This is an optimization exercise on Yosys and OpenROAD, whose aim is small area, a short achievable clock period and few clock cycles per item, not a production implementation.
Where RTL was checked, it was by simulation tests only, not by an equivalence proof against the original.
Some runs may be left out. An edit can pass the tests and still lose a function that they never use.
For run 2, only the layout was checked, not whether the RTL still works.

## flow/design.v

```verilog
`default_nettype	none
module	seqpolar(i_clk, i_reset, i_stb, i_xval, i_yval, i_aux, o_busy,
		o_done, o_mag, o_phase, o_aux);
	localparam	IW=29,	 
			OW=26, 
			NSTAGES=33,
			XTRA= 3, 
			WW=35,	 
			PW=36;	 
	input	wire	i_clk, i_reset, i_stb;
	input	wire	signed	[(IW-1):0]	i_xval, i_yval;
	output	wire				o_busy;
	output	reg				o_done;
	output	reg	signed	[(OW-1):0]	o_mag;
	output	reg		[(OW-1):0]	o_phase;
	input	wire				i_aux;
	output	reg				o_aux;
	wire	signed [(WW-1):0]	e_xval, e_yval;
	assign	e_xval = { {(2){i_xval[(IW-1)]}}, i_xval, {(WW-IW-2){1'b0}} };
	assign	e_yval = { {(2){i_yval[(IW-1)]}}, i_yval, {(WW-IW-2){1'b0}} };
	reg	signed	[(WW-1):0]	xv, yv, prex, prey;
	reg		[(PW-1):0]	ph, preph;
	reg		aux;
	always @(posedge i_clk)
	if (i_reset)
		aux <= 0;
	else if ((i_stb)&&(!o_busy))
		aux <= i_aux;
	always @(posedge i_clk)
		case({i_xval[IW-1], i_yval[IW-1]})
		2'b01: begin  
			prex <=  e_xval - e_yval;
			prey <=  e_xval + e_yval;
			preph <= 36'he00000000;
			end
		2'b10: begin  
			prex <= -e_xval + e_yval;
			prey <= -e_xval - e_yval;
			preph <= 36'h600000000;
			end
		2'b11: begin  
			prex <= -e_xval - e_yval;
			prey <=  e_xval - e_yval;
			preph <= 36'ha00000000;
			end
		default: begin  
			prex <=  e_xval + e_yval;
			prey <= -e_xval + e_yval;
			preph <= 36'h200000000;
			end
		endcase
	reg	[35:0]	cangle;
	always @(posedge i_clk)
		case(state)
		6'd0: cangle <= 36'h12e40_51da;  
		6'd1: cangle <= 36'h09fb3_85b5;  
		6'd2: cangle <= 36'h05111_1d41;  
		6'd3: cangle <= 36'h028b0_d430;  
		6'd4: cangle <= 36'h0145d_7e15;  
		6'd5: cangle <= 36'h00a2f_61e5;  
		6'd6: cangle <= 36'h00517_c551;  
		6'd7: cangle <= 36'h0028b_e534;  
		6'd8: cangle <= 36'h00145_f2eb;  
		6'd9: cangle <= 36'h000a2_f980;  
		6'd10: cangle <= 36'h00051_7cc1;  
		6'd11: cangle <= 36'h00028_be60;  
		6'd12: cangle <= 36'h00014_5f30;  
		6'd13: cangle <= 36'h0000a_2f98;  
		6'd14: cangle <= 36'h00005_17cc;  
		6'd15: cangle <= 36'h00002_8be6;  
		6'd16: cangle <= 36'h00001_45f3;  
		6'd17: cangle <= 36'h00000_a2f9;  
		6'd18: cangle <= 36'h00000_517c;  
		6'd19: cangle <= 36'h00000_28be;  
		6'd20: cangle <= 36'h00000_145f;  
		6'd21: cangle <= 36'h00000_0a2f;  
		6'd22: cangle <= 36'h00000_0517;  
		6'd23: cangle <= 36'h00000_028b;  
		6'd24: cangle <= 36'h00000_0145;  
		6'd25: cangle <= 36'h00000_00a2;  
		6'd26: cangle <= 36'h00000_0051;  
		6'd27: cangle <= 36'h00000_0028;  
		6'd28: cangle <= 36'h00000_0014;  
		6'd29: cangle <= 36'h00000_000a;  
		6'd30: cangle <= 36'h00000_0005;  
		6'd31: cangle <= 36'h00000_0002;  
		6'd32: cangle <= 36'h00000_0001;  
		6'd33: cangle <= 36'h00000_0000;  
		6'd34: cangle <= 36'h00000_0000;  
		6'd35: cangle <= 36'h00000_0000;  
		6'd36: cangle <= 36'h00000_0000;  
		default: cangle <= 36'h0;
		endcase
	reg		idle, pre_valid;
	reg	[5:0]	state;
	wire	last_state;
	assign	last_state = (state >= 34);
	always @(posedge i_clk)
	if (i_reset)
		idle <= 1'b1;
	else if (i_stb)
		idle <= 1'b0;
	else if (last_state)
		idle <= 1'b1;
	always @(posedge i_clk)
	if (i_reset)
		pre_valid <= 1'b0;
	else
		pre_valid <= (i_stb)&&(idle);
	always @(posedge i_clk)
	if (i_reset)
		state <= 0;
	else if (idle)
		state <= 0;
	else if (last_state)
		state <= 0;
	else
		state <= state + 1;
	always @(posedge i_clk)
	if (pre_valid)
	begin
		xv <= prex;
		yv <= prey;
		ph <= preph;
	end else if (yv[(WW-1)])  
	begin
		xv <= xv - (yv>>>state);
		yv <= yv + (xv>>>state);
		ph <= ph - cangle;
	end else begin
		xv <= xv + (yv>>>state);
		yv <= yv - (xv>>>state);
		ph <= ph + cangle;
	end
	always @(posedge i_clk)
	if (i_reset)
		o_done <= 1'b0;
	else
		o_done <= (last_state);
	wire	[(WW-1):0]	final_mag;
	assign	final_mag = xv + $signed({{(OW){1'b0}},
				xv[(WW-OW)],
				{(WW-OW-1){!xv[WW-OW]}}});
	always @(posedge i_clk)
	if (last_state)
	begin
		o_mag   <= final_mag[(WW-2):(WW-OW-1)];   
		o_phase <= ph[(PW-1):(PW-OW)];
		o_aux <= aux;
	end
	assign	o_busy = !idle;
	/*verilator lint_off UNUSED*/
	wire	[(WW-OW):0] unused_val;
	assign	unused_val = { final_mag[WW-1], final_mag[(WW-OW-1):0] };
	/*verilator lint_on UNUSED*/
endmodule
```

## flow/run.sh

```bash
#!/bin/bash
# synth_recipe.tcl (not shown) runs the flow's synth.tcl, then flattens the netlist and writes it again
# the make line also repeats each setting of config.mk as NAME=value (left out here)
make -C /OpenROAD-flow-scripts/flow DESIGN_CONFIG=/design/flow/config.mk WORK_HOME=/design/flow/orfs CLKGATE_MAP_FILE= SYNTH_SCRIPT=/design/flow/synth_recipe.tcl finish
```

## flow/config.mk

```make
export PLATFORM = sky130hd
export DESIGN_NAME = seqpolar
export DESIGN_NICKNAME = seqpolar
export VERILOG_FILES = /design/flow/design.v
export SDC_FILE = /design/flow/constraint.sdc
export NUM_CORES = 4
export LEC_CHECK = 0
export CAP_MARGIN = 20
export CORE_MARGIN = 2
export CORE_UTILIZATION = 40
export SLEW_MARGIN = 20
```

## flow/constraint.sdc

```tcl
create_clock -name core_clock -period 7.0 [get_ports {i_clk}]
set_input_delay 1.4000 -clock core_clock [delete_from_list [all_inputs] [get_ports {i_clk}]]
set_output_delay 1.4000 -clock core_clock [all_outputs]
set_load 0.01 [all_outputs]
```

==> impl_metrics.csv, run 1 <==
group,metric,value,unit
yosys,syn_inst,3614,
placement,place.gp.congestion,1.081,
yosys,synthSimpleGateAreaFrac,17.79,%
status,status,"timing/DRC/antenna clean",
timing,rsz0062_at_grt,"false",
clock_tree,cts_buffer_depth,3,
worst_setup_path,crit_fanout,75,
timing,fin_crit_sh,95.28,%
drt,drt_pass1_iterations,6,
timing,fin_crit,6669,ps
yosys,synth.ff_latch_count,265,
yosys,ys_types,97,
clock_tree,htree_num_levels,1,
timing,fin_ws,330.6,ps
worst_setup_path,critPathSlowestCell,"or4_1",
global_route,met1_usage,36.51,%
timing,hold_slack,425.7,ps
global_route,grt_pass1_wl,158300,um
floorplan,dieArea,74020,um2
worst_setup_path,crit_buf_inv,2,
global_route,grt_util_all_layers,27.01,%
timing,drv_slew,0,
yosys,synth.net_count,3925,
floorplan,row_count,98,
global_route,grt_use_met3,3.782,%
worst_setup_path,cp_cell_sequence,"buf_16, mux2_2, mux4_2, mux2i_1, mux4_2, o21ai_0, nor3_2, buf_4, nor2_1, xnor2_1, ha_1, a2111o_1, a21oi_1, o21a_1, a21oi_1, a21o_1, or4_1, a2111oi_1, or3_1, o21ai_0, xnor2_1, mux2_2",
clock_tree,clock_tree.root_cell,"clkbuf_16",
cells_and_area,layout_commonest_cell,"nor2_1",
clock_tree,cts_hold_buffers,0,
cells_and_area,layout.nets,4033,
timing,setup_violations,0,
timing,tns,0,ps
floorplan,coreArea,71360,um2
Testbench counts for the RTL of run 1, summed over its fixed seeds: cycles 18,432, items 512.
[run 1: flip-flops by register name, indices dropped and copies added, names as in the netlist, 2 cells and up]
name	flops
ph	36
o_mag	26
state	6
yv	35
xv	35
prey	30
o_phase	26
preph	2
cangle	33
prex	31
[run 1: final timing paths]
check             startpoint  endpoint  slack, ps  cells past startpoint
setup / recovery    state[1]    yv[34]        330                     22
hold / removal      prex[12]    xv[12]        430                      2
setup reg to reg    state[1]    yv[34]        330                     22
hold reg to reg     prex[12]    xv[12]        430                      2
[run 1: area by class of cell]
class	count	area share, %
multi-input combinational	2975	65.52
sequential	265	17.93
timing repair buffer	290	7.709
tap	950	3.638
clock buffer	42	2.884
inverter	159	1.827
clock inverter	16	0.4902
antenna	1	0.007659
[run 1: worst min-delay path, stage by stage (launching register included)]
cell     delay (ps)
dfxtp_1         300
nand2_1          40
o21ai_0          50
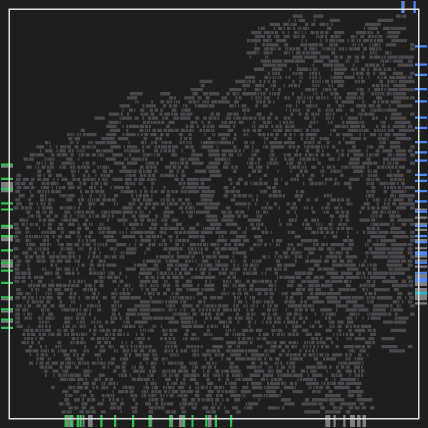
**Above:** run 1 (I/O pins on the die edge).
Scale: 1.5 px per um. Pins as bars across the die edge, other pins in grey.
port	colour	pins	direction	edge
i_yval	green	29	input	15 left, 14 bottom
i_aux	cyan	1	input	right
o_phase	blue	26	output	24 right, 2 top
all pins by edge	44 right, 41 bottom, 29 left, 3 top
die width: 272.1 um
PortBufs: 116
Die H: 272.1 um

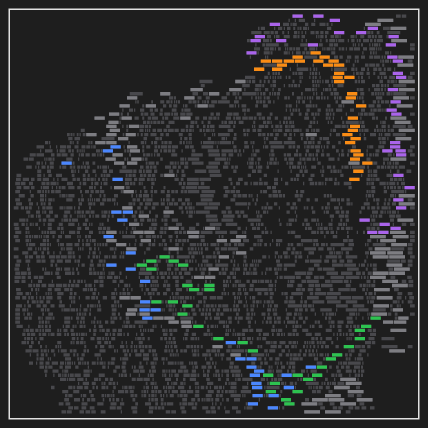
**Above:** run 1 (register map, names as in the netlist).
Scale: 1.5 px per um.
netlist name	colour	placed flops
prex	blue	31
xv	green	35
cangle	orange	33
ph	purple	36
Post-Route Utilization: 45.78%
Seq area share: 17.93%

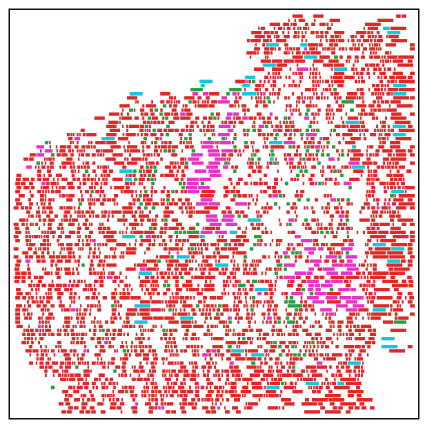
**Above:** run 1 (sizing map).
Scale: 1.5 px per um.
size	colour	cells	share
x6 and larger	cyan	49	1.3%
x1 and smaller	red	3359	90%
x2	magenta	152	4.1%
x3 and x4	green	187	5.0%

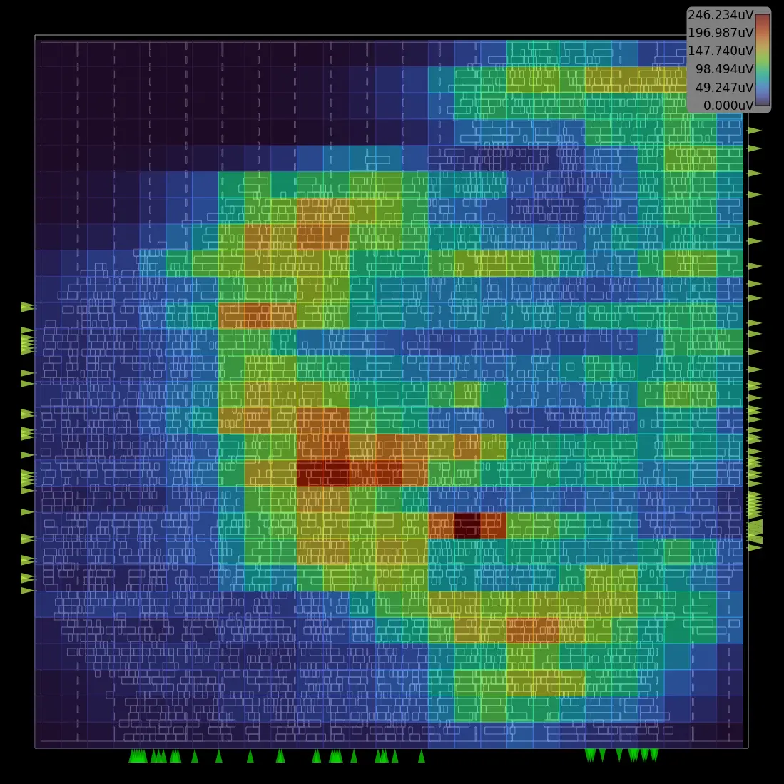
**Above:** run 1 (IR drop over the die).

==> run 2: changes to the inputs <==
==> flow/design.v (replaced) <==
`default_nettype none
module seqpolar(i_clk, i_reset, i_stb, i_xval, i_yval, i_aux, o_busy,
		o_done, o_mag, o_phase, o_aux);
	input	wire		i_clk, i_reset, i_stb;
	input	wire	[28:0]	i_xval, i_yval;
	input	wire		i_aux;
	output	wire		o_busy;
	output	reg		o_done;
	output	wire	[25:0]	o_mag;
	output	wire	[25:0]	o_phase;
	output	reg		o_aux;
	reg		busy;
	reg	[5:0]	k;		 
	reg	[33:0]	xv;		 
	reg	[33:0]	yv;		 
	reg	[35:1]	ph;		 
	wire	sx = i_xval[28], sy = i_yval[28];
	wire	[33:0]	ex = { {1{sx}}, i_xval, 4'b0 };
	wire	[33:0]	ey = { {1{sy}}, i_yval, 4'b0 };
	wire	[33:0]	nsel = sy ? ey : ex;
	wire	[33:0]	neg  = -nsel;
	wire	[33:0]	ld_x = !sx ? ex : (sy ? neg : ey);
	wire	[33:0]	ld_y = !sx ? ey : (sy ? ex : neg);
	wire	[35:1]	ld_p = { !sx, !(sx^sy), 33'h1c7c6e34f };
	wire		d = yv[33];			 
	wire	[33:0]	ysh = $signed(yv) >>> k;
	wire	[33:0]	xsh = xv >> k;
	wire		last = (k == 6'd33);
	wire	[9:0]	x34 = xv[9:0] + {9'b0, d};
	wire		rnd = last && (x34[9] || (x34[7:0] != 8'd0));
	wire	[33:0]	xop = (ysh ^ {34{d}}) | {25'b0, rnd, 8'b0};
	wire	[33:0]	xn = xv + xop + {33'b0, d};
	wire	[33:0]	yn = yv + (xsh ^ {34{!d}}) + {33'b0, !d};
	reg	[34:0]	ang;
	always @(*)
		case (k)
		6'd1: ang = 35'h12e4051da;
		6'd2: ang = 35'h09fb385b5;
		6'd3: ang = 35'h051111d41;
		6'd4: ang = 35'h028b0d430;
		6'd5: ang = 35'h0145d7e15;
		6'd6: ang = 35'h00a2f61e5;
		6'd7: ang = 35'h00517c551;
		6'd8: ang = 35'h0028be534;
		6'd9: ang = 35'h00145f2eb;
		6'd10: ang = 35'h000a2f980;
		6'd11: ang = 35'h000517cc1;
		6'd12: ang = 35'h00028be60;
		6'd13: ang = 35'h000145f30;
		6'd14: ang = 35'h0000a2f98;
		6'd15: ang = 35'h0000517cc;
		6'd16: ang = 35'h000028be6;
		6'd17: ang = 35'h0000145f3;
		6'd18: ang = 35'h00000a2f9;
		6'd19: ang = 35'h00000517c;
		6'd20: ang = 35'h0000028be;
		6'd21: ang = 35'h00000145f;
		6'd22: ang = 35'h000000a2f;
		6'd23: ang = 35'h000000517;
		6'd24: ang = 35'h00000028b;
		6'd25: ang = 35'h000000145;
		6'd26: ang = 35'h0000000a2;
		6'd27: ang = 35'h000000051;
		6'd28: ang = 35'h000000028;
		6'd29: ang = 35'h000000014;
		6'd30: ang = 35'h00000000a;
		6'd31: ang = 35'h000000005;
		6'd32: ang = 35'h000000002;
		6'd33: ang = 35'h000000001;
		default: ang = 35'h0;
		endcase
	wire	[35:1]	pn = ph + (ang & {35{!d}});
	wire	load = i_stb && !busy;
	always @(posedge i_clk)
	begin
		if (load) begin
			xv <= ld_x;
			yv <= ld_y;
			ph <= ld_p;
			k  <= 6'd0;
		end else begin
			xv <= xn;
			yv <= yn;
			ph <= pn;
			k  <= k + 6'd1;
		end
	end
	always @(posedge i_clk)
	if (load)
		o_aux <= i_aux;
	always @(posedge i_clk)
	if (i_reset) begin
		busy   <= 1'b0;
		o_done <= 1'b0;
	end else begin
		o_done <= busy && last;
		if (load)
			busy <= 1'b1;
		else if (last)
			busy <= 1'b0;
	end
	assign	o_busy  = busy;
	assign	o_mag   = xv[33:8];
	assign	o_phase = ph[35:10];
endmodule
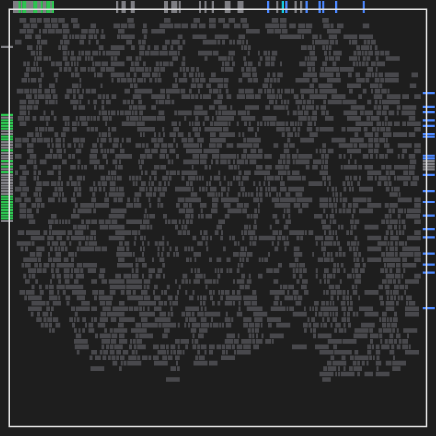
**Above:** run 2 (I/O pins on the die edge).
Scale: 2 px per um. Pins as bars across the die edge, other pins in grey.
port	colour	pins	direction	edge
i_aux	cyan	1	input	top
i_yval	green	29	input	20 left, 9 top
o_phase	blue	26	output	19 right, 7 top
die width: 207.9 um
Die H: 207.9 um

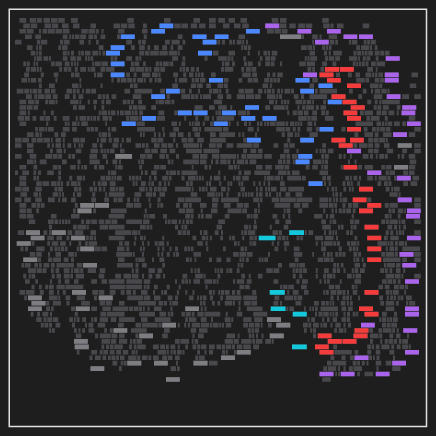
**Above:** run 2 (register map, names as in the netlist).
Scale: 2 px per um.
netlist name	colour	placed flops
ph	purple	35
k	cyan	6
xv	blue	34
ang	red	33
not coloured	37

==> run 2 against run 1 <==
Effect of this change: synthesized area decreased by 42%; via count decreased by 43%; non-clock buffer count decreased by 151; critical endpoint is now xv[18]; register-to-register slack improved by 390 ps; first-iteration DRC count decreased by 55%; wire length decreased by 44%.
==> impl_metrics.csv, run 2 <==
group,metric,value,unit
worst_setup_path,crit_start,"k[4]",
min_path,worstHoldEndpoint,"o_done",
cells_and_area,top_register,"ph",
timing,fin_crit_sh,89.67,%
clock_tree,cts_hold_buffers,0,
worst_setup_path,cp_cell_sequence,"nor2_1, nand2_1, a211oi_1, or3_1, mux2_2, fa_1, a21o_1, a21oi_1, o21ai_0, a41o_1, a211oi_1, o21ai_0, a21oi_1, o21ai_0, a21oi_1, xor2_1, o21ai_0",
clock_tree,cts_buffer_depth,2,
clock_tree,clock_tree.root_cell,"clkbuf_16",
global_route,grt_pass1_wl,89690,um
yosys,synthSimpleGateAreaFrac,19.95,%
timing,rsz0062_at_grt,"false",
status,status,"timing/DRC/antenna clean",
min_path,hp-start,"busy",
cells_and_area,fin_util,44.62,%
floorplan,coreArea,40920,um2
drt,drt_pass1_iterations,7,
cells_and_area,largestRegisters,"ph x35, xv x34, yv x34",
yosys,syn_inst,2243,
cells_and_area,layout.nets,2381,
cells_and_area,largest_reg_flops,35,
global_route,grt_util_all_layers,26.33,%
min_path,worstHoldPathCells,1,
worst_setup_path,r2r-start,"k[4]",
placement,place.gp.congestion,0.9617,
floorplan,row_count,74,
timing,fin_crit,6277,ps
worst_setup_path,ff2ff_path_depth,17,
timing,drv_slew,0,
worst_setup_path,r2r-end,"xv[18]",
yosys,synth.net_count,2418,
cells_and_area,layout_commonest_cell,"nand2_1",
worst_setup_path,critPathSlowestCell,"nor2_1",
worst_setup_path,crit_fanout,27,
timing,tns,0,ps
floorplan,dieArea,43200,um2
timing,hold_slack,502.0,ps
run 2: changes by cell type in the layout (fill, tap and decap cells not counted), sizes merged, moves of 68 or more:
cell	delta
buf	-149
dfxtp	-68
nand2	-73
ha	-132
inv	-106
a21oi	-126
xnor2	-110
nor2	-133
run 2: cells by family (layout without fill, tap and decap cells):
| family | after synthesis | in the layout |
|---|---|---|
| DFF | 145 | 145 |
| adders and majority gates | 113 | 113 |
| xor gates and xnor gates | 196 | 196 |
| muxes | 122 | 122 |
| buffers and inverters | 242 | 218 |
| and+or+nand+nor | 732 | 732 |
| AOI/OAI and AO/OA | 693 | 693 |
run 2: metal layers:
| metal | routed length, um | part of all wire, % | up-vias | global-route usage [%] |
|---|---|---|---|---|
| li1 | - | - | 7967 | - |
| met1 | 25140 | 43 | 7883 | 33.89 |
| met2 | 28040 | 48 | 528 | 44.82 |
| met3 | 3098 | 5.3 | 92 | 3.797 |
| met4 | 1904 | 3.3 | 0 | 9.269 |
| met5 | 0 | 0 | - | 0 |
run 2: final cells by class:
class,count,share of cell area [%]
multi-input combinational,1856,68.96
sequential,145,16.02
timing repair buffer,139,7.401
tap,532,3.646
clock buffer,19,2.426
inverter,47,0.9799
clock inverter,13,0.5688
--- run 3 (changed files replaced; the others as in run 2) ---
==> flow/design.v <==
`default_nettype none
module seqpolar(i_clk, i_reset, i_stb, i_xval, i_yval, i_aux, o_busy,
		o_done, o_mag, o_phase, o_aux);
	input	wire		i_clk, i_reset, i_stb;
	input	wire	[28:0]	i_xval, i_yval;
	input	wire		i_aux;
	output	wire		o_busy;
	output	reg		o_done;
	output	wire	[25:0]	o_mag;
	output	wire	[25:0]	o_phase;
	output	reg		o_aux;
	reg		busy;
	reg		rot;		 
	reg	[5:0]	k;		 
	reg	[5:0]	kn;		 
	reg	[33:0]	xv;		 
	reg	[39:1]	yn;		 
	reg	[35:1]	ph;		 
	wire	sx = i_xval[28], sy = i_yval[28];
	wire	[33:0]	ex = { {1{sx}}, i_xval, 4'b0 };
	wire	[39:1]	ey = { {7{sy}}, i_yval, 3'b0 };
	wire	[33:0]	ld_x = sx ? { {2{sx}}, i_xval, 3'b0 } : ex;
	wire	[35:1]	ld_p = { !sx, !(sx^sy), 33'h1c7c6e34f };
	wire		d = yn[39];			 
	wire	[39:0]	y0 = { yn, 1'b0 };
	wire	[39:0]	ys0 = kn[0] ? y0  : { {2{y0[39]}},  y0[39:2] };
	wire	[39:0]	ys1 = kn[1] ? ys0 : { {4{ys0[39]}}, ys0[39:4] };
	wire	[39:0]	ys2 = kn[2] ? ys1 : { {8{ys1[39]}}, ys1[39:8] };
	wire	[39:0]	ys3 = kn[3] ? ys2 : { {16{ys2[39]}}, ys2[39:16] };
	wire	[39:0]	ys4 = kn[4] ? ys3 : { {32{ys3[39]}}, ys3[39:32] };
	wire	[33:0]	ysh = kn[5] ? ys4[33:0] : {34{ys4[39]}};
	wire	[33:0]	xmask = {34{1'b1}} << k;
	wire	[33:0]	xm = xv & xmask;
	wire		last = (k == 6'd33);
	wire	[9:0]	x34 = xv[9:0] + {9'b0, d};
	wire		rnd = last && (x34[9] || (x34[7:0] != 8'd0));
	wire	[33:0]	xop = (ysh ^ {34{d}}) | {25'b0, rnd, 8'b0};
	wire	[33:0]	xa = xv & {34{!rot}};
	wire	[33:0]	xn_s_a = xa;
	wire	[33:0]	xn_s_b = xop;
	wire	[33:0]	xn_s_p = xn_s_a ^ xn_s_b;
	wire	[33:0]	xn_s_g = xn_s_a & xn_s_b;
	wire	xn_s_ci = d;
	wire xn_s_g0c = xn_s_g[0] | (xn_s_p[0] & xn_s_ci);
	wire xn_s_g0 = xn_s_g[1] | (xn_s_p[1] & xn_s_g0c);
	wire xn_s_p0 = xn_s_p[1] & xn_s_p[0];
	wire xn_s_g1 = xn_s_g[3] | (xn_s_p[3] & xn_s_g[2]);
	wire xn_s_p1 = xn_s_p[3] & xn_s_p[2];
	wire xn_s_g2 = xn_s_g[5] | (xn_s_p[5] & xn_s_g[4]);
	wire xn_s_p2 = xn_s_p[5] & xn_s_p[4];
	wire xn_s_g3 = xn_s_g[7] | (xn_s_p[7] & xn_s_g[6]);
	wire xn_s_p3 = xn_s_p[7] & xn_s_p[6];
	wire xn_s_g4 = xn_s_g[9] | (xn_s_p[9] & xn_s_g[8]);
	wire xn_s_p4 = xn_s_p[9] & xn_s_p[8];
	wire xn_s_g5 = xn_s_g[11] | (xn_s_p[11] & xn_s_g[10]);
	wire xn_s_p5 = xn_s_p[11] & xn_s_p[10];
	wire xn_s_g6 = xn_s_g[13] | (xn_s_p[13] & xn_s_g[12]);
	wire xn_s_p6 = xn_s_p[13] & xn_s_p[12];
	wire xn_s_g7 = xn_s_g[15] | (xn_s_p[15] & xn_s_g[14]);
	wire xn_s_p7 = xn_s_p[15] & xn_s_p[14];
	wire xn_s_g8 = xn_s_g[17] | (xn_s_p[17] & xn_s_g[16]);
	wire xn_s_p8 = xn_s_p[17] & xn_s_p[16];
	wire xn_s_g9 = xn_s_g[19] | (xn_s_p[19] & xn_s_g[18]);
	wire xn_s_p9 = xn_s_p[19] & xn_s_p[18];
	wire xn_s_g10 = xn_s_g[21] | (xn_s_p[21] & xn_s_g[20]);
	wire xn_s_p10 = xn_s_p[21] & xn_s_p[20];
	wire xn_s_g11 = xn_s_g[23] | (xn_s_p[23] & xn_s_g[22]);
	wire xn_s_p11 = xn_s_p[23] & xn_s_p[22];
	wire xn_s_g12 = xn_s_g[25] | (xn_s_p[25] & xn_s_g[24]);
	wire xn_s_p12 = xn_s_p[25] & xn_s_p[24];
	wire xn_s_g13 = xn_s_g[27] | (xn_s_p[27] & xn_s_g[26]);
	wire xn_s_p13 = xn_s_p[27] & xn_s_p[26];
	wire xn_s_g14 = xn_s_g[29] | (xn_s_p[29] & xn_s_g[28]);
	wire xn_s_p14 = xn_s_p[29] & xn_s_p[28];
	wire xn_s_g15 = xn_s_g[31] | (xn_s_p[31] & xn_s_g[30]);
	wire xn_s_p15 = xn_s_p[31] & xn_s_p[30];
	wire xn_s_g16 = xn_s_g[2] | (xn_s_p[2] & xn_s_g0);
	wire xn_s_p16 = xn_s_p[2] & xn_s_p0;
	wire xn_s_g17 = xn_s_g1 | (xn_s_p1 & xn_s_g0);
	wire xn_s_p17 = xn_s_p1 & xn_s_p0;
	wire xn_s_g18 = xn_s_g[6] | (xn_s_p[6] & xn_s_g2);
	wire xn_s_p18 = xn_s_p[6] & xn_s_p2;
	wire xn_s_g19 = xn_s_g3 | (xn_s_p3 & xn_s_g2);
	wire xn_s_p19 = xn_s_p3 & xn_s_p2;
	wire xn_s_g20 = xn_s_g[10] | (xn_s_p[10] & xn_s_g4);
	wire xn_s_p20 = xn_s_p[10] & xn_s_p4;
	wire xn_s_g21 = xn_s_g5 | (xn_s_p5 & xn_s_g4);
	wire xn_s_p21 = xn_s_p5 & xn_s_p4;
	wire xn_s_g22 = xn_s_g[14] | (xn_s_p[14] & xn_s_g6);
	wire xn_s_p22 = xn_s_p[14] & xn_s_p6;
	wire xn_s_g23 = xn_s_g7 | (xn_s_p7 & xn_s_g6);
	wire xn_s_p23 = xn_s_p7 & xn_s_p6;
	wire xn_s_g24 = xn_s_g[18] | (xn_s_p[18] & xn_s_g8);
	wire xn_s_p24 = xn_s_p[18] & xn_s_p8;
	wire xn_s_g25 = xn_s_g9 | (xn_s_p9 & xn_s_g8);
	wire xn_s_p25 = xn_s_p9 & xn_s_p8;
	wire xn_s_g26 = xn_s_g[22] | (xn_s_p[22] & xn_s_g10);
	wire xn_s_p26 = xn_s_p[22] & xn_s_p10;
	wire xn_s_g27 = xn_s_g11 | (xn_s_p11 & xn_s_g10);
	wire xn_s_p27 = xn_s_p11 & xn_s_p10;
	wire xn_s_g28 = xn_s_g[26] | (xn_s_p[26] & xn_s_g12);
	wire xn_s_p28 = xn_s_p[26] & xn_s_p12;
	wire xn_s_g29 = xn_s_g13 | (xn_s_p13 & xn_s_g12);
	wire xn_s_p29 = xn_s_p13 & xn_s_p12;
	wire xn_s_g30 = xn_s_g[30] | (xn_s_p[30] & xn_s_g14);
	wire xn_s_p30 = xn_s_p[30] & xn_s_p14;
	wire xn_s_g31 = xn_s_g15 | (xn_s_p15 & xn_s_g14);
	wire xn_s_p31 = xn_s_p15 & xn_s_p14;
	wire xn_s_g32 = xn_s_g[4] | (xn_s_p[4] & xn_s_g17);
	wire xn_s_p32 = xn_s_p[4] & xn_s_p17;
	wire xn_s_g33 = xn_s_g2 | (xn_s_p2 & xn_s_g17);
	wire xn_s_p33 = xn_s_p2 & xn_s_p17;
	wire xn_s_g34 = xn_s_g18 | (xn_s_p18 & xn_s_g17);
	wire xn_s_p34 = xn_s_p18 & xn_s_p17;
	wire xn_s_g35 = xn_s_g19 | (xn_s_p19 & xn_s_g17);
	wire xn_s_p35 = xn_s_p19 & xn_s_p17;
	wire xn_s_g36 = xn_s_g[12] | (xn_s_p[12] & xn_s_g21);
	wire xn_s_p36 = xn_s_p[12] & xn_s_p21;
	wire xn_s_g37 = xn_s_g6 | (xn_s_p6 & xn_s_g21);
	wire xn_s_p37 = xn_s_p6 & xn_s_p21;
	wire xn_s_g38 = xn_s_g22 | (xn_s_p22 & xn_s_g21);
	wire xn_s_p38 = xn_s_p22 & xn_s_p21;
	wire xn_s_g39 = xn_s_g23 | (xn_s_p23 & xn_s_g21);
	wire xn_s_p39 = xn_s_p23 & xn_s_p21;
	wire xn_s_g40 = xn_s_g[20] | (xn_s_p[20] & xn_s_g25);
	wire xn_s_p40 = xn_s_p[20] & xn_s_p25;
	wire xn_s_g41 = xn_s_g10 | (xn_s_p10 & xn_s_g25);
	wire xn_s_p41 = xn_s_p10 & xn_s_p25;
	wire xn_s_g42 = xn_s_g26 | (xn_s_p26 & xn_s_g25);
	wire xn_s_p42 = xn_s_p26 & xn_s_p25;
	wire xn_s_g43 = xn_s_g27 | (xn_s_p27 & xn_s_g25);
	wire xn_s_p43 = xn_s_p27 & xn_s_p25;
	wire xn_s_g44 = xn_s_g[28] | (xn_s_p[28] & xn_s_g29);
	wire xn_s_p44 = xn_s_p[28] & xn_s_p29;
	wire xn_s_g45 = xn_s_g14 | (xn_s_p14 & xn_s_g29);
	wire xn_s_p45 = xn_s_p14 & xn_s_p29;
	wire xn_s_g46 = xn_s_g30 | (xn_s_p30 & xn_s_g29);
	wire xn_s_p46 = xn_s_p30 & xn_s_p29;
	wire xn_s_g47 = xn_s_g31 | (xn_s_p31 & xn_s_g29);
	wire xn_s_p47 = xn_s_p31 & xn_s_p29;
	wire xn_s_g48 = xn_s_g[8] | (xn_s_p[8] & xn_s_g35);
	wire xn_s_p48 = xn_s_p[8] & xn_s_p35;
	wire xn_s_g49 = xn_s_g4 | (xn_s_p4 & xn_s_g35);
	wire xn_s_p49 = xn_s_p4 & xn_s_p35;
	wire xn_s_g50 = xn_s_g20 | (xn_s_p20 & xn_s_g35);
	wire xn_s_p50 = xn_s_p20 & xn_s_p35;
	wire xn_s_g51 = xn_s_g21 | (xn_s_p21 & xn_s_g35);
	wire xn_s_p51 = xn_s_p21 & xn_s_p35;
	wire xn_s_g52 = xn_s_g36 | (xn_s_p36 & xn_s_g35);
	wire xn_s_p52 = xn_s_p36 & xn_s_p35;
	wire xn_s_g53 = xn_s_g37 | (xn_s_p37 & xn_s_g35);
	wire xn_s_p53 = xn_s_p37 & xn_s_p35;
	wire xn_s_g54 = xn_s_g38 | (xn_s_p38 & xn_s_g35);
	wire xn_s_p54 = xn_s_p38 & xn_s_p35;
	wire xn_s_g55 = xn_s_g39 | (xn_s_p39 & xn_s_g35);
	wire xn_s_p55 = xn_s_p39 & xn_s_p35;
	wire xn_s_g56 = xn_s_g[24] | (xn_s_p[24] & xn_s_g43);
	wire xn_s_p56 = xn_s_p[24] & xn_s_p43;
	wire xn_s_g57 = xn_s_g12 | (xn_s_p12 & xn_s_g43);
	wire xn_s_p57 = xn_s_p12 & xn_s_p43;
	wire xn_s_g58 = xn_s_g28 | (xn_s_p28 & xn_s_g43);
	wire xn_s_p58 = xn_s_p28 & xn_s_p43;
	wire xn_s_g59 = xn_s_g29 | (xn_s_p29 & xn_s_g43);
	wire xn_s_p59 = xn_s_p29 & xn_s_p43;
	wire xn_s_g60 = xn_s_g44 | (xn_s_p44 & xn_s_g43);
	wire xn_s_p60 = xn_s_p44 & xn_s_p43;
	wire xn_s_g61 = xn_s_g45 | (xn_s_p45 & xn_s_g43);
	wire xn_s_p61 = xn_s_p45 & xn_s_p43;
	wire xn_s_g62 = xn_s_g46 | (xn_s_p46 & xn_s_g43);
	wire xn_s_p62 = xn_s_p46 & xn_s_p43;
	wire xn_s_g63 = xn_s_g47 | (xn_s_p47 & xn_s_g43);
	wire xn_s_p63 = xn_s_p47 & xn_s_p43;
	wire xn_s_g64 = xn_s_g[16] | (xn_s_p[16] & xn_s_g55);
	wire xn_s_p64 = xn_s_p[16] & xn_s_p55;
	wire xn_s_g65 = xn_s_g8 | (xn_s_p8 & xn_s_g55);
	wire xn_s_p65 = xn_s_p8 & xn_s_p55;
	wire xn_s_g66 = xn_s_g24 | (xn_s_p24 & xn_s_g55);
	wire xn_s_p66 = xn_s_p24 & xn_s_p55;
	wire xn_s_g67 = xn_s_g25 | (xn_s_p25 & xn_s_g55);
	wire xn_s_p67 = xn_s_p25 & xn_s_p55;
	wire xn_s_g68 = xn_s_g40 | (xn_s_p40 & xn_s_g55);
	wire xn_s_p68 = xn_s_p40 & xn_s_p55;
	wire xn_s_g69 = xn_s_g41 | (xn_s_p41 & xn_s_g55);
	wire xn_s_p69 = xn_s_p41 & xn_s_p55;
	wire xn_s_g70 = xn_s_g42 | (xn_s_p42 & xn_s_g55);
	wire xn_s_p70 = xn_s_p42 & xn_s_p55;
	wire xn_s_g71 = xn_s_g43 | (xn_s_p43 & xn_s_g55);
	wire xn_s_p71 = xn_s_p43 & xn_s_p55;
	wire xn_s_g72 = xn_s_g56 | (xn_s_p56 & xn_s_g55);
	wire xn_s_p72 = xn_s_p56 & xn_s_p55;
	wire xn_s_g73 = xn_s_g57 | (xn_s_p57 & xn_s_g55);
	wire xn_s_p73 = xn_s_p57 & xn_s_p55;
	wire xn_s_g74 = xn_s_g58 | (xn_s_p58 & xn_s_g55);
	wire xn_s_p74 = xn_s_p58 & xn_s_p55;
	wire xn_s_g75 = xn_s_g59 | (xn_s_p59 & xn_s_g55);
	wire xn_s_p75 = xn_s_p59 & xn_s_p55;
	wire xn_s_g76 = xn_s_g60 | (xn_s_p60 & xn_s_g55);
	wire xn_s_p76 = xn_s_p60 & xn_s_p55;
	wire xn_s_g77 = xn_s_g61 | (xn_s_p61 & xn_s_g55);
	wire xn_s_p77 = xn_s_p61 & xn_s_p55;
	wire xn_s_g78 = xn_s_g62 | (xn_s_p62 & xn_s_g55);
	wire xn_s_p78 = xn_s_p62 & xn_s_p55;
	wire xn_s_g79 = xn_s_g63 | (xn_s_p63 & xn_s_g55);
	wire xn_s_p79 = xn_s_p63 & xn_s_p55;
	wire xn_s_g80 = xn_s_g[32] | (xn_s_p[32] & xn_s_g79);
	wire xn_s_p80 = xn_s_p[32] & xn_s_p79;
	wire	[33:0]	xn_s_c = {xn_s_g80, xn_s_g79, xn_s_g78, xn_s_g77, xn_s_g76, xn_s_g75, xn_s_g74, xn_s_g73, xn_s_g72, xn_s_g71, xn_s_g70, xn_s_g69, xn_s_g68, xn_s_g67, xn_s_g66, xn_s_g65, xn_s_g64, xn_s_g55, xn_s_g54, xn_s_g53, xn_s_g52, xn_s_g51, xn_s_g50, xn_s_g49, xn_s_g48, xn_s_g35, xn_s_g34, xn_s_g33, xn_s_g32, xn_s_g17, xn_s_g16, xn_s_g0, xn_s_g0c, xn_s_ci};
	wire	[33:0]	xn_s = xn_s_p ^ xn_s_c;
	wire	[33:0]	xn = xn_s;
	wire	[38:0]	ya = { yn[38:1], 1'b0 } & {39{!rot}};
	wire	[38:0]	yop = { {5{rot & xv[33]}}, xm } ^ {39{!d}};
	wire	[38:0]	ynn_s_a = ya;
	wire	[38:0]	ynn_s_b = yop;
	wire	[38:0]	ynn_s_p = ynn_s_a ^ ynn_s_b;
	wire	[38:0]	ynn_s_g = ynn_s_a & ynn_s_b;
	wire	ynn_s_ci = !d;
	wire ynn_s_g0c = ynn_s_g[0] | (ynn_s_p[0] & ynn_s_ci);
	wire ynn_s_g0 = ynn_s_g[1] | (ynn_s_p[1] & ynn_s_g0c);
	wire ynn_s_p0 = ynn_s_p[1] & ynn_s_p[0];
	wire ynn_s_g1 = ynn_s_g[3] | (ynn_s_p[3] & ynn_s_g[2]);
	wire ynn_s_p1 = ynn_s_p[3] & ynn_s_p[2];
	wire ynn_s_g2 = ynn_s_g[5] | (ynn_s_p[5] & ynn_s_g[4]);
	wire ynn_s_p2 = ynn_s_p[5] & ynn_s_p[4];
	wire ynn_s_g3 = ynn_s_g[7] | (ynn_s_p[7] & ynn_s_g[6]);
	wire ynn_s_p3 = ynn_s_p[7] & ynn_s_p[6];
	wire ynn_s_g4 = ynn_s_g[9] | (ynn_s_p[9] & ynn_s_g[8]);
	wire ynn_s_p4 = ynn_s_p[9] & ynn_s_p[8];
	wire ynn_s_g5 = ynn_s_g[11] | (ynn_s_p[11] & ynn_s_g[10]);
	wire ynn_s_p5 = ynn_s_p[11] & ynn_s_p[10];
	wire ynn_s_g6 = ynn_s_g[13] | (ynn_s_p[13] & ynn_s_g[12]);
	wire ynn_s_p6 = ynn_s_p[13] & ynn_s_p[12];
	wire ynn_s_g7 = ynn_s_g[15] | (ynn_s_p[15] & ynn_s_g[14]);
	wire ynn_s_p7 = ynn_s_p[15] & ynn_s_p[14];
	wire ynn_s_g8 = ynn_s_g[17] | (ynn_s_p[17] & ynn_s_g[16]);
	wire ynn_s_p8 = ynn_s_p[17] & ynn_s_p[16];
	wire ynn_s_g9 = ynn_s_g[19] | (ynn_s_p[19] & ynn_s_g[18]);
	wire ynn_s_p9 = ynn_s_p[19] & ynn_s_p[18];
	wire ynn_s_g10 = ynn_s_g[21] | (ynn_s_p[21] & ynn_s_g[20]);
	wire ynn_s_p10 = ynn_s_p[21] & ynn_s_p[20];
	wire ynn_s_g11 = ynn_s_g[23] | (ynn_s_p[23] & ynn_s_g[22]);
	wire ynn_s_p11 = ynn_s_p[23] & ynn_s_p[22];
	wire ynn_s_g12 = ynn_s_g[25] | (ynn_s_p[25] & ynn_s_g[24]);
	wire ynn_s_p12 = ynn_s_p[25] & ynn_s_p[24];
	wire ynn_s_g13 = ynn_s_g[27] | (ynn_s_p[27] & ynn_s_g[26]);
	wire ynn_s_p13 = ynn_s_p[27] & ynn_s_p[26];
	wire ynn_s_g14 = ynn_s_g[29] | (ynn_s_p[29] & ynn_s_g[28]);
	wire ynn_s_p14 = ynn_s_p[29] & ynn_s_p[28];
	wire ynn_s_g15 = ynn_s_g[31] | (ynn_s_p[31] & ynn_s_g[30]);
	wire ynn_s_p15 = ynn_s_p[31] & ynn_s_p[30];
	wire ynn_s_g16 = ynn_s_g[33] | (ynn_s_p[33] & ynn_s_g[32]);
	wire ynn_s_p16 = ynn_s_p[33] & ynn_s_p[32];
	wire ynn_s_g17 = ynn_s_g[35] | (ynn_s_p[35] & ynn_s_g[34]);
	wire ynn_s_p17 = ynn_s_p[35] & ynn_s_p[34];
	wire ynn_s_g18 = ynn_s_g[37] | (ynn_s_p[37] & ynn_s_g[36]);
	wire ynn_s_p18 = ynn_s_p[37] & ynn_s_p[36];
	wire ynn_s_g19 = ynn_s_g[2] | (ynn_s_p[2] & ynn_s_g0);
	wire ynn_s_p19 = ynn_s_p[2] & ynn_s_p0;
	wire ynn_s_g20 = ynn_s_g1 | (ynn_s_p1 & ynn_s_g0);
	wire ynn_s_p20 = ynn_s_p1 & ynn_s_p0;
	wire ynn_s_g21 = ynn_s_g[6] | (ynn_s_p[6] & ynn_s_g2);
	wire ynn_s_p21 = ynn_s_p[6] & ynn_s_p2;
	wire ynn_s_g22 = ynn_s_g3 | (ynn_s_p3 & ynn_s_g2);
	wire ynn_s_p22 = ynn_s_p3 & ynn_s_p2;
	wire ynn_s_g23 = ynn_s_g[10] | (ynn_s_p[10] & ynn_s_g4);
	wire ynn_s_p23 = ynn_s_p[10] & ynn_s_p4;
	wire ynn_s_g24 = ynn_s_g5 | (ynn_s_p5 & ynn_s_g4);
	wire ynn_s_p24 = ynn_s_p5 & ynn_s_p4;
	wire ynn_s_g25 = ynn_s_g[14] | (ynn_s_p[14] & ynn_s_g6);
	wire ynn_s_p25 = ynn_s_p[14] & ynn_s_p6;
	wire ynn_s_g26 = ynn_s_g7 | (ynn_s_p7 & ynn_s_g6);
	wire ynn_s_p26 = ynn_s_p7 & ynn_s_p6;
	wire ynn_s_g27 = ynn_s_g[18] | (ynn_s_p[18] & ynn_s_g8);
	wire ynn_s_p27 = ynn_s_p[18] & ynn_s_p8;
	wire ynn_s_g28 = ynn_s_g9 | (ynn_s_p9 & ynn_s_g8);
	wire ynn_s_p28 = ynn_s_p9 & ynn_s_p8;
	wire ynn_s_g29 = ynn_s_g[22] | (ynn_s_p[22] & ynn_s_g10);
	wire ynn_s_p29 = ynn_s_p[22] & ynn_s_p10;
	wire ynn_s_g30 = ynn_s_g11 | (ynn_s_p11 & ynn_s_g10);
	wire ynn_s_p30 = ynn_s_p11 & ynn_s_p10;
	wire ynn_s_g31 = ynn_s_g[26] | (ynn_s_p[26] & ynn_s_g12);
	wire ynn_s_p31 = ynn_s_p[26] & ynn_s_p12;
	wire ynn_s_g32 = ynn_s_g13 | (ynn_s_p13 & ynn_s_g12);
	wire ynn_s_p32 = ynn_s_p13 & ynn_s_p12;
	wire ynn_s_g33 = ynn_s_g[30] | (ynn_s_p[30] & ynn_s_g14);
	wire ynn_s_p33 = ynn_s_p[30] & ynn_s_p14;
	wire ynn_s_g34 = ynn_s_g15 | (ynn_s_p15 & ynn_s_g14);
	wire ynn_s_p34 = ynn_s_p15 & ynn_s_p14;
	wire ynn_s_g35 = ynn_s_g[34] | (ynn_s_p[34] & ynn_s_g16);
	wire ynn_s_p35 = ynn_s_p[34] & ynn_s_p16;
	wire ynn_s_g36 = ynn_s_g17 | (ynn_s_p17 & ynn_s_g16);
	wire ynn_s_p36 = ynn_s_p17 & ynn_s_p16;
	wire ynn_s_g37 = ynn_s_g[4] | (ynn_s_p[4] & ynn_s_g20);
	wire ynn_s_p37 = ynn_s_p[4] & ynn_s_p20;
	wire ynn_s_g38 = ynn_s_g2 | (ynn_s_p2 & ynn_s_g20);
	wire ynn_s_p38 = ynn_s_p2 & ynn_s_p20;
	wire ynn_s_g39 = ynn_s_g21 | (ynn_s_p21 & ynn_s_g20);
	wire ynn_s_p39 = ynn_s_p21 & ynn_s_p20;
	wire ynn_s_g40 = ynn_s_g22 | (ynn_s_p22 & ynn_s_g20);
	wire ynn_s_p40 = ynn_s_p22 & ynn_s_p20;
	wire ynn_s_g41 = ynn_s_g[12] | (ynn_s_p[12] & ynn_s_g24);
	wire ynn_s_p41 = ynn_s_p[12] & ynn_s_p24;
	wire ynn_s_g42 = ynn_s_g6 | (ynn_s_p6 & ynn_s_g24);
	wire ynn_s_p42 = ynn_s_p6 & ynn_s_p24;
	wire ynn_s_g43 = ynn_s_g25 | (ynn_s_p25 & ynn_s_g24);
	wire ynn_s_p43 = ynn_s_p25 & ynn_s_p24;
	wire ynn_s_g44 = ynn_s_g26 | (ynn_s_p26 & ynn_s_g24);
	wire ynn_s_p44 = ynn_s_p26 & ynn_s_p24;
	wire ynn_s_g45 = ynn_s_g[20] | (ynn_s_p[20] & ynn_s_g28);
	wire ynn_s_p45 = ynn_s_p[20] & ynn_s_p28;
	wire ynn_s_g46 = ynn_s_g10 | (ynn_s_p10 & ynn_s_g28);
	wire ynn_s_p46 = ynn_s_p10 & ynn_s_p28;
	wire ynn_s_g47 = ynn_s_g29 | (ynn_s_p29 & ynn_s_g28);
	wire ynn_s_p47 = ynn_s_p29 & ynn_s_p28;
	wire ynn_s_g48 = ynn_s_g30 | (ynn_s_p30 & ynn_s_g28);
	wire ynn_s_p48 = ynn_s_p30 & ynn_s_p28;
	wire ynn_s_g49 = ynn_s_g[28] | (ynn_s_p[28] & ynn_s_g32);
	wire ynn_s_p49 = ynn_s_p[28] & ynn_s_p32;
	wire ynn_s_g50 = ynn_s_g14 | (ynn_s_p14 & ynn_s_g32);
	wire ynn_s_p50 = ynn_s_p14 & ynn_s_p32;
	wire ynn_s_g51 = ynn_s_g33 | (ynn_s_p33 & ynn_s_g32);
	wire ynn_s_p51 = ynn_s_p33 & ynn_s_p32;
	wire ynn_s_g52 = ynn_s_g34 | (ynn_s_p34 & ynn_s_g32);
	wire ynn_s_p52 = ynn_s_p34 & ynn_s_p32;
	wire ynn_s_g53 = ynn_s_g[36] | (ynn_s_p[36] & ynn_s_g36);
	wire ynn_s_p53 = ynn_s_p[36] & ynn_s_p36;
	wire ynn_s_g54 = ynn_s_g18 | (ynn_s_p18 & ynn_s_g36);
	wire ynn_s_p54 = ynn_s_p18 & ynn_s_p36;
	wire ynn_s_g55 = ynn_s_g[8] | (ynn_s_p[8] & ynn_s_g40);
	wire ynn_s_p55 = ynn_s_p[8] & ynn_s_p40;
	wire ynn_s_g56 = ynn_s_g4 | (ynn_s_p4 & ynn_s_g40);
	wire ynn_s_p56 = ynn_s_p4 & ynn_s_p40;
	wire ynn_s_g57 = ynn_s_g23 | (ynn_s_p23 & ynn_s_g40);
	wire ynn_s_p57 = ynn_s_p23 & ynn_s_p40;
	wire ynn_s_g58 = ynn_s_g24 | (ynn_s_p24 & ynn_s_g40);
	wire ynn_s_p58 = ynn_s_p24 & ynn_s_p40;
	wire ynn_s_g59 = ynn_s_g41 | (ynn_s_p41 & ynn_s_g40);
	wire ynn_s_p59 = ynn_s_p41 & ynn_s_p40;
	wire ynn_s_g60 = ynn_s_g42 | (ynn_s_p42 & ynn_s_g40);
	wire ynn_s_p60 = ynn_s_p42 & ynn_s_p40;
	wire ynn_s_g61 = ynn_s_g43 | (ynn_s_p43 & ynn_s_g40);
	wire ynn_s_p61 = ynn_s_p43 & ynn_s_p40;
	wire ynn_s_g62 = ynn_s_g44 | (ynn_s_p44 & ynn_s_g40);
	wire ynn_s_p62 = ynn_s_p44 & ynn_s_p40;
	wire ynn_s_g63 = ynn_s_g[24] | (ynn_s_p[24] & ynn_s_g48);
	wire ynn_s_p63 = ynn_s_p[24] & ynn_s_p48;
	wire ynn_s_g64 = ynn_s_g12 | (ynn_s_p12 & ynn_s_g48);
	wire ynn_s_p64 = ynn_s_p12 & ynn_s_p48;
	wire ynn_s_g65 = ynn_s_g31 | (ynn_s_p31 & ynn_s_g48);
	wire ynn_s_p65 = ynn_s_p31 & ynn_s_p48;
	wire ynn_s_g66 = ynn_s_g32 | (ynn_s_p32 & ynn_s_g48);
	wire ynn_s_p66 = ynn_s_p32 & ynn_s_p48;
	wire ynn_s_g67 = ynn_s_g49 | (ynn_s_p49 & ynn_s_g48);
	wire ynn_s_p67 = ynn_s_p49 & ynn_s_p48;
	wire ynn_s_g68 = ynn_s_g50 | (ynn_s_p50 & ynn_s_g48);
	wire ynn_s_p68 = ynn_s_p50 & ynn_s_p48;
	wire ynn_s_g69 = ynn_s_g51 | (ynn_s_p51 & ynn_s_g48);
	wire ynn_s_p69 = ynn_s_p51 & ynn_s_p48;
	wire ynn_s_g70 = ynn_s_g52 | (ynn_s_p52 & ynn_s_g48);
	wire ynn_s_p70 = ynn_s_p52 & ynn_s_p48;
	wire ynn_s_g71 = ynn_s_g[16] | (ynn_s_p[16] & ynn_s_g62);
	wire ynn_s_p71 = ynn_s_p[16] & ynn_s_p62;
	wire ynn_s_g72 = ynn_s_g8 | (ynn_s_p8 & ynn_s_g62);
	wire ynn_s_p72 = ynn_s_p8 & ynn_s_p62;
	wire ynn_s_g73 = ynn_s_g27 | (ynn_s_p27 & ynn_s_g62);
	wire ynn_s_p73 = ynn_s_p27 & ynn_s_p62;
	wire ynn_s_g74 = ynn_s_g28 | (ynn_s_p28 & ynn_s_g62);
	wire ynn_s_p74 = ynn_s_p28 & ynn_s_p62;
	wire ynn_s_g75 = ynn_s_g45 | (ynn_s_p45 & ynn_s_g62);
	wire ynn_s_p75 = ynn_s_p45 & ynn_s_p62;
	wire ynn_s_g76 = ynn_s_g46 | (ynn_s_p46 & ynn_s_g62);
	wire ynn_s_p76 = ynn_s_p46 & ynn_s_p62;
	wire ynn_s_g77 = ynn_s_g47 | (ynn_s_p47 & ynn_s_g62);
	wire ynn_s_p77 = ynn_s_p47 & ynn_s_p62;
	wire ynn_s_g78 = ynn_s_g48 | (ynn_s_p48 & ynn_s_g62);
	wire ynn_s_p78 = ynn_s_p48 & ynn_s_p62;
	wire ynn_s_g79 = ynn_s_g63 | (ynn_s_p63 & ynn_s_g62);
	wire ynn_s_p79 = ynn_s_p63 & ynn_s_p62;
	wire ynn_s_g80 = ynn_s_g64 | (ynn_s_p64 & ynn_s_g62);
	wire ynn_s_p80 = ynn_s_p64 & ynn_s_p62;
	wire ynn_s_g81 = ynn_s_g65 | (ynn_s_p65 & ynn_s_g62);
	wire ynn_s_p81 = ynn_s_p65 & ynn_s_p62;
	wire ynn_s_g82 = ynn_s_g66 | (ynn_s_p66 & ynn_s_g62);
	wire ynn_s_p82 = ynn_s_p66 & ynn_s_p62;
	wire ynn_s_g83 = ynn_s_g67 | (ynn_s_p67 & ynn_s_g62);
	wire ynn_s_p83 = ynn_s_p67 & ynn_s_p62;
	wire ynn_s_g84 = ynn_s_g68 | (ynn_s_p68 & ynn_s_g62);
	wire ynn_s_p84 = ynn_s_p68 & ynn_s_p62;
	wire ynn_s_g85 = ynn_s_g69 | (ynn_s_p69 & ynn_s_g62);
	wire ynn_s_p85 = ynn_s_p69 & ynn_s_p62;
	wire ynn_s_g86 = ynn_s_g70 | (ynn_s_p70 & ynn_s_g62);
	wire ynn_s_p86 = ynn_s_p70 & ynn_s_p62;
	wire ynn_s_g87 = ynn_s_g[32] | (ynn_s_p[32] & ynn_s_g86);
	wire ynn_s_p87 = ynn_s_p[32] & ynn_s_p86;
	wire ynn_s_g88 = ynn_s_g16 | (ynn_s_p16 & ynn_s_g86);
	wire ynn_s_p88 = ynn_s_p16 & ynn_s_p86;
	wire ynn_s_g89 = ynn_s_g35 | (ynn_s_p35 & ynn_s_g86);
	wire ynn_s_p89 = ynn_s_p35 & ynn_s_p86;
	wire ynn_s_g90 = ynn_s_g36 | (ynn_s_p36 & ynn_s_g86);
	wire ynn_s_p90 = ynn_s_p36 & ynn_s_p86;
	wire ynn_s_g91 = ynn_s_g53 | (ynn_s_p53 & ynn_s_g86);
	wire ynn_s_p91 = ynn_s_p53 & ynn_s_p86;
	wire ynn_s_g92 = ynn_s_g54 | (ynn_s_p54 & ynn_s_g86);
	wire ynn_s_p92 = ynn_s_p54 & ynn_s_p86;
	wire	[38:0]	ynn_s_c = {ynn_s_g92, ynn_s_g91, ynn_s_g90, ynn_s_g89, ynn_s_g88, ynn_s_g87, ynn_s_g86, ynn_s_g85, ynn_s_g84, ynn_s_g83, ynn_s_g82, ynn_s_g81, ynn_s_g80, ynn_s_g79, ynn_s_g78, ynn_s_g77, ynn_s_g76, ynn_s_g75, ynn_s_g74, ynn_s_g73, ynn_s_g72, ynn_s_g71, ynn_s_g62, ynn_s_g61, ynn_s_g60, ynn_s_g59, ynn_s_g58, ynn_s_g57, ynn_s_g56, ynn_s_g55, ynn_s_g40, ynn_s_g39, ynn_s_g38, ynn_s_g37, ynn_s_g20, ynn_s_g19, ynn_s_g0, ynn_s_g0c, ynn_s_ci};
	wire	[38:0]	ynn_s = ynn_s_p ^ ynn_s_c;
	wire	[38:0]	ynn = ynn_s;
	wire	[34:0]	ang =
		({35{k == 6'd1}} & 35'h12e4051da) |
		({35{k == 6'd2}} & 35'h09fb385b5) |
		({35{k == 6'd3}} & 35'h051111d41) |
		({35{k == 6'd4}} & 35'h028b0d430) |
		({35{k == 6'd5}} & 35'h0145d7e15) |
		({35{k == 6'd6}} & 35'h00a2f61e5) |
		({35{k == 6'd7}} & 35'h00517c551) |
		({35{k == 6'd8}} & 35'h0028be534) |
		({35{k == 6'd9}} & 35'h00145f2eb) |
		({35{k == 6'd10}} & 35'h000a2f980) |
		({35{k == 6'd11}} & 35'h000517cc1) |
		({35{k == 6'd12}} & 35'h00028be60) |
		({35{k == 6'd13}} & 35'h000145f30) |
		({35{k == 6'd14}} & 35'h0000a2f98) |
		({35{k == 6'd15}} & 35'h0000517cc) |
		({35{k == 6'd16}} & 35'h000028be6) |
		({35{k == 6'd17}} & 35'h0000145f3) |
		({35{k == 6'd18}} & 35'h00000a2f9) |
		({35{k == 6'd19}} & 35'h00000517c) |
		({35{k == 6'd20}} & 35'h0000028be) |
		({35{k == 6'd21}} & 35'h00000145f) |
		({35{k == 6'd22}} & 35'h000000a2f) |
		({35{k == 6'd23}} & 35'h000000517) |
		({35{k == 6'd24}} & 35'h00000028b) |
		({35{k == 6'd25}} & 35'h000000145) |
		({35{k == 6'd26}} & 35'h0000000a2) |
		({35{k == 6'd27}} & 35'h000000051) |
		({35{k == 6'd28}} & 35'h000000028) |
		({35{k == 6'd29}} & 35'h000000014) |
		({35{k == 6'd30}} & 35'h00000000a) |
		({35{k == 6'd31}} & 35'h000000005) |
		({35{k == 6'd32}} & 35'h000000002) |
		({35{k == 6'd33}} & 35'h000000001);
	wire	[34:0]	pn_s_a = ph;
	wire	[34:0]	pn_s_b = (ang & {35{!d}});
	wire	[34:0]	pn_s_p = pn_s_a ^ pn_s_b;
	wire	[34:0]	pn_s_g = pn_s_a & pn_s_b;
	wire	pn_s_ci = 1'b0;
	wire pn_s_g0c = pn_s_g[0] | (pn_s_p[0] & pn_s_ci);
	wire pn_s_g0 = pn_s_g[1] | (pn_s_p[1] & pn_s_g0c);
	wire pn_s_p0 = pn_s_p[1] & pn_s_p[0];
	wire pn_s_g1 = pn_s_g[3] | (pn_s_p[3] & pn_s_g[2]);
	wire pn_s_p1 = pn_s_p[3] & pn_s_p[2];
	wire pn_s_g2 = pn_s_g[5] | (pn_s_p[5] & pn_s_g[4]);
	wire pn_s_p2 = pn_s_p[5] & pn_s_p[4];
	wire pn_s_g3 = pn_s_g[7] | (pn_s_p[7] & pn_s_g[6]);
	wire pn_s_p3 = pn_s_p[7] & pn_s_p[6];
	wire pn_s_g4 = pn_s_g[9] | (pn_s_p[9] & pn_s_g[8]);
	wire pn_s_p4 = pn_s_p[9] & pn_s_p[8];
	wire pn_s_g5 = pn_s_g[11] | (pn_s_p[11] & pn_s_g[10]);
	wire pn_s_p5 = pn_s_p[11] & pn_s_p[10];
	wire pn_s_g6 = pn_s_g[13] | (pn_s_p[13] & pn_s_g[12]);
	wire pn_s_p6 = pn_s_p[13] & pn_s_p[12];
	wire pn_s_g7 = pn_s_g[15] | (pn_s_p[15] & pn_s_g[14]);
	wire pn_s_p7 = pn_s_p[15] & pn_s_p[14];
	wire pn_s_g8 = pn_s_g[17] | (pn_s_p[17] & pn_s_g[16]);
	wire pn_s_p8 = pn_s_p[17] & pn_s_p[16];
	wire pn_s_g9 = pn_s_g[19] | (pn_s_p[19] & pn_s_g[18]);
	wire pn_s_p9 = pn_s_p[19] & pn_s_p[18];
	wire pn_s_g10 = pn_s_g[21] | (pn_s_p[21] & pn_s_g[20]);
	wire pn_s_p10 = pn_s_p[21] & pn_s_p[20];
	wire pn_s_g11 = pn_s_g[23] | (pn_s_p[23] & pn_s_g[22]);
	wire pn_s_p11 = pn_s_p[23] & pn_s_p[22];
	wire pn_s_g12 = pn_s_g[25] | (pn_s_p[25] & pn_s_g[24]);
	wire pn_s_p12 = pn_s_p[25] & pn_s_p[24];
	wire pn_s_g13 = pn_s_g[27] | (pn_s_p[27] & pn_s_g[26]);
	wire pn_s_p13 = pn_s_p[27] & pn_s_p[26];
	wire pn_s_g14 = pn_s_g[29] | (pn_s_p[29] & pn_s_g[28]);
	wire pn_s_p14 = pn_s_p[29] & pn_s_p[28];
	wire pn_s_g15 = pn_s_g[31] | (pn_s_p[31] & pn_s_g[30]);
	wire pn_s_p15 = pn_s_p[31] & pn_s_p[30];
	wire pn_s_g16 = pn_s_g[33] | (pn_s_p[33] & pn_s_g[32]);
	wire pn_s_p16 = pn_s_p[33] & pn_s_p[32];
	wire pn_s_g17 = pn_s_g1 | (pn_s_p1 & pn_s_g0);
	wire pn_s_p17 = pn_s_p1 & pn_s_p0;
	wire pn_s_g18 = pn_s_g3 | (pn_s_p3 & pn_s_g2);
	wire pn_s_p18 = pn_s_p3 & pn_s_p2;
	wire pn_s_g19 = pn_s_g5 | (pn_s_p5 & pn_s_g4);
	wire pn_s_p19 = pn_s_p5 & pn_s_p4;
	wire pn_s_g20 = pn_s_g7 | (pn_s_p7 & pn_s_g6);
	wire pn_s_p20 = pn_s_p7 & pn_s_p6;
	wire pn_s_g21 = pn_s_g9 | (pn_s_p9 & pn_s_g8);
	wire pn_s_p21 = pn_s_p9 & pn_s_p8;
	wire pn_s_g22 = pn_s_g11 | (pn_s_p11 & pn_s_g10);
	wire pn_s_p22 = pn_s_p11 & pn_s_p10;
	wire pn_s_g23 = pn_s_g13 | (pn_s_p13 & pn_s_g12);
	wire pn_s_p23 = pn_s_p13 & pn_s_p12;
	wire pn_s_g24 = pn_s_g15 | (pn_s_p15 & pn_s_g14);
	wire pn_s_p24 = pn_s_p15 & pn_s_p14;
	wire pn_s_g25 = pn_s_g18 | (pn_s_p18 & pn_s_g17);
	wire pn_s_p25 = pn_s_p18 & pn_s_p17;
	wire pn_s_g26 = pn_s_g20 | (pn_s_p20 & pn_s_g19);
	wire pn_s_p26 = pn_s_p20 & pn_s_p19;
	wire pn_s_g27 = pn_s_g22 | (pn_s_p22 & pn_s_g21);
	wire pn_s_p27 = pn_s_p22 & pn_s_p21;
	wire pn_s_g28 = pn_s_g24 | (pn_s_p24 & pn_s_g23);
	wire pn_s_p28 = pn_s_p24 & pn_s_p23;
	wire pn_s_g29 = pn_s_g26 | (pn_s_p26 & pn_s_g25);
	wire pn_s_p29 = pn_s_p26 & pn_s_p25;
	wire pn_s_g30 = pn_s_g28 | (pn_s_p28 & pn_s_g27);
	wire pn_s_p30 = pn_s_p28 & pn_s_p27;
	wire pn_s_g31 = pn_s_g30 | (pn_s_p30 & pn_s_g29);
	wire pn_s_p31 = pn_s_p30 & pn_s_p29;
	wire pn_s_g32 = pn_s_g27 | (pn_s_p27 & pn_s_g29);
	wire pn_s_p32 = pn_s_p27 & pn_s_p29;
	wire pn_s_g33 = pn_s_g19 | (pn_s_p19 & pn_s_g25);
	wire pn_s_p33 = pn_s_p19 & pn_s_p25;
	wire pn_s_g34 = pn_s_g21 | (pn_s_p21 & pn_s_g29);
	wire pn_s_p34 = pn_s_p21 & pn_s_p29;
	wire pn_s_g35 = pn_s_g23 | (pn_s_p23 & pn_s_g32);
	wire pn_s_p35 = pn_s_p23 & pn_s_p32;
	wire pn_s_g36 = pn_s_g2 | (pn_s_p2 & pn_s_g17);
	wire pn_s_p36 = pn_s_p2 & pn_s_p17;
	wire pn_s_g37 = pn_s_g4 | (pn_s_p4 & pn_s_g25);
	wire pn_s_p37 = pn_s_p4 & pn_s_p25;
	wire pn_s_g38 = pn_s_g6 | (pn_s_p6 & pn_s_g33);
	wire pn_s_p38 = pn_s_p6 & pn_s_p33;
	wire pn_s_g39 = pn_s_g8 | (pn_s_p8 & pn_s_g29);
	wire pn_s_p39 = pn_s_p8 & pn_s_p29;
	wire pn_s_g40 = pn_s_g10 | (pn_s_p10 & pn_s_g34);
	wire pn_s_p40 = pn_s_p10 & pn_s_p34;
	wire pn_s_g41 = pn_s_g12 | (pn_s_p12 & pn_s_g32);
	wire pn_s_p41 = pn_s_p12 & pn_s_p32;
	wire pn_s_g42 = pn_s_g14 | (pn_s_p14 & pn_s_g35);
	wire pn_s_p42 = pn_s_p14 & pn_s_p35;
	wire pn_s_g43 = pn_s_g16 | (pn_s_p16 & pn_s_g31);
	wire pn_s_p43 = pn_s_p16 & pn_s_p31;
	wire pn_s_g44 = pn_s_g[2] | (pn_s_p[2] & pn_s_g0);
	wire pn_s_p44 = pn_s_p[2] & pn_s_p0;
	wire pn_s_g45 = pn_s_g[4] | (pn_s_p[4] & pn_s_g17);
	wire pn_s_p45 = pn_s_p[4] & pn_s_p17;
	wire pn_s_g46 = pn_s_g[6] | (pn_s_p[6] & pn_s_g36);
	wire pn_s_p46 = pn_s_p[6] & pn_s_p36;
	wire pn_s_g47 = pn_s_g[8] | (pn_s_p[8] & pn_s_g25);
	wire pn_s_p47 = pn_s_p[8] & pn_s_p25;
	wire pn_s_g48 = pn_s_g[10] | (pn_s_p[10] & pn_s_g37);
	wire pn_s_p48 = pn_s_p[10] & pn_s_p37;
	wire pn_s_g49 = pn_s_g[12] | (pn_s_p[12] & pn_s_g33);
	wire pn_s_p49 = pn_s_p[12] & pn_s_p33;
	wire pn_s_g50 = pn_s_g[14] | (pn_s_p[14] & pn_s_g38);
	wire pn_s_p50 = pn_s_p[14] & pn_s_p38;
	wire pn_s_g51 = pn_s_g[16] | (pn_s_p[16] & pn_s_g29);
	wire pn_s_p51 = pn_s_p[16] & pn_s_p29;
	wire pn_s_g52 = pn_s_g[18] | (pn_s_p[18] & pn_s_g39);
	wire pn_s_p52 = pn_s_p[18] & pn_s_p39;
	wire pn_s_g53 = pn_s_g[20] | (pn_s_p[20] & pn_s_g34);
	wire pn_s_p53 = pn_s_p[20] & pn_s_p34;
	wire pn_s_g54 = pn_s_g[22] | (pn_s_p[22] & pn_s_g40);
	wire pn_s_p54 = pn_s_p[22] & pn_s_p40;
	wire pn_s_g55 = pn_s_g[24] | (pn_s_p[24] & pn_s_g32);
	wire pn_s_p55 = pn_s_p[24] & pn_s_p32;
	wire pn_s_g56 = pn_s_g[26] | (pn_s_p[26] & pn_s_g41);
	wire pn_s_p56 = pn_s_p[26] & pn_s_p41;
	wire pn_s_g57 = pn_s_g[28] | (pn_s_p[28] & pn_s_g35);
	wire pn_s_p57 = pn_s_p[28] & pn_s_p35;
	wire pn_s_g58 = pn_s_g[30] | (pn_s_p[30] & pn_s_g42);
	wire pn_s_p58 = pn_s_p[30] & pn_s_p42;
	wire pn_s_g59 = pn_s_g[32] | (pn_s_p[32] & pn_s_g31);
	wire pn_s_p59 = pn_s_p[32] & pn_s_p31;
	wire	[34:0]	pn_s_c = {pn_s_g43, pn_s_g59, pn_s_g31, pn_s_g58, pn_s_g42, pn_s_g57, pn_s_g35, pn_s_g56, pn_s_g41, pn_s_g55, pn_s_g32, pn_s_g54, pn_s_g40, pn_s_g53, pn_s_g34, pn_s_g52, pn_s_g39, pn_s_g51, pn_s_g29, pn_s_g50, pn_s_g38, pn_s_g49, pn_s_g33, pn_s_g48, pn_s_g37, pn_s_g47, pn_s_g25, pn_s_g46, pn_s_g36, pn_s_g45, pn_s_g17, pn_s_g44, pn_s_g0, pn_s_g0c, pn_s_ci};
	wire	[34:0]	pn_s = pn_s_p ^ pn_s_c;
	wire	[35:1]	pn = pn_s;
	wire	load = i_stb && !busy;
	always @(posedge i_clk)
	begin
		if (load) begin
			xv <= ld_x;
			yn <= ey;
			rot <= sx;
			ph <= ld_p;
			k  <= 6'd0;
			kn <= 6'h3f;
		end else begin
			xv <= xn;
			yn <= ynn;
			ph <= pn;
			k  <= k + {5'd0, !rot};
			kn <= ~(k + {5'd0, !rot});
			rot <= 1'b0;
		end
	end
	always @(posedge i_clk)
	if (load)
		o_aux <= i_aux;
	always @(posedge i_clk)
	if (i_reset) begin
		busy   <= 1'b0;
		o_done <= 1'b0;
	end else begin
		o_done <= busy && last;
		if (load)
			busy <= 1'b1;
		else if (last)
			busy <= 1'b0;
	end
	assign	o_busy  = busy;
	assign	o_mag   = xv[33:8];
	assign	o_phase = ph[35:10];
endmodule
==> flow/config.mk <==
export PLATFORM = sky130hd
export DESIGN_NAME = seqpolar
export DESIGN_NICKNAME = seqpolar
export VERILOG_FILES = /design/flow/design.v
export SDC_FILE = /design/flow/constraint.sdc
export NUM_CORES = 4
export LEC_CHECK = 0
export CAP_MARGIN = 20
export CORE_MARGIN = 2
export CORE_UTILIZATION = 40
export SETUP_SLACK_MARGIN = 2
export SLEW_MARGIN = 20
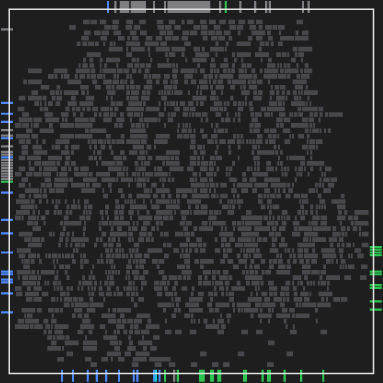
**Above:** run 3 (I/O pins on the die edge).
Scale: 2 px per um. Pins as bars across the die edge, other pins in grey.
port	colour	pins	direction	edge
i_aux	cyan	1	input	bottom
o_phase	blue	26	output	15 left, 10 bottom, 1 top
i_yval	green	29	input	17 bottom, 10 right, 1 left, 1 top
die width: 181.4 um
Die H: 181.4 um

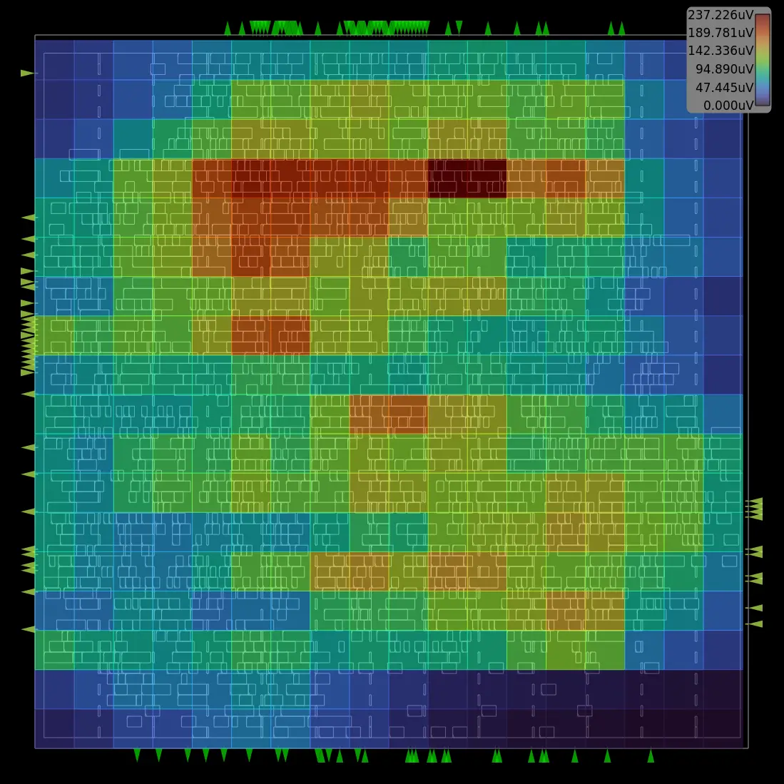
**Above:** run 3 (IR drop over the die).

==> run 3 against run 2 <==
Effect of this change: non-clock buffer count rose by 9; utilization is 2.3 points higher; sequential share of layout area rose by 1.4 points; critical path type unchanged.
==> impl_metrics.csv, run 3 <==
group,metric,value,unit
timing,drv_slew,0,
yosys,syn_inst,1631,
timing,fin_crit,4781,ps
timing,rsz0062_at_grt,"true",
worst_setup_path,setup.worst_path.end,"xv[33]",
drt,top_layer_used,"met4",
global_route,met1_usage,33.17,%
clock_tree,cts_buffer_depth,2,
global_route,top_usage_layer,"met2",
timing,fin_crit_sh,68.30,%
drt,route.met3.wl,2202,um
global_route,grt_pass1_wl,64830,um
cells_and_area,diodes,0,
global_route,use_met2,41.07,%
worst_setup_path,crit_buf_inv,1,
cells_and_area,fin_util,46.88,%
global_route,grt_use_met3,4.593,%
placement,io_buffers,116,
worst_setup_path,crit_start,"kn[1]",
status,status,"timing/DRC/antenna clean",
cells_and_area,layout.nets,1842,
yosys,ys_types,73,
yosys,synth.ff_latch_count,124,
worst_setup_path,r2r-end,"xv[33]",
cells_and_area,top_register,"yn",
worst_setup_path,critical_path_cell_count,20,
Testbench counts for the RTL of run 3, summed over its fixed seeds: cycles 18,182, items 512.
## run 3: layout make-up
type,instances,area share (%)
multi-input cells,1306,63.99
flip-flops and latches,124,17.39
repair buffers,148,9.860
well taps,396,3.428
clock buffers,20,3.160
inverters,51,1.402
clock inverters,12,0.7704
## run 3: cell families after synthesis
kind of cell	share of synthesized area, %
buffers and inverters	7.691
AO/OA/AOI/OAI	21.99
XOR/XNOR	8.694
adder cells (fa/ha/maj)	14.85
multiplexers	6.151
AND/OR/NAND/NOR	20.84
flip-flops	19.79
## run 3: worst reg2reg max path, stage by stage (launching register included)
cell,delay [ps]
dfxtp_4,420
buf_4,140
mux2_2,340
o21ai_0,320
mux2i_1,210
o21ai_0,280
o22ai_1,130
o211a_1,230
ha_1,340
o211ai_1,120
a21o_1,220
a211oi_4,310
o221a_4,280
nand3_2,100
nand3_2,80
a31oi_1,120
o21ba_2,230
fa_2,400
xnor2_2,150
xnor2_1,130
a21oi_1,80
==> run 4: changes to the inputs <==
--- a/flow/config.mk
+++ b/flow/config.mk
@@ -8,5 +8,5 @@
 export CAP_MARGIN = 20
 export CORE_MARGIN = 2
 export CORE_UTILIZATION = 40
-export SETUP_SLACK_MARGIN = 2
+export SETUP_SLACK_MARGIN = 2.5
 export SLEW_MARGIN = 20
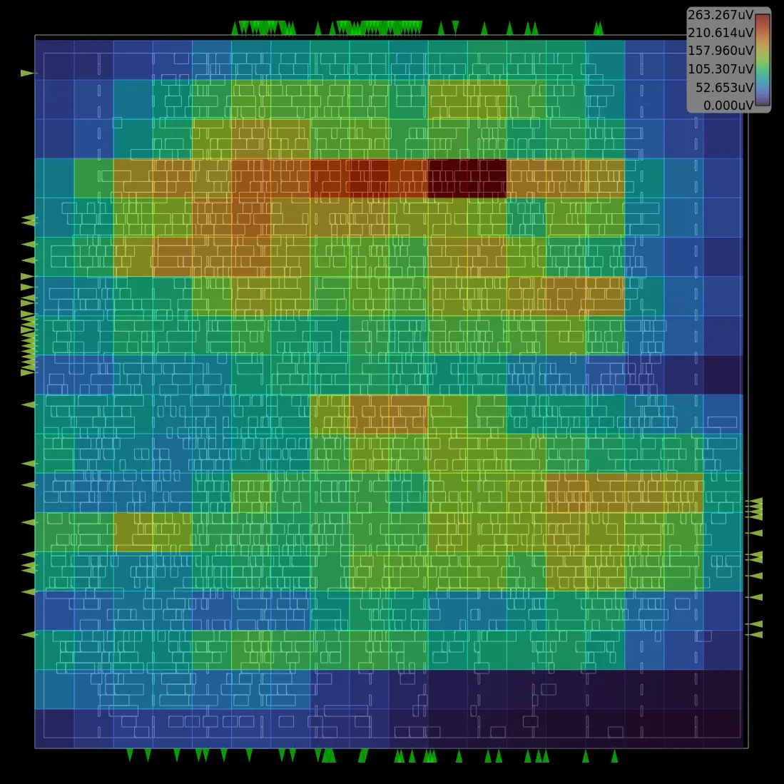
**Above:** run 4 (IR drop over the die).

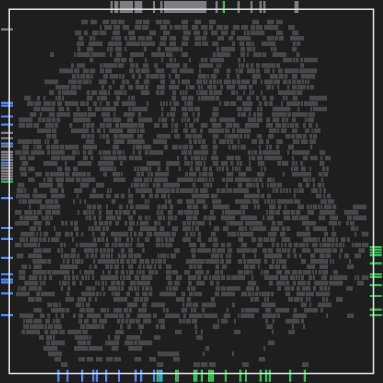
**Above:** run 4 (I/O pins on the die edge).
Scale: 2 px per um. Pins as bars across the die edge, other pins in grey.
port	colour	pins	direction	edge
i_aux	cyan	1	input	bottom
o_phase	blue	26	output	15 left, 11 bottom
i_yval	green	29	input	16 bottom, 11 right, 1 left, 1 top

==> run 4 against run 3 <==
Effect of this change: still clean; sequential share of layout area decreased by 0.55 points; critical path depth is the same; non-clock buffer count grew 31; first-iteration DRC count increased by 8.8%.
==> impl_metrics.csv, run 4 <==
group,metric,value,unit
status,status,"timing/DRC/antenna clean",
yosys,synthAdderAreaFrac,14.84,%
clock_tree,cts_buffer_depth,2,
global_route,grt_util_all_layers,25.57,%
worst_setup_path,crit_buf_inv,1,
drt,wl_met1,19190,um
min_path,hp-start,"ph[1]",
floorplan,coreArea,30830,um2
timing,setup_violations,0,
timing,rsz0062_at_grt,"true",
global_route,grt_pass1_wl,66100,um
drt,route.met3.wl,2584,um
worst_setup_path,r2r-start,"kn[1]",
global_route,met1_usage,34.57,%
yosys,syn_inst,1631,
timing,drv_slew,0,
global_route,grt_use_met3,3.771,%
worst_setup_path,r2r-end,"xv[33]",
yosys,synth.net_count,1825,
cells_and_area,largestRegisters,"yn x39, ph x35, xv x34",
worst_setup_path,critPathSlowestCell,"dfxtp_4",
timing,hold_slack,545.1,ps
drt,wl_met2,19470,um
yosys,muxShareOfSynthArea,6.151,%
worst_setup_path,crit_fanout,6,
yosys,synth_xor_xnor_area_share,8.694,%
min_path,worstHoldEndpoint,"ph[1]",
min_path,worstHoldPathCells,2,
placement,place.gp.congestion,0.9398,
drt,top_layer_used,"met4",
yosys,synth_top_family_by_area,"compound AO/OA/AOI/OAI gates",
cells_and_area,largest_reg_flops,39,
timing,fin_crit,4441,ps
placement,io_buffers,116,
floorplan,dieArea,32920,um2
timing,fin_crit_sh,63.44,%
cells_and_area,diodes,0,
timing,tns,0,ps
yosys,synth_compound_area_share,21.99,%
cells_and_area,layout.nets,1873,
yosys,ys_types,73,
worst_setup_path,ff2ff_path_depth,20,
floorplan,row_count,64,
worst_setup_path,cp_cell_sequence,"buf_4, mux2_2, o21ai_1, mux2i_2, o21ai_1, o22ai_1, o211a_1, ha_4, o211ai_1, a21o_1, a211oi_2, o221a_2, nand3_2, nand3_2, a31oi_4, o21ba_4, fa_2, xnor2_2, xnor2_1, a21oi_1",
cells_and_area,fin_util,48.75,%
[run 4: cell count changes in the layout (fill, tap and decap cells not counted), sizes merged]
cell and change:
buf +30, bufinv -1, clkinv +1, clkinvlp +1, inv -1
[run 4: cell type report]
class	count	area, um2	area share (%)
clock buffers	19	442.9	2.947
clock inverters	12	90.09	0.5993
inverters	51	207.7	1.382
multi-input cells	1306	9494	63.16
flip-flops and latches	124	2531	16.84
well taps	396	495.5	3.296
repair buffers	179	1769	11.77
[run 4: worst max path at each step]
stage | cells past startpoint | endpoint | slack [ps] | startpoint
6_report | 20 | xv[33] | 2560 | kn[1]
5_1_grt | 21 | xv[33] | 2330 | kn[1]
4_1_cts | 20 | xv[33] | 2480 | kn[2]
3_5_place_dp | 18 | ph[33] | 1440 | k[3]
3_3_place_gp | 22 | xv[33] | 1620 | kn[0]
2_1_floorplan | 23 | xv[33] | 2440 | kn[0]
[run 4: repair_timing]
item                       in CTS  in global routing
pin swaps                      16                 16
gates resized for setup        75                 67
setup endpoints to repair      43                 21
gates cloned                    1                  2
buffers inserted               17                 24
==> run 5: changes to the inputs <==
--- a/flow/config.mk
+++ b/flow/config.mk
@@ -7,6 +7,6 @@
 export LEC_CHECK = 0
 export CAP_MARGIN = 20
 export CORE_MARGIN = 2
-export CORE_UTILIZATION = 40
+export CORE_UTILIZATION = 60
 export SETUP_SLACK_MARGIN = 2.5
 export SLEW_MARGIN = 20
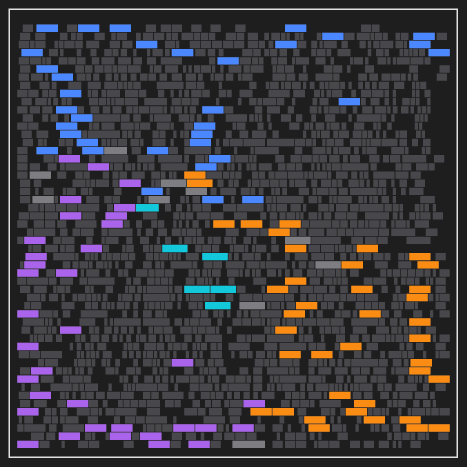
**Above:** run 5 (register map, names as in the netlist).
Scale: 3 px per um.
Post-Route Utilization: 72.82%
FF/Latch Area: 2532 um2
Seq area share: 17.02%

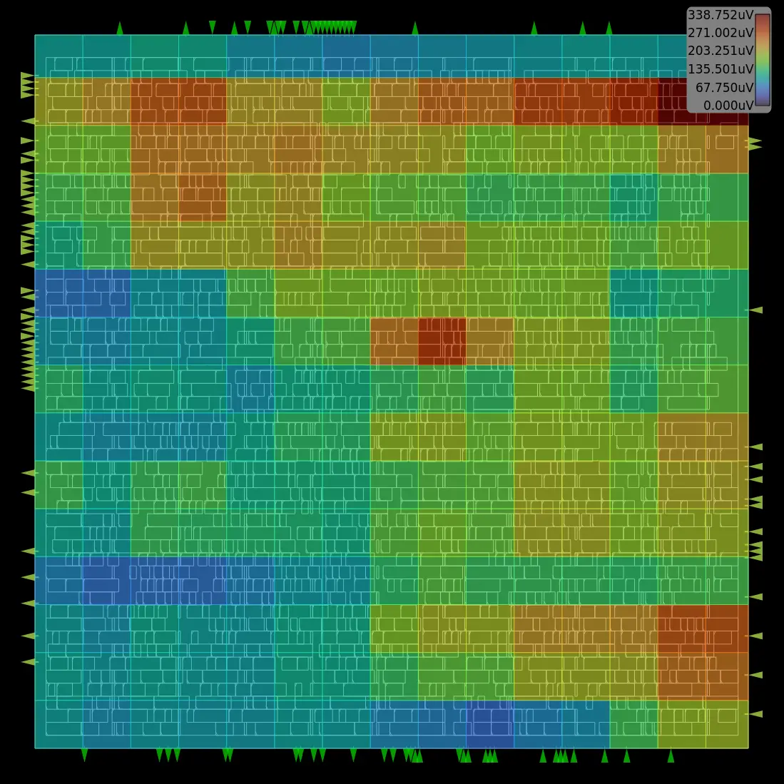
**Above:** run 5 (IR drop over the die).

==> run 5 against run 4 <==
Effect of this change: still clean; synthesized area unchanged; hold slack worse by 31 ps; global-route usage up 10 points; wire length down 5.6%; die area down 33%; critical path depth up 4; sequential cell count unchanged; cell area down 1.0%; non-clock buffer count up 1; largest cell class unchanged.
==> impl_metrics.csv, run 5 <==
group,metric,value,unit
cells_and_area,top_register,"yn",
floorplan,row_count,52,
floorplan,die_w,148.9,um
clock_tree,htree_num_levels,4,
yosys,synth_top_family_by_area,"compound AO/OA/AOI/OAI gates",
yosys,synthAdderAreaFrac,14.84,%
cells_and_area,nonClkBufAreaFrac,12.04,%
drt,drt_pass1_iterations,8,
global_route,grt_util_all_layers,35.77,%
cells_and_area,seq_cells,124,
timing,tns,0,ps
timing,fin_crit,4533,ps
clock_tree,cts_hold_buffers,0,
global_route,grt_use_met3,8.807,%
status,status,"timing/DRC/antenna clean",
drt,wl_met1,17100,um
drt,route.met3.wl,3900,um
yosys,synth.ff_latch_count,124,
timing,rsz0062_at_grt,"true",
[run 5: worst paths after layout]
check / from / slack (ps) / end / cells past startpoint
worst max-delay path: kn[1] / 2470 / xv[33] / 24
worst min-delay path: busy / 510 / o_done / 1
worst max register to register: kn[1] / 2470 / xv[33] / 24
worst min register to register: busy / 510 / o_done / 1
[run 5: critical path: stages (launching register included)]
cell	delay (ps)
dfxtp_4	420
buf_6	140
buf_4	110
mux4_2	310
nand2_1	110
nand2_2	80
inv_2	50
nor2_1	30
a311o_1	270
o211a_1	150
nor2b_1	110
o22ai_1	90
fa_2	370
nand2b_4	160
a21o_1	180
a211oi_2	220
o221a_2	280
nand3_2	90
nand3_2	110
a31oi_4	110
o21ba_4	230
fa_2	350
xnor2_2	200
xnor2_1	130
a21oi_1	80
[run 5: per-stage QoR]
step | worst slack, ps | std cells
CTS | 2503 | 1936
global route | 2267 | 1963
floorplan | 2441 | 1631
global placement | 1520 | 1882
detailed placement | 1385 | 1882
finish | 2467 | 1963
[run 5: repair_timing]
action,CTS,global route
gates cloned,0,1
pin swaps,8,25
gates resized for setup,60,67
endpoints found under the hold margin,0,0
buffers inserted,22,26
setup endpoints to repair,48,20
==> run 6: changes to the inputs <==
--- a/flow/config.mk
+++ b/flow/config.mk
@@ -8,5 +8,5 @@
 export CAP_MARGIN = 20
 export CORE_MARGIN = 2
 export CORE_UTILIZATION = 60
-export SETUP_SLACK_MARGIN = 2.5
+export SETUP_SLACK_MARGIN = 2.8
 export SLEW_MARGIN = 20
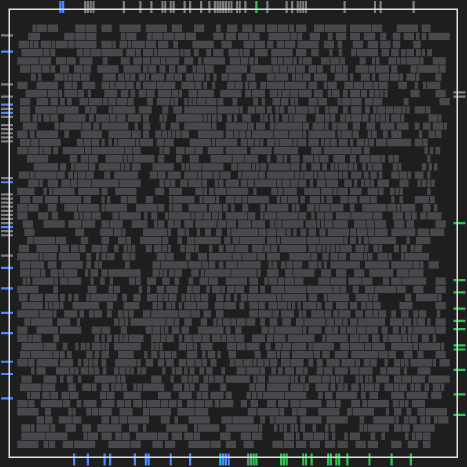
**Above:** run 6 (I/O pins on the die edge).
Scale: 3 px per um. Pins as bars across the die edge, other pins in grey.
port	colour	pins	direction	edge
i_yval	green	29	input	17 bottom, 11 right, 1 top
i_aux	cyan	1	input	bottom
o_phase	blue	26	output	12 left, 12 bottom, 2 top
all pins by edge	39 top, 34 left, 31 bottom, 13 right

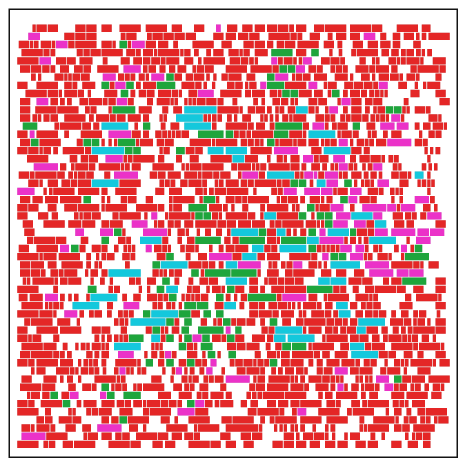
**Above:** run 6 (sizing map).
Scale: 3 px per um.
size	colour	cells	share
x1 and smaller	red	1456	84%
x6 and larger	cyan	51	2.9%
x3 and x4	green	112	6.5%
x2	magenta	110	6.4%

==> run 6 against run 5 <==
Effect of this change: wire length increased by 4.9%; still clean on timing, DRC and antenna; clock skew grew 4.3 ps; register-to-register slack about the same.
==> impl_metrics.csv, run 6 <==
group,metric,value,unit
global_route,use_met2,58.22,%
cells_and_area,diodes,0,
drt,route.met3.wl,4026,um
drt,drt_pass1_iterations,8,
worst_setup_path,crit_buf_inv,1,
global_route,grt_pass1_wl,64300,um
floorplan,die_w,148.9,um
cells_and_area,largest_reg_flops,39,
timing,hold_slack,529.0,ps
worst_setup_path,crit_start,"kn[4]",
global_route,top_usage_layer,"met2",
worst_setup_path,cpPeakStageDelay,720,ps
cells_and_area,instances_no_fill,1999,
timing,fin_ws,2473,ps
worst_setup_path,critPathSlowestCell,"dfxtp_1",
drt,top_layer_used,"met4",
clock_tree,post_cts_buffers,43,
cells_and_area,layout.nets,1910,
yosys,synth_top_family_by_area,"compound AO/OA/AOI/OAI gates",
placement,place_inst,1882,
placement,io_buffers,116,
worst_setup_path,r2r-start,"kn[4]",
worst_setup_path,ff2ff_path_depth,18,
worst_setup_path,rrSetupSlack,2470,ps
status,status,"timing/DRC/antenna clean",
yosys,synth.net_count,1825,
placement,place.gp.congestion,0.9859,
timing,rsz0062_at_grt,"true",
min_path,worstHoldEndpoint,"o_done",
clock_tree,htree_num_levels,4,
worst_setup_path,crit_fanout,12,
cells_and_area,largestRegisters,"yn x39, ph x35, xv x34",
floorplan,die_h,148.9,um
min_path,hp-start,"busy",
==> run 6: cell counts after synthesis <==
No cell type changed its count.
==> run 6: worst max-delay path by stage <==
stage / end / slack [ps] / depth (start not counted)
floorplan: xv[33] / 2710 / 22
global placement: ph[34] / 1620 / 19
detailed placement: ph[34] / 1590 / 19
CTS: xv[33] / 2490 / 22
global route: xv[33] / 2320 / 22
finish: xv[33] / 2470 / 18
==> run 6: area by class of cell <==
cell class / instances / area share [%]
Inverter: 51 / 1.341
Multi-Input combinational cell: 1306 / 62.28
Tap cell: 270 / 2.194
Clock inverter: 14 / 1.276
Clock buffer: 18 / 2.852
Sequential cell: 124 / 16.40
Timing Repair Buffer: 216 / 13.65
==> run 7: changes to the inputs <==
==> flow/flow/run.sh (new file) <==
#!/bin/bash
set -euo pipefail
export BUFFER_PORTS_ARGS="-buffer_cell sky130_fd_sc_hd__buf_1"
bash standard.sh > standard_flow.log 2>&1
==> flow/standard.sh (new file) <==
#!/bin/bash
# synth_recipe.tcl (not shown) runs the flow's synth.tcl, then flattens the netlist and writes it again
# the make line also repeats each setting of config.mk as NAME=value (left out here)
make -C /OpenROAD-flow-scripts/flow DESIGN_CONFIG=/design/flow/config.mk WORK_HOME=/design/flow/orfs CLKGATE_MAP_FILE= SYNTH_SCRIPT=/design/flow/synth_recipe.tcl "${@:-finish}"
--- a/flow/config.mk
+++ b/flow/config.mk
@@ -7,6 +7,6 @@
 export LEC_CHECK = 0
 export CAP_MARGIN = 20
 export CORE_MARGIN = 2
-export CORE_UTILIZATION = 60
-export SETUP_SLACK_MARGIN = 2.8
+export CORE_UTILIZATION = 40
+export SETUP_SLACK_MARGIN = 2.5
 export SLEW_MARGIN = 20
removed: flow/run.sh
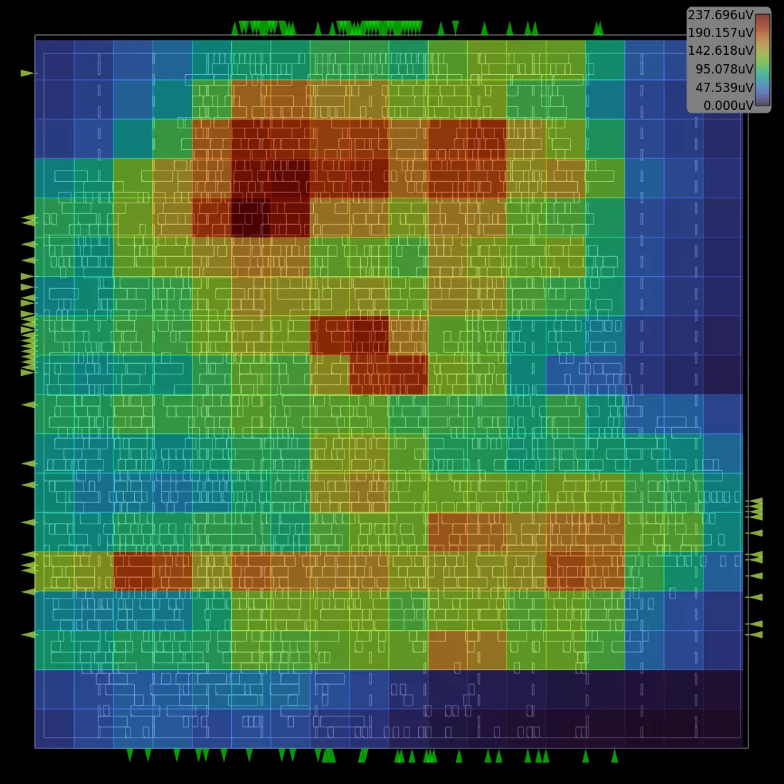
**Above:** run 7 (IR drop over the die).

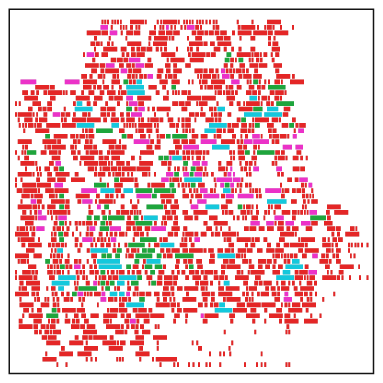
**Above:** run 7 (sizing map).
Scale: 2 px per um.
size	colour	cells	share
x6 and larger	cyan	45	2.7%
x1 and smaller	red	1476	87%
x2	magenta	90	5.3%
x3 and x4	green	85	5.0%

==> run 7 against run 6 <==
Effect of this change: wire length is 1.1% lower; sequential cell count unchanged; critical path depth up 4; hold slack lost 23 ps; largest cell class unchanged; cell count is 4.7% higher; clock skew hardly changed; cell area down 6.4%.
==> impl_metrics.csv, run 7 <==
group,metric,value,unit
floorplan,coreArea,30830,um2
global_route,top_usage_layer,"met2",
drt,route.met3.wl,2701,um
worst_setup_path,r2r-start,"kn[0]",
drt,drt_pass1_iterations,5,
min_path,hp-start,"busy",
global_route,grt_util_all_layers,25.24,%
cells_and_area,layout.nets,1877,
placement,place.gp.congestion,0.9628,
status,status,"timing/DRC/antenna clean",
clock_tree,cts_buffer_depth,2,
worst_setup_path,critPathSlowestCell,"mux4_2",
worst_setup_path,setup.worst_path.end,"xv[33]",
placement,place_inst,2011,
cells_and_area,largest_reg_flops,39,
placement,io_buffers,116,
timing,fin_crit,4515,ps
timing,rsz0062_at_grt,"true",
worst_setup_path,crit_fanout,8,
global_route,grt_pass1_wl,64780,um
worst_setup_path,r2r-end,"xv[33]",
worst_setup_path,cp_top_family,"compound AO/OA/AOI/OAI gates",
global_route,use_met2,40.40,%
timing,drv_slew,0,
worst_setup_path,cp_cell_sequence,"mux4_2, nand2_2, nand2_2, inv_2, nor2_1, a311o_1, o211a_1, nor2b_1, o22ai_2, fa_2, nand2b_4, a21o_1, a211oi_2, o221a_2, nand3_2, nand3_2, a31oi_2, o21ba_2, fa_2, xnor2_2, xnor2_1, a21oi_1",
clock_tree,cts_hold_buffers,0,
floorplan,dieArea,32920,um2
cells_and_area,layout_commonest_cell,"nand2_1",
floorplan,row_count,64,
yosys,synth.ff_latch_count,124,
yosys,ys_types,73,
timing,tns,0,ps
yosys,synth.net_count,1825,
worst_setup_path,critical_path_cell_count,22,
min_path,worstHoldPathCells,1,
==> run 7: kinds of logic (layout without fill, tap and decap cells) <==
logic type	count (synthesis)	after routing	share of synthesized area, %
AND/OR/NAND/NOR	551	551	20.84
AO/OA/AOI/OAI	430	430	21.99
flip-flops	124	124	19.79
XOR/XNOR	125	125	8.694
adder cells (fa/ha/maj)	132	132	14.85
buffers and inverters	201	266	7.691
multiplexers	68	68	6.151
==> run 7: area by class of cell <==
class / count / area (um2)
clock buffers: 17 / 425.4
clock inverters: 15 / 158.9
fillers: 3081 / 16410
inverters: 51 / 206.4
multi-input cells: 1306 / 9490
flip-flops and latches: 124 / 2530
well taps: 396 / 495.5
repair buffers: 183 / 1114
==> run 7: worst register-to-register path: cells and delay by family, from the launching register on <==
family / cells / cell delay [ps]
AOI/OAI and AO/OA: 9 / 1640
and+or+nand+nor: 7 / 670
buffers and inverters: 1 / 50
xor gates and xnor gates: 2 / 310
DFF: 1 / 410
adders and majority gates: 2 / 770
muxes: 1 / 540
==> run 7: repair_timing <==
action | CTS | global route
endpoints found under the setup margin | 42 | 19
gates cloned | 3 | 1
setup buffers | 20 | 25
resized for setup | 72 | 60
pin swaps | 7 | 31
==> run 8: changes to the inputs <==
--- a/flow/design.v
+++ b/flow/design.v
@@ -12,7 +12,9 @@
 	reg		busy;
 	reg		rot;		 
 	reg	[5:0]	k;		 
-	reg	[5:0]	kn;		 
+	reg	[3:0]	sa;		 
+	reg	[7:0]	sc;		 
+	reg		kbig;		 
 	reg	[33:0]	xv;		 
 	reg	[39:1]	yn;		 
 	reg	[35:1]	ph;		 
@@ -22,13 +24,17 @@
 	wire	[33:0]	ld_x = sx ? { {2{sx}}, i_xval, 3'b0 } : ex;
 	wire	[35:1]	ld_p = { !sx, !(sx^sy), 33'h1c7c6e34f };
 	wire		d = yn[39];			 
-	wire	[39:0]	y0 = { yn, 1'b0 };
-	wire	[39:0]	ys0 = kn[0] ? y0  : { {2{y0[39]}},  y0[39:2] };
-	wire	[39:0]	ys1 = kn[1] ? ys0 : { {4{ys0[39]}}, ys0[39:4] };
-	wire	[39:0]	ys2 = kn[2] ? ys1 : { {8{ys1[39]}}, ys1[39:8] };
-	wire	[39:0]	ys3 = kn[3] ? ys2 : { {16{ys2[39]}}, ys2[39:16] };
-	wire	[39:0]	ys4 = kn[4] ? ys3 : { {32{ys3[39]}}, ys3[39:32] };
-	wire	[33:0]	ysh = kn[5] ? ys4[33:0] : {34{ys4[39]}};
+	wire	[35:0]	y0 = { yn[35:1], 1'b0 };
+	wire	[35:0]	ya0 = ({36{sa[0]}} & y0) |
+			({36{sa[1]}} & { {2{y0[35]}}, y0[35:2] }) |
+			({36{sa[2]}} & { {4{y0[35]}}, y0[35:4] }) |
+			({36{sa[3]}} & { {6{y0[35]}}, y0[35:6] });
+	wire	[35:0]	yb0 = ({36{sc[0]}} & ya0) |
+			({36{sc[1]}} & { {8{ya0[35]}}, ya0[35:8] }) |
+			({36{sc[2]}} & { {16{ya0[35]}}, ya0[35:16] }) |
+			({36{sc[3]}} & { {24{ya0[35]}}, ya0[35:24] }) |
+			({36{sc[4]}} & { {32{ya0[35]}}, ya0[35:32] });
+	wire	[33:0]	ysh = kbig ? {34{d}} : yb0[33:0];
 	wire	[33:0]	xmask = {34{1'b1}} << k;
 	wire	[33:0]	xm = xv & xmask;
 	wire		last = (k == 6'd33);
@@ -405,39 +411,39 @@
 	wire	[38:0]	ynn_s = ynn_s_p ^ ynn_s_c;
 	wire	[38:0]	ynn = ynn_s;
 	wire	[34:0]	ang =
-		({35{k == 6'd1}} & 35'h12e4051da) |
-		({35{k == 6'd2}} & 35'h09fb385b5) |
-		({35{k == 6'd3}} & 35'h051111d41) |
-		({35{k == 6'd4}} & 35'h028b0d430) |
-		({35{k == 6'd5}} & 35'h0145d7e15) |
-		({35{k == 6'd6}} & 35'h00a2f61e5) |
-		({35{k == 6'd7}} & 35'h00517c551) |
-		({35{k == 6'd8}} & 35'h0028be534) |
-		({35{k == 6'd9}} & 35'h00145f2eb) |
-		({35{k == 6'd10}} & 35'h000a2f980) |
-		({35{k == 6'd11}} & 35'h000517cc1) |
-		({35{k == 6'd12}} & 35'h00028be60) |
-		({35{k == 6'd13}} & 35'h000145f30) |
-		({35{k == 6'd14}} & 35'h0000a2f98) |
-		({35{k == 6'd15}} & 35'h0000517cc) |
-		({35{k == 6'd16}} & 35'h000028be6) |
-		({35{k == 6'd17}} & 35'h0000145f3) |
-		({35{k == 6'd18}} & 35'h00000a2f9) |
-		({35{k == 6'd19}} & 35'h00000517c) |
-		({35{k == 6'd20}} & 35'h0000028be) |
-		({35{k == 6'd21}} & 35'h00000145f) |
-		({35{k == 6'd22}} & 35'h000000a2f) |
-		({35{k == 6'd23}} & 35'h000000517) |
-		({35{k == 6'd24}} & 35'h00000028b) |
-		({35{k == 6'd25}} & 35'h000000145) |
-		({35{k == 6'd26}} & 35'h0000000a2) |
-		({35{k == 6'd27}} & 35'h000000051) |
-		({35{k == 6'd28}} & 35'h000000028) |
-		({35{k == 6'd29}} & 35'h000000014) |
-		({35{k == 6'd30}} & 35'h00000000a) |
-		({35{k == 6'd31}} & 35'h000000005) |
-		({35{k == 6'd32}} & 35'h000000002) |
-		({35{k == 6'd33}} & 35'h000000001);
+		({35{!k[5] & sc[0] & sa[1]}} & 35'h12e4051da) |
+		({35{!k[5] & sc[0] & sa[2]}} & 35'h09fb385b5) |
+		({35{!k[5] & sc[0] & sa[3]}} & 35'h051111d41) |
+		({35{!k[5] & sc[1] & sa[0]}} & 35'h028b0d430) |
+		({35{!k[5] & sc[1] & sa[1]}} & 35'h0145d7e15) |
+		({35{!k[5] & sc[1] & sa[2]}} & 35'h00a2f61e5) |
+		({35{!k[5] & sc[1] & sa[3]}} & 35'h00517c551) |
+		({35{!k[5] & sc[2] & sa[0]}} & 35'h0028be534) |
+		({35{!k[5] & sc[2] & sa[1]}} & 35'h00145f2eb) |
+		({35{!k[5] & sc[2] & sa[2]}} & 35'h000a2f980) |
+		({35{!k[5] & sc[2] & sa[3]}} & 35'h000517cc1) |
+		({35{!k[5] & sc[3] & sa[0]}} & 35'h00028be60) |
+		({35{!k[5] & sc[3] & sa[1]}} & 35'h000145f30) |
+		({35{!k[5] & sc[3] & sa[2]}} & 35'h0000a2f98) |
+		({35{!k[5] & sc[3] & sa[3]}} & 35'h0000517cc) |
+		({35{!k[5] & sc[4] & sa[0]}} & 35'h000028be6) |
+		({35{!k[5] & sc[4] & sa[1]}} & 35'h0000145f3) |
+		({35{!k[5] & sc[4] & sa[2]}} & 35'h00000a2f9) |
+		({35{!k[5] & sc[4] & sa[3]}} & 35'h00000517c) |
+		({35{!k[5] & sc[5] & sa[0]}} & 35'h0000028be) |
+		({35{!k[5] & sc[5] & sa[1]}} & 35'h00000145f) |
+		({35{!k[5] & sc[5] & sa[2]}} & 35'h000000a2f) |
+		({35{!k[5] & sc[5] & sa[3]}} & 35'h000000517) |
+		({35{!k[5] & sc[6] & sa[0]}} & 35'h00000028b) |
+		({35{!k[5] & sc[6] & sa[1]}} & 35'h000000145) |
+		({35{!k[5] & sc[6] & sa[2]}} & 35'h0000000a2) |
+		({35{!k[5] & sc[6] & sa[3]}} & 35'h000000051) |
+		({35{!k[5] & sc[7] & sa[0]}} & 35'h000000028) |
+		({35{!k[5] & sc[7] & sa[1]}} & 35'h000000014) |
+		({35{!k[5] & sc[7] & sa[2]}} & 35'h00000000a) |
+		({35{!k[5] & sc[7] & sa[3]}} & 35'h000000005) |
+		({35{k[5] & sa[0]}} & 35'h000000002) |
+		({35{k[5] & sa[1]}} & 35'h000000001);
 	wire	[34:0]	pn_s_a = ph;
 	wire	[34:0]	pn_s_b = (ang & {35{!d}});
 	wire	[34:0]	pn_s_p = pn_s_a ^ pn_s_b;
@@ -568,6 +574,7 @@
 	wire	[34:0]	pn_s = pn_s_p ^ pn_s_c;
 	wire	[35:1]	pn = pn_s;
 	wire	load = i_stb && !busy;
+	wire	[5:0]	knext = k + {5'd0, !rot};
 	always @(posedge i_clk)
 	begin
 		if (load) begin
@@ -576,13 +583,17 @@
 			rot <= sx;
 			ph <= ld_p;
 			k  <= 6'd0;
-			kn <= 6'h3f;
+			sa <= 4'b0001;
+			sc <= 8'b00000001;
+			kbig <= 1'b0;
 		end else begin
 			xv <= xn;
 			yn <= ynn;
 			ph <= pn;
-			k  <= k + {5'd0, !rot};
-			kn <= ~(k + {5'd0, !rot});
+			k  <= knext;
+			sa <= 4'b0001 << knext[1:0];
+			sc <= 8'b00000001 << knext[4:2];
+			kbig <= knext >= 6'd18;
 			rot <= 1'b0;
 		end
 	end
--- a/flow/config.mk
+++ b/flow/config.mk
@@ -8,5 +8,6 @@
 export CAP_MARGIN = 20
 export CORE_MARGIN = 2
 export CORE_UTILIZATION = 40
+export CTS_BUF_LIST = sky130_fd_sc_hd__clkbuf_8
 export SETUP_SLACK_MARGIN = 2.5
 export SLEW_MARGIN = 20
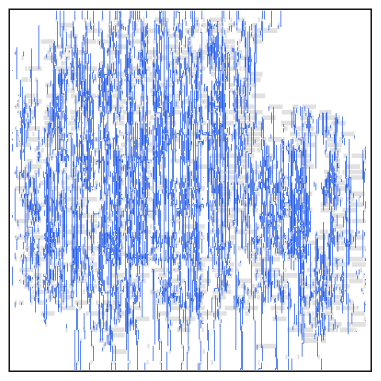
**Above:** run 8 (the metal 2 layer).
Scale: 2 px per um.
longest straight run	75.1 um
nets with wire on the layer	1570
final WL: 40200 um
met2 usage: 41.85%

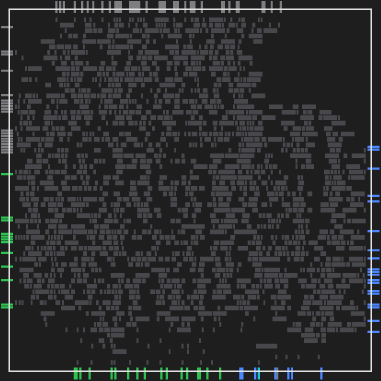
**Above:** run 8 (I/O pins on the die edge).
Scale: 2 px per um. Pins as bars across the die edge, other pins in grey.
port	colour	pins	direction	edge
i_aux	cyan	1	input	bottom
i_yval	green	29	input	17 bottom, 12 left
o_phase	blue	26	output	19 right, 7 bottom

==> run 8 against run 7 <==
Effect of this change: highest routed layer unchanged; setup slack got worse by 5.2 ps; utilization fell by 1.1 points; critical path type unchanged; die area fell by 1.2%; count of clock-buffer cells in the layout rose by 1; register-to-register slack barely moved; cell count fell by 1.9%; fmax fell by 0.11%.
==> impl_metrics.csv, run 8 <==
group,metric,value,unit
clock_tree,htree_num_levels,4,
placement,place_ws,1393,ps
cells_and_area,top_register,"yn",
worst_setup_path,crit_buf_inv,2,
cells_and_area,seq_cells,131,
yosys,synth.ff_latch_count,131,
worst_setup_path,crit_fanout,5,
worst_setup_path,cp_top_family,"compound AO/OA/AOI/OAI gates",
placement,io_buffers,116,
cells_and_area,instances_no_fill,2052,
timing,rsz0062_at_grt,"true",
floorplan,row_count,64,
cells_and_area,seq_share,19.11,%
timing,tns,0,ps
cells_and_area,multi_input_area,9271,um2
global_route,grt_util_all_layers,24.12,%
timing,drv_slew,0,
worst_setup_path,critPathSlowestCell,"or3_4",
cells_and_area,multi_input_area_share,66.40,%
cells_and_area,largest_class,"multi-input gates",
status,status,"timing/DRC/antenna clean",
cells_and_area,fill_cells,3140,
worst_setup_path,cp_cell_sequence,"buf_12, or3_4, a22o_4, a222oi_1, a21oi_1, o21ai_2, fa_2, inv_1, a21o_1, a2111o_1, a41o_4, a31oi_4, o21ai_2, a41o_1, o21a_1, nor2_2, fa_2, xnor2_2, xnor2_1, a21oi_1",
floorplan,coreArea,30590,um2
drt,drt_pass1_iterations,6,
cells_and_area,n_all_inverters,40,
yosys,ys_types,72,
floorplan,dieArea,32510,um2
clock_tree,cts_hold_buffers,0,
placement,place.gp.congestion,0.9159,
cells_and_area,largestRegisters,"yn x39, ph x35, xv x34",
global_route,grt_pass1_wl,62460,um
Testbench counts for the RTL of run 8, summed over its fixed seeds: cycles 18,182, items 512.
[run 8: cell count changes after synthesis, sizes merged, moves of 14 or more]
cell,previous run,this run
a22oi,5,81
mux2i,47,16
nor2,146,124
nand3,36,55
o21ai,99,81
clkbuf,69,84
a222oi,1,15
and3,8,22
o22ai,15,1
[run 8: timing repair]
action | in CTS | in global routing
setup endpoints to repair | 52 | 21
gates cloned | 2 | 1
buffers inserted | 15 | 21
pin swaps | 29 | 39
resized for setup | 66 | 52
[run 8: logic make-up (layout without fill, tap and decap cells)]
group                    Yosys count  in the layout  synth area share, %
adder cells (fa/ha/maj)          132            132                15.03
XOR/XNOR                         128            128                9.017
multiplexers                      21             21                1.741
flip-flops                       131            131                21.17
AND/OR/NAND/NOR                  551            551                21.40
AO/OA/AOI/OAI                    448            448                24.20
buffers and inverters            194            245                7.427
[run 8: routing by layer]
metal  part of all wire, %  vias up
li1                      -     5774
met1                    42     5679
met2                    49      375
met3                   4.7       89
met4                   4.0        0
met5                     0        -
[run 8: final timing paths]
path	startpoint	to	slack, ps	depth (start not counted)
worst max-delay path	sa[3]	xv[33]	2480	20
worst min-delay path	busy	o_done	520	1
worst max register to register	sa[3]	xv[33]	2480	20
worst min register to register	busy	o_done	520	1
==> run 9: changes to the inputs <==
--- a/flow/design.v
+++ b/flow/design.v
@@ -11,7 +11,7 @@
 	output	reg		o_aux;
 	reg		busy;
 	reg		rot;		 
-	reg	[5:0]	k;		 
+	reg		k5;
 	reg	[3:0]	sa;		 
 	reg	[7:0]	sc;		 
 	reg		kbig;		 
@@ -35,9 +35,43 @@
 			({36{sc[3]}} & { {24{ya0[35]}}, ya0[35:24] }) |
 			({36{sc[4]}} & { {32{ya0[35]}}, ya0[35:32] });
 	wire	[33:0]	ysh = kbig ? {34{d}} : yb0[33:0];
-	wire	[33:0]	xmask = {34{1'b1}} << k;
+	wire	[33:0]	xmask;
+	assign	xmask[0] = !k5 & ((sc[0] & sa[0]));
+	assign	xmask[1] = !k5 & ((sc[0] & |sa[1:0]));
+	assign	xmask[2] = !k5 & ((sc[0] & |sa[2:0]));
+	assign	xmask[3] = !k5 & ((sc[0] & |sa[3:0]));
+	assign	xmask[4] = !k5 & (sc[0] | (sc[1] & sa[0]));
+	assign	xmask[5] = !k5 & (sc[0] | (sc[1] & |sa[1:0]));
+	assign	xmask[6] = !k5 & (sc[0] | (sc[1] & |sa[2:0]));
+	assign	xmask[7] = !k5 & (sc[0] | (sc[1] & |sa[3:0]));
+	assign	xmask[8] = !k5 & (|sc[1:0] | (sc[2] & sa[0]));
+	assign	xmask[9] = !k5 & (|sc[1:0] | (sc[2] & |sa[1:0]));
+	assign	xmask[10] = !k5 & (|sc[1:0] | (sc[2] & |sa[2:0]));
+	assign	xmask[11] = !k5 & (|sc[1:0] | (sc[2] & |sa[3:0]));
+	assign	xmask[12] = !k5 & (|sc[2:0] | (sc[3] & sa[0]));
+	assign	xmask[13] = !k5 & (|sc[2:0] | (sc[3] & |sa[1:0]));
+	assign	xmask[14] = !k5 & (|sc[2:0] | (sc[3] & |sa[2:0]));
+	assign	xmask[15] = !k5 & (|sc[2:0] | (sc[3] & |sa[3:0]));
+	assign	xmask[16] = !k5 & (|sc[3:0] | (sc[4] & sa[0]));
+	assign	xmask[17] = !k5 & (|sc[3:0] | (sc[4] & |sa[1:0]));
+	assign	xmask[18] = !k5 & (|sc[3:0] | (sc[4] & |sa[2:0]));
+	assign	xmask[19] = !k5 & (|sc[3:0] | (sc[4] & |sa[3:0]));
+	assign	xmask[20] = !k5 & (|sc[4:0] | (sc[5] & sa[0]));
+	assign	xmask[21] = !k5 & (|sc[4:0] | (sc[5] & |sa[1:0]));
+	assign	xmask[22] = !k5 & (|sc[4:0] | (sc[5] & |sa[2:0]));
+	assign	xmask[23] = !k5 & (|sc[4:0] | (sc[5] & |sa[3:0]));
+	assign	xmask[24] = !k5 & (|sc[5:0] | (sc[6] & sa[0]));
+	assign	xmask[25] = !k5 & (|sc[5:0] | (sc[6] & |sa[1:0]));
+	assign	xmask[26] = !k5 & (|sc[5:0] | (sc[6] & |sa[2:0]));
+	assign	xmask[27] = !k5 & (|sc[5:0] | (sc[6] & |sa[3:0]));
+	assign	xmask[28] = !k5 & (|sc[6:0] | (sc[7] & sa[0]));
+	assign	xmask[29] = !k5 & (|sc[6:0] | (sc[7] & |sa[1:0]));
+	assign	xmask[30] = !k5 & (|sc[6:0] | (sc[7] & |sa[2:0]));
+	assign	xmask[31] = !k5 & (|sc[6:0] | (sc[7] & |sa[3:0]));
+	assign	xmask[32] = !k5 | sa[0];
+	assign	xmask[33] = !k5 | |sa[1:0];
 	wire	[33:0]	xm = xv & xmask;
-	wire		last = (k == 6'd33);
+	wire		last = k5 & sa[1];		 
 	wire	[9:0]	x34 = xv[9:0] + {9'b0, d};
 	wire		rnd = last && (x34[9] || (x34[7:0] != 8'd0));
 	wire	[33:0]	xop = (ysh ^ {34{d}}) | {25'b0, rnd, 8'b0};
@@ -411,39 +445,39 @@
 	wire	[38:0]	ynn_s = ynn_s_p ^ ynn_s_c;
 	wire	[38:0]	ynn = ynn_s;
 	wire	[34:0]	ang =
-		({35{!k[5] & sc[0] & sa[1]}} & 35'h12e4051da) |
-		({35{!k[5] & sc[0] & sa[2]}} & 35'h09fb385b5) |
-		({35{!k[5] & sc[0] & sa[3]}} & 35'h051111d41) |
-		({35{!k[5] & sc[1] & sa[0]}} & 35'h028b0d430) |
-		({35{!k[5] & sc[1] & sa[1]}} & 35'h0145d7e15) |
-		({35{!k[5] & sc[1] & sa[2]}} & 35'h00a2f61e5) |
-		({35{!k[5] & sc[1] & sa[3]}} & 35'h00517c551) |
-		({35{!k[5] & sc[2] & sa[0]}} & 35'h0028be534) |
-		({35{!k[5] & sc[2] & sa[1]}} & 35'h00145f2eb) |
-		({35{!k[5] & sc[2] & sa[2]}} & 35'h000a2f980) |
-		({35{!k[5] & sc[2] & sa[3]}} & 35'h000517cc1) |
-		({35{!k[5] & sc[3] & sa[0]}} & 35'h00028be60) |
-		({35{!k[5] & sc[3] & sa[1]}} & 35'h000145f30) |
-		({35{!k[5] & sc[3] & sa[2]}} & 35'h0000a2f98) |
-		({35{!k[5] & sc[3] & sa[3]}} & 35'h0000517cc) |
-		({35{!k[5] & sc[4] & sa[0]}} & 35'h000028be6) |
-		({35{!k[5] & sc[4] & sa[1]}} & 35'h0000145f3) |
-		({35{!k[5] & sc[4] & sa[2]}} & 35'h00000a2f9) |
-		({35{!k[5] & sc[4] & sa[3]}} & 35'h00000517c) |
-		({35{!k[5] & sc[5] & sa[0]}} & 35'h0000028be) |
-		({35{!k[5] & sc[5] & sa[1]}} & 35'h00000145f) |
-		({35{!k[5] & sc[5] & sa[2]}} & 35'h000000a2f) |
-		({35{!k[5] & sc[5] & sa[3]}} & 35'h000000517) |
-		({35{!k[5] & sc[6] & sa[0]}} & 35'h00000028b) |
-		({35{!k[5] & sc[6] & sa[1]}} & 35'h000000145) |
-		({35{!k[5] & sc[6] & sa[2]}} & 35'h0000000a2) |
-		({35{!k[5] & sc[6] & sa[3]}} & 35'h000000051) |
-		({35{!k[5] & sc[7] & sa[0]}} & 35'h000000028) |
-		({35{!k[5] & sc[7] & sa[1]}} & 35'h000000014) |
-		({35{!k[5] & sc[7] & sa[2]}} & 35'h00000000a) |
-		({35{!k[5] & sc[7] & sa[3]}} & 35'h000000005) |
-		({35{k[5] & sa[0]}} & 35'h000000002) |
-		({35{k[5] & sa[1]}} & 35'h000000001);
+		({35{!k5 & sc[0] & sa[1]}} & 35'h12e4051da) |
+		({35{!k5 & sc[0] & sa[2]}} & 35'h09fb385b5) |
+		({35{!k5 & sc[0] & sa[3]}} & 35'h051111d41) |
+		({35{!k5 & sc[1] & sa[0]}} & 35'h028b0d430) |
+		({35{!k5 & sc[1] & sa[1]}} & 35'h0145d7e15) |
+		({35{!k5 & sc[1] & sa[2]}} & 35'h00a2f61e5) |
+		({35{!k5 & sc[1] & sa[3]}} & 35'h00517c551) |
+		({35{!k5 & sc[2] & sa[0]}} & 35'h0028be534) |
+		({35{!k5 & sc[2] & sa[1]}} & 35'h00145f2eb) |
+		({35{!k5 & sc[2] & sa[2]}} & 35'h000a2f980) |
+		({35{!k5 & sc[2] & sa[3]}} & 35'h000517cc1) |
+		({35{!k5 & sc[3] & sa[0]}} & 35'h00028be60) |
+		({35{!k5 & sc[3] & sa[1]}} & 35'h000145f30) |
+		({35{!k5 & sc[3] & sa[2]}} & 35'h0000a2f98) |
+		({35{!k5 & sc[3] & sa[3]}} & 35'h0000517cc) |
+		({35{!k5 & sc[4] & sa[0]}} & 35'h000028be6) |
+		({35{!k5 & sc[4] & sa[1]}} & 35'h0000145f3) |
+		({35{!k5 & sc[4] & sa[2]}} & 35'h00000a2f9) |
+		({35{!k5 & sc[4] & sa[3]}} & 35'h00000517c) |
+		({35{!k5 & sc[5] & sa[0]}} & 35'h0000028be) |
+		({35{!k5 & sc[5] & sa[1]}} & 35'h00000145f) |
+		({35{!k5 & sc[5] & sa[2]}} & 35'h000000a2f) |
+		({35{!k5 & sc[5] & sa[3]}} & 35'h000000517) |
+		({35{!k5 & sc[6] & sa[0]}} & 35'h00000028b) |
+		({35{!k5 & sc[6] & sa[1]}} & 35'h000000145) |
+		({35{!k5 & sc[6] & sa[2]}} & 35'h0000000a2) |
+		({35{!k5 & sc[6] & sa[3]}} & 35'h000000051) |
+		({35{!k5 & sc[7] & sa[0]}} & 35'h000000028) |
+		({35{!k5 & sc[7] & sa[1]}} & 35'h000000014) |
+		({35{!k5 & sc[7] & sa[2]}} & 35'h00000000a) |
+		({35{!k5 & sc[7] & sa[3]}} & 35'h000000005) |
+		({35{k5 & sa[0]}} & 35'h000000002) |
+		({35{k5 & sa[1]}} & 35'h000000001);
 	wire	[34:0]	pn_s_a = ph;
 	wire	[34:0]	pn_s_b = (ang & {35{!d}});
 	wire	[34:0]	pn_s_p = pn_s_a ^ pn_s_b;
@@ -574,7 +608,9 @@
 	wire	[34:0]	pn_s = pn_s_p ^ pn_s_c;
 	wire	[35:1]	pn = pn_s;
 	wire	load = i_stb && !busy;
-	wire	[5:0]	knext = k + {5'd0, !rot};
+	wire	[3:0]	san = rot ? sa : { sa[2:0], sa[3] };
+	wire	[7:0]	scn = (rot || !sa[3]) ? sc : { sc[6:0], sc[7] };
+	wire		k5n = k5 || (!rot && sa[3] && sc[7]);
 	always @(posedge i_clk)
 	begin
 		if (load) begin
@@ -582,7 +618,7 @@
 			yn <= ey;
 			rot <= sx;
 			ph <= ld_p;
-			k  <= 6'd0;
+			k5 <= 1'b0;
 			sa <= 4'b0001;
 			sc <= 8'b00000001;
 			kbig <= 1'b0;
@@ -590,10 +626,10 @@
 			xv <= xn;
 			yn <= ynn;
 			ph <= pn;
-			k  <= knext;
-			sa <= 4'b0001 << knext[1:0];
-			sc <= 8'b00000001 << knext[4:2];
-			kbig <= knext >= 6'd18;
+			k5 <= k5n;
+			sa <= san;
+			sc <= scn;
+			kbig <= k5n || (|scn[7:5]) || (scn[4] && (san[2] || san[3]));
 			rot <= 1'b0;
 		end
 	end
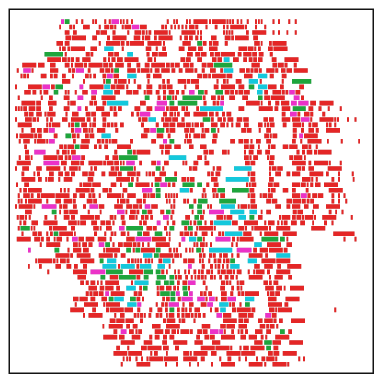
**Above:** run 9 (sizing map).
Scale: 2 px per um.
size	colour	cells	share
x3 and x4	green	94	5.6%
x1 and smaller	red	1477	88%
x6 and larger	cyan	45	2.7%
x2	magenta	69	4.1%

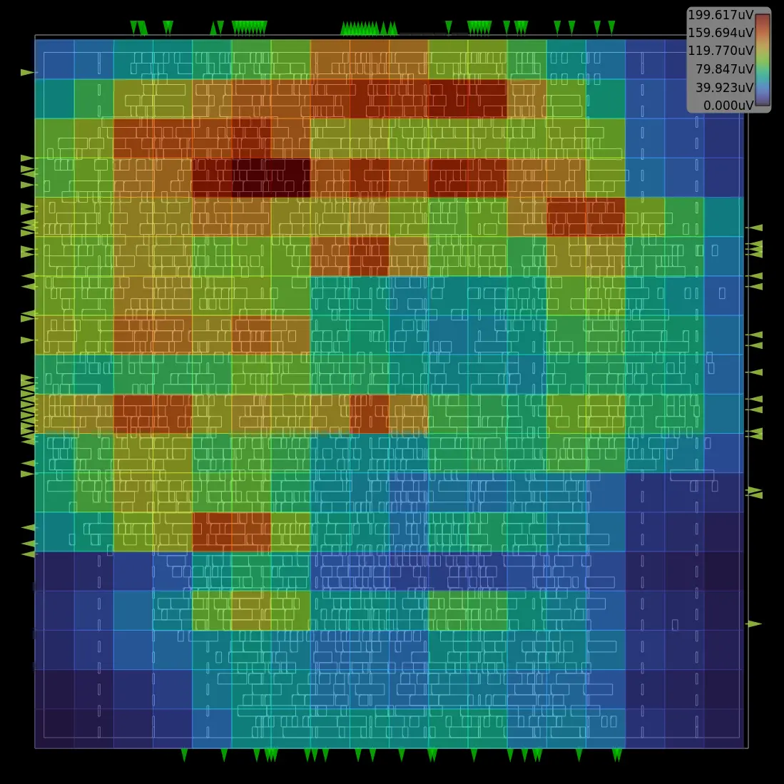
**Above:** run 9 (IR drop over the die).

==> run 9 against run 8 <==
Effect of this change: die area increased by 1.0%; wire length increased by 4.8%; cell count increased by 1.5%; non-clock buffer count increased by 17; critical endpoint unchanged.
==> impl_metrics.csv, run 9 <==
group,metric,value,unit
status,status,"timing/DRC/antenna clean",
global_route,grt_pass1_wl,64470,um
worst_setup_path,critPathSlowestCell,"or3_4",
floorplan,row_count,64,
clock_tree,post_cts_buffers,6,
floorplan,die_h,181.2,um
clock_tree,htree_num_levels,4,
clock_tree,cts_hold_buffers,0,
yosys,synth_ff_type,"dfxtp_1",
placement,place.gp.congestion,0.9601,
timing,drv_slew,0,
floorplan,coreArea,30750,um2
timing,hold_slack,527.6,ps
floorplan,die_w,181.2,um
yosys,syn_inst,1626,
yosys,synth.ff_latch_count,126,
global_route,grt_util_all_layers,24.70,%
cells_and_area,top_register,"yn",
timing,setup_violations,0,
worst_setup_path,ff2ff_path_depth,21,
worst_setup_path,crit_arrival,4770,ps
timing,rsz0062_at_grt,"true",
worst_setup_path,crit_buf_inv,2,
worst_setup_path,cpPeakStageDelay,400,ps
clock_tree,cts-resized-gates,59,
cells_and_area,syn2layout_area_growth,13.06,%
floorplan,dieArea,32840,um2
placement,place_ws,1687,ps
yosys,ys_types,83,
placement,place_inst,1994,
cells_and_area,largestRegisters,"yn x39, ph x35, xv x34",
cells_and_area,instances_no_fill,2082,
worst_setup_path,cp_cell_sequence,"buf_12, or3_4, a22o_4, a222oi_1, buf_4, and3_1, o21ai_1, fa_2, nor2b_2, o31a_1, o21ai_2, a211oi_2, o21ai_2, nand2_2, o221ai_4, a21oi_2, a21oi_2, fa_2, xnor2_2, xnor2_1, a21oi_1",
timing,fin_ws,2576,ps
timing,fin_crit_sh,63.20,%
cells_and_area,largest_reg_flops,39,
yosys,synth.net_count,1818,
drt,drt_pass1_iterations,6,
min_path,worstHoldPathCells,1,
cells_and_area,fin_util,46.20,%
placement,io_buffers,116,
drt,ant_nets,0,
cells_and_area,layout.nets,1864,
worst_setup_path,crit_fanout,13,
timing,tns,0,ps
worst_setup_path,critical_path_cell_count,21,
worst_setup_path,cp_top_family,"compound AO/OA/AOI/OAI gates",
clock_tree,clock_tree.root_cell,"clkbuf_8",
timing,fin_crit,4424,ps
clock_tree,cts_buffer_depth,2,
Testbench counts for the RTL of run 9, summed over its fixed seeds: cycles 18,182, items 512.
==> run 9: path summary, 6_finish.rpt <==
check / from / to / slack, ps
hold / removal: busy / o_done / 530
setup / recovery: sa[3] / xv[33] / 2580
hold reg to reg: busy / o_done / 530
setup reg to reg: sa[3] / xv[33] / 2580
==> run 9: layout make-up <==
class	instances	area (um2)
Clock buffer	17	234.0
Tap cell	396	495.5
Sequential cell	126	2561
Clock inverter	15	140.1
Multi-Input combinational cell	1296	9354
Antenna cell	1	2.502
Inverter	41	173.9
Timing Repair Buffer	190	1245
Fill cell	3174	16540
==> run 9: metal layers <==
layer	global-route usage (%)	routed length [um]	vias to the layer above
li1	-	-	5861
met4	7.252	1067	0
met3	6.350	3983	92
met5	0	0	-
met1	34.49	18820	5846
met2	37.32	18240	574
==> run 9: kinds of logic after synthesis <==
logic type / Yosys count / synth area share, %
flops: 126 / 20.16
buf+inv: 204 / 7.747
fa+ha+maj: 130 / 14.68
simple gates: 526 / 20.46
mux: 25 / 2.021
compound gates: 493 / 26.43
xor+xnor: 122 / 8.504
==> run 10: changes to the inputs <==
--- a/flow/config.mk
+++ b/flow/config.mk
@@ -9,5 +9,5 @@
 export CORE_MARGIN = 2
 export CORE_UTILIZATION = 40
 export CTS_BUF_LIST = sky130_fd_sc_hd__clkbuf_8
-export SETUP_SLACK_MARGIN = 2.5
+export SETUP_SLACK_MARGIN = 2.7
 export SLEW_MARGIN = 20
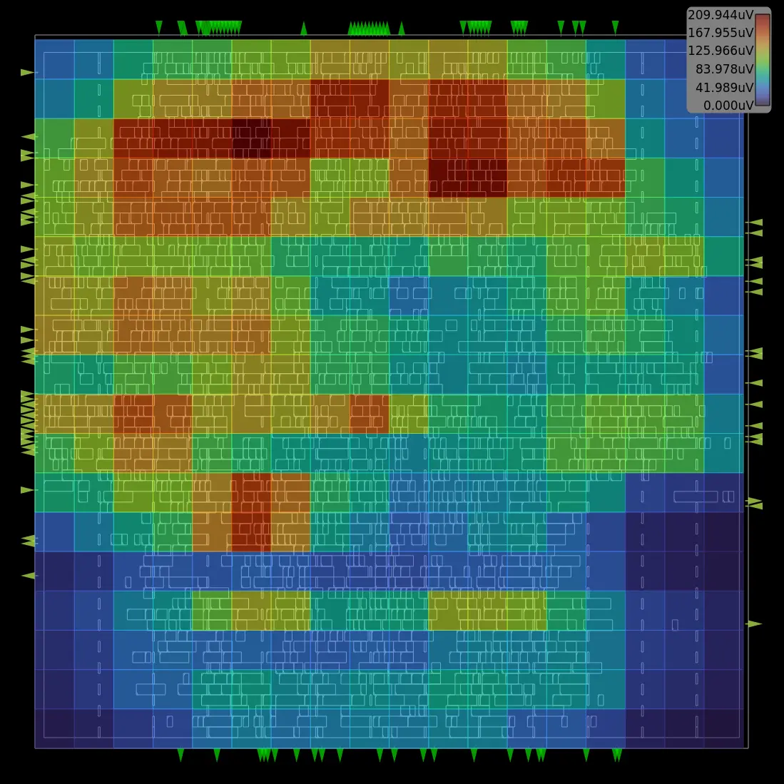
**Above:** run 10 (IR drop over the die).

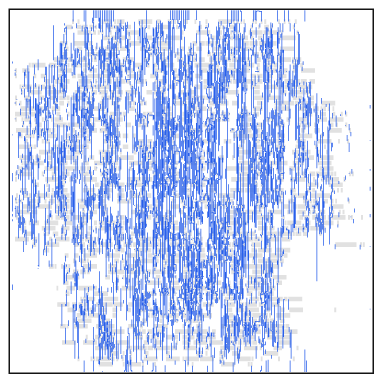
**Above:** run 10 (the metal 2 layer).
Scale: 2 px per um.
longest straight run	54.4 um
nets with wire on the layer	1576
share of all routed wire	43%
wire length on this layer	18800 um
main direction	vertical

==> run 10 against run 9 <==
Effect of this change: die area is the same; cell count rose by 2.3%; non-clock buffer count up 48; hold slack lost 14 ps; wire length rose by 2.8%; setup slack improved by 120 ps; fmax is 2.9% higher; sequential share of layout area shrank 0.68 points; first-iteration DRC count shrank 18%; critical path type unchanged.
==> impl_metrics.csv, run 10 <==
group,metric,value,unit
yosys,synth_compound_area_share,26.43,%
placement,place_ws,1664,ps
cells_and_area,diodes,0,
min_path,hp-start,"sc[1]",
floorplan,coreArea,30750,um2
yosys,synth_ff_type,"dfxtp_1",
cells_and_area,largestRegisters,"yn x39, ph x35, xv x34",
yosys,synth.net_count,1818,
placement,place.gp.congestion,0.9765,
yosys,synth_xor_xnor_area_share,8.504,%
status,status,"timing/DRC/antenna clean",
placement,place_inst,1995,
yosys,synthSimpleGateAreaFrac,20.46,%
clock_tree,cts-resized-gates,85,
cells_and_area,layout.nets,1912,
yosys,synth_top_family_by_area,"compound AO/OA/AOI/OAI gates",
worst_setup_path,critical_path_cell_count,19,
drt,drt_wl_total,43300,um
cells_and_area,top_register,"yn",
global_route,grt_util_all_layers,25.40,%
min_path,worstHoldEndpoint,"sc[1]",
cells_and_area,layout_commonest_cell,"nand2_1",
timing,fin_crit_sh,61.44,%
clock_tree,cts_buffer_depth,2,
floorplan,die_h,181.2,um
cells_and_area,syn2layout_area_growth,17.53,%
-- run 10: cell count changes in the layout (fill, tap and decap cells not counted), sizes merged --
cell and delta:
buf +50, inv +3, clkinvlp -2, bufbuf -1, clkbuf -1, clkinv -1
diode -1
-- run 10: layout make-up --
cell class	instances	area (um2)
Multi-Input combinational cell	1296	9548
Sequential cell	126	2561
Clock buffer	17	234.0
Clock inverter	15	148.9
Timing Repair Buffer	238	1607
Tap cell	396	495.5
Inverter	41	172.7
Fill cell	3125	15980
-- run 10: worst max-delay path by stage --
stage,start,to
2_1_floorplan,sa[3],ph[32]
6_report,sa[3],xv[15]
5_1_grt,sa[2],xv[33]
4_1_cts,sa[2],xv[33]
3_5_place_dp,k5,ph[32]
3_3_place_gp,sc[1],ph[32]
-- run 10: layer usage --
metal | part of all wire, % | GRT usage, % | vias up
li1 | - | - | 5951
met5 | 0 | 0 | -
met2 | 43 | 38.22 | 526
met3 | 7.7 | 3.628 | 91
met1 | 46 | 37.11 | 5926
met4 | 2.7 | 8.228 | 0

separate check: timing with driven ports:
No port has a modelled driver above. Below, the same layouts with a new extraction and two added sets of constraints. Step 1, drivers: a clkbuf_16 drives i_clk and a buf_2 each remaining input, both assumed. Step 2 adds t to the input delays and takes it off the output delays; t is the mean of the earliest and latest rising clock arrival at the registers after step 1. Input paths then give back, and output paths get back, about the clock's delay inside the block. Three values: no drivers, after step 1, after step 2; two values: the first two.
run	t (ns)	setup WS [ns]	worst slew at a driven data input, ns
run 1	0.661	0.331 / 0.331 / 0.217	0.03
run 2	0.520	0.723 / 0.723 / 0.723	0.05
run 3	0.486	2.219 / 2.219 / 2.219	0.06
run 4	0.485	2.559 / 2.559 / 2.559	0.07
run 5	0.477	2.467 / 2.467 / 2.467	0.05
run 6	0.478	2.473 / 2.473 / 2.473	0.07
run 7	0.491	2.485 / 2.485 / 2.485	0.06
run 8	0.522	2.480 / 2.480 / 2.480	0.03
run 9	0.530	2.576 / 2.576 / 2.576	0.04
run 10	0.524	2.699 / 2.699 / 2.699	0.04
After both steps setup and hold are still met in every run listed. For run 1, which loses most, drivers alone change the setup slack by 0.000 ns; drivers and shift together by -0.114 ns.
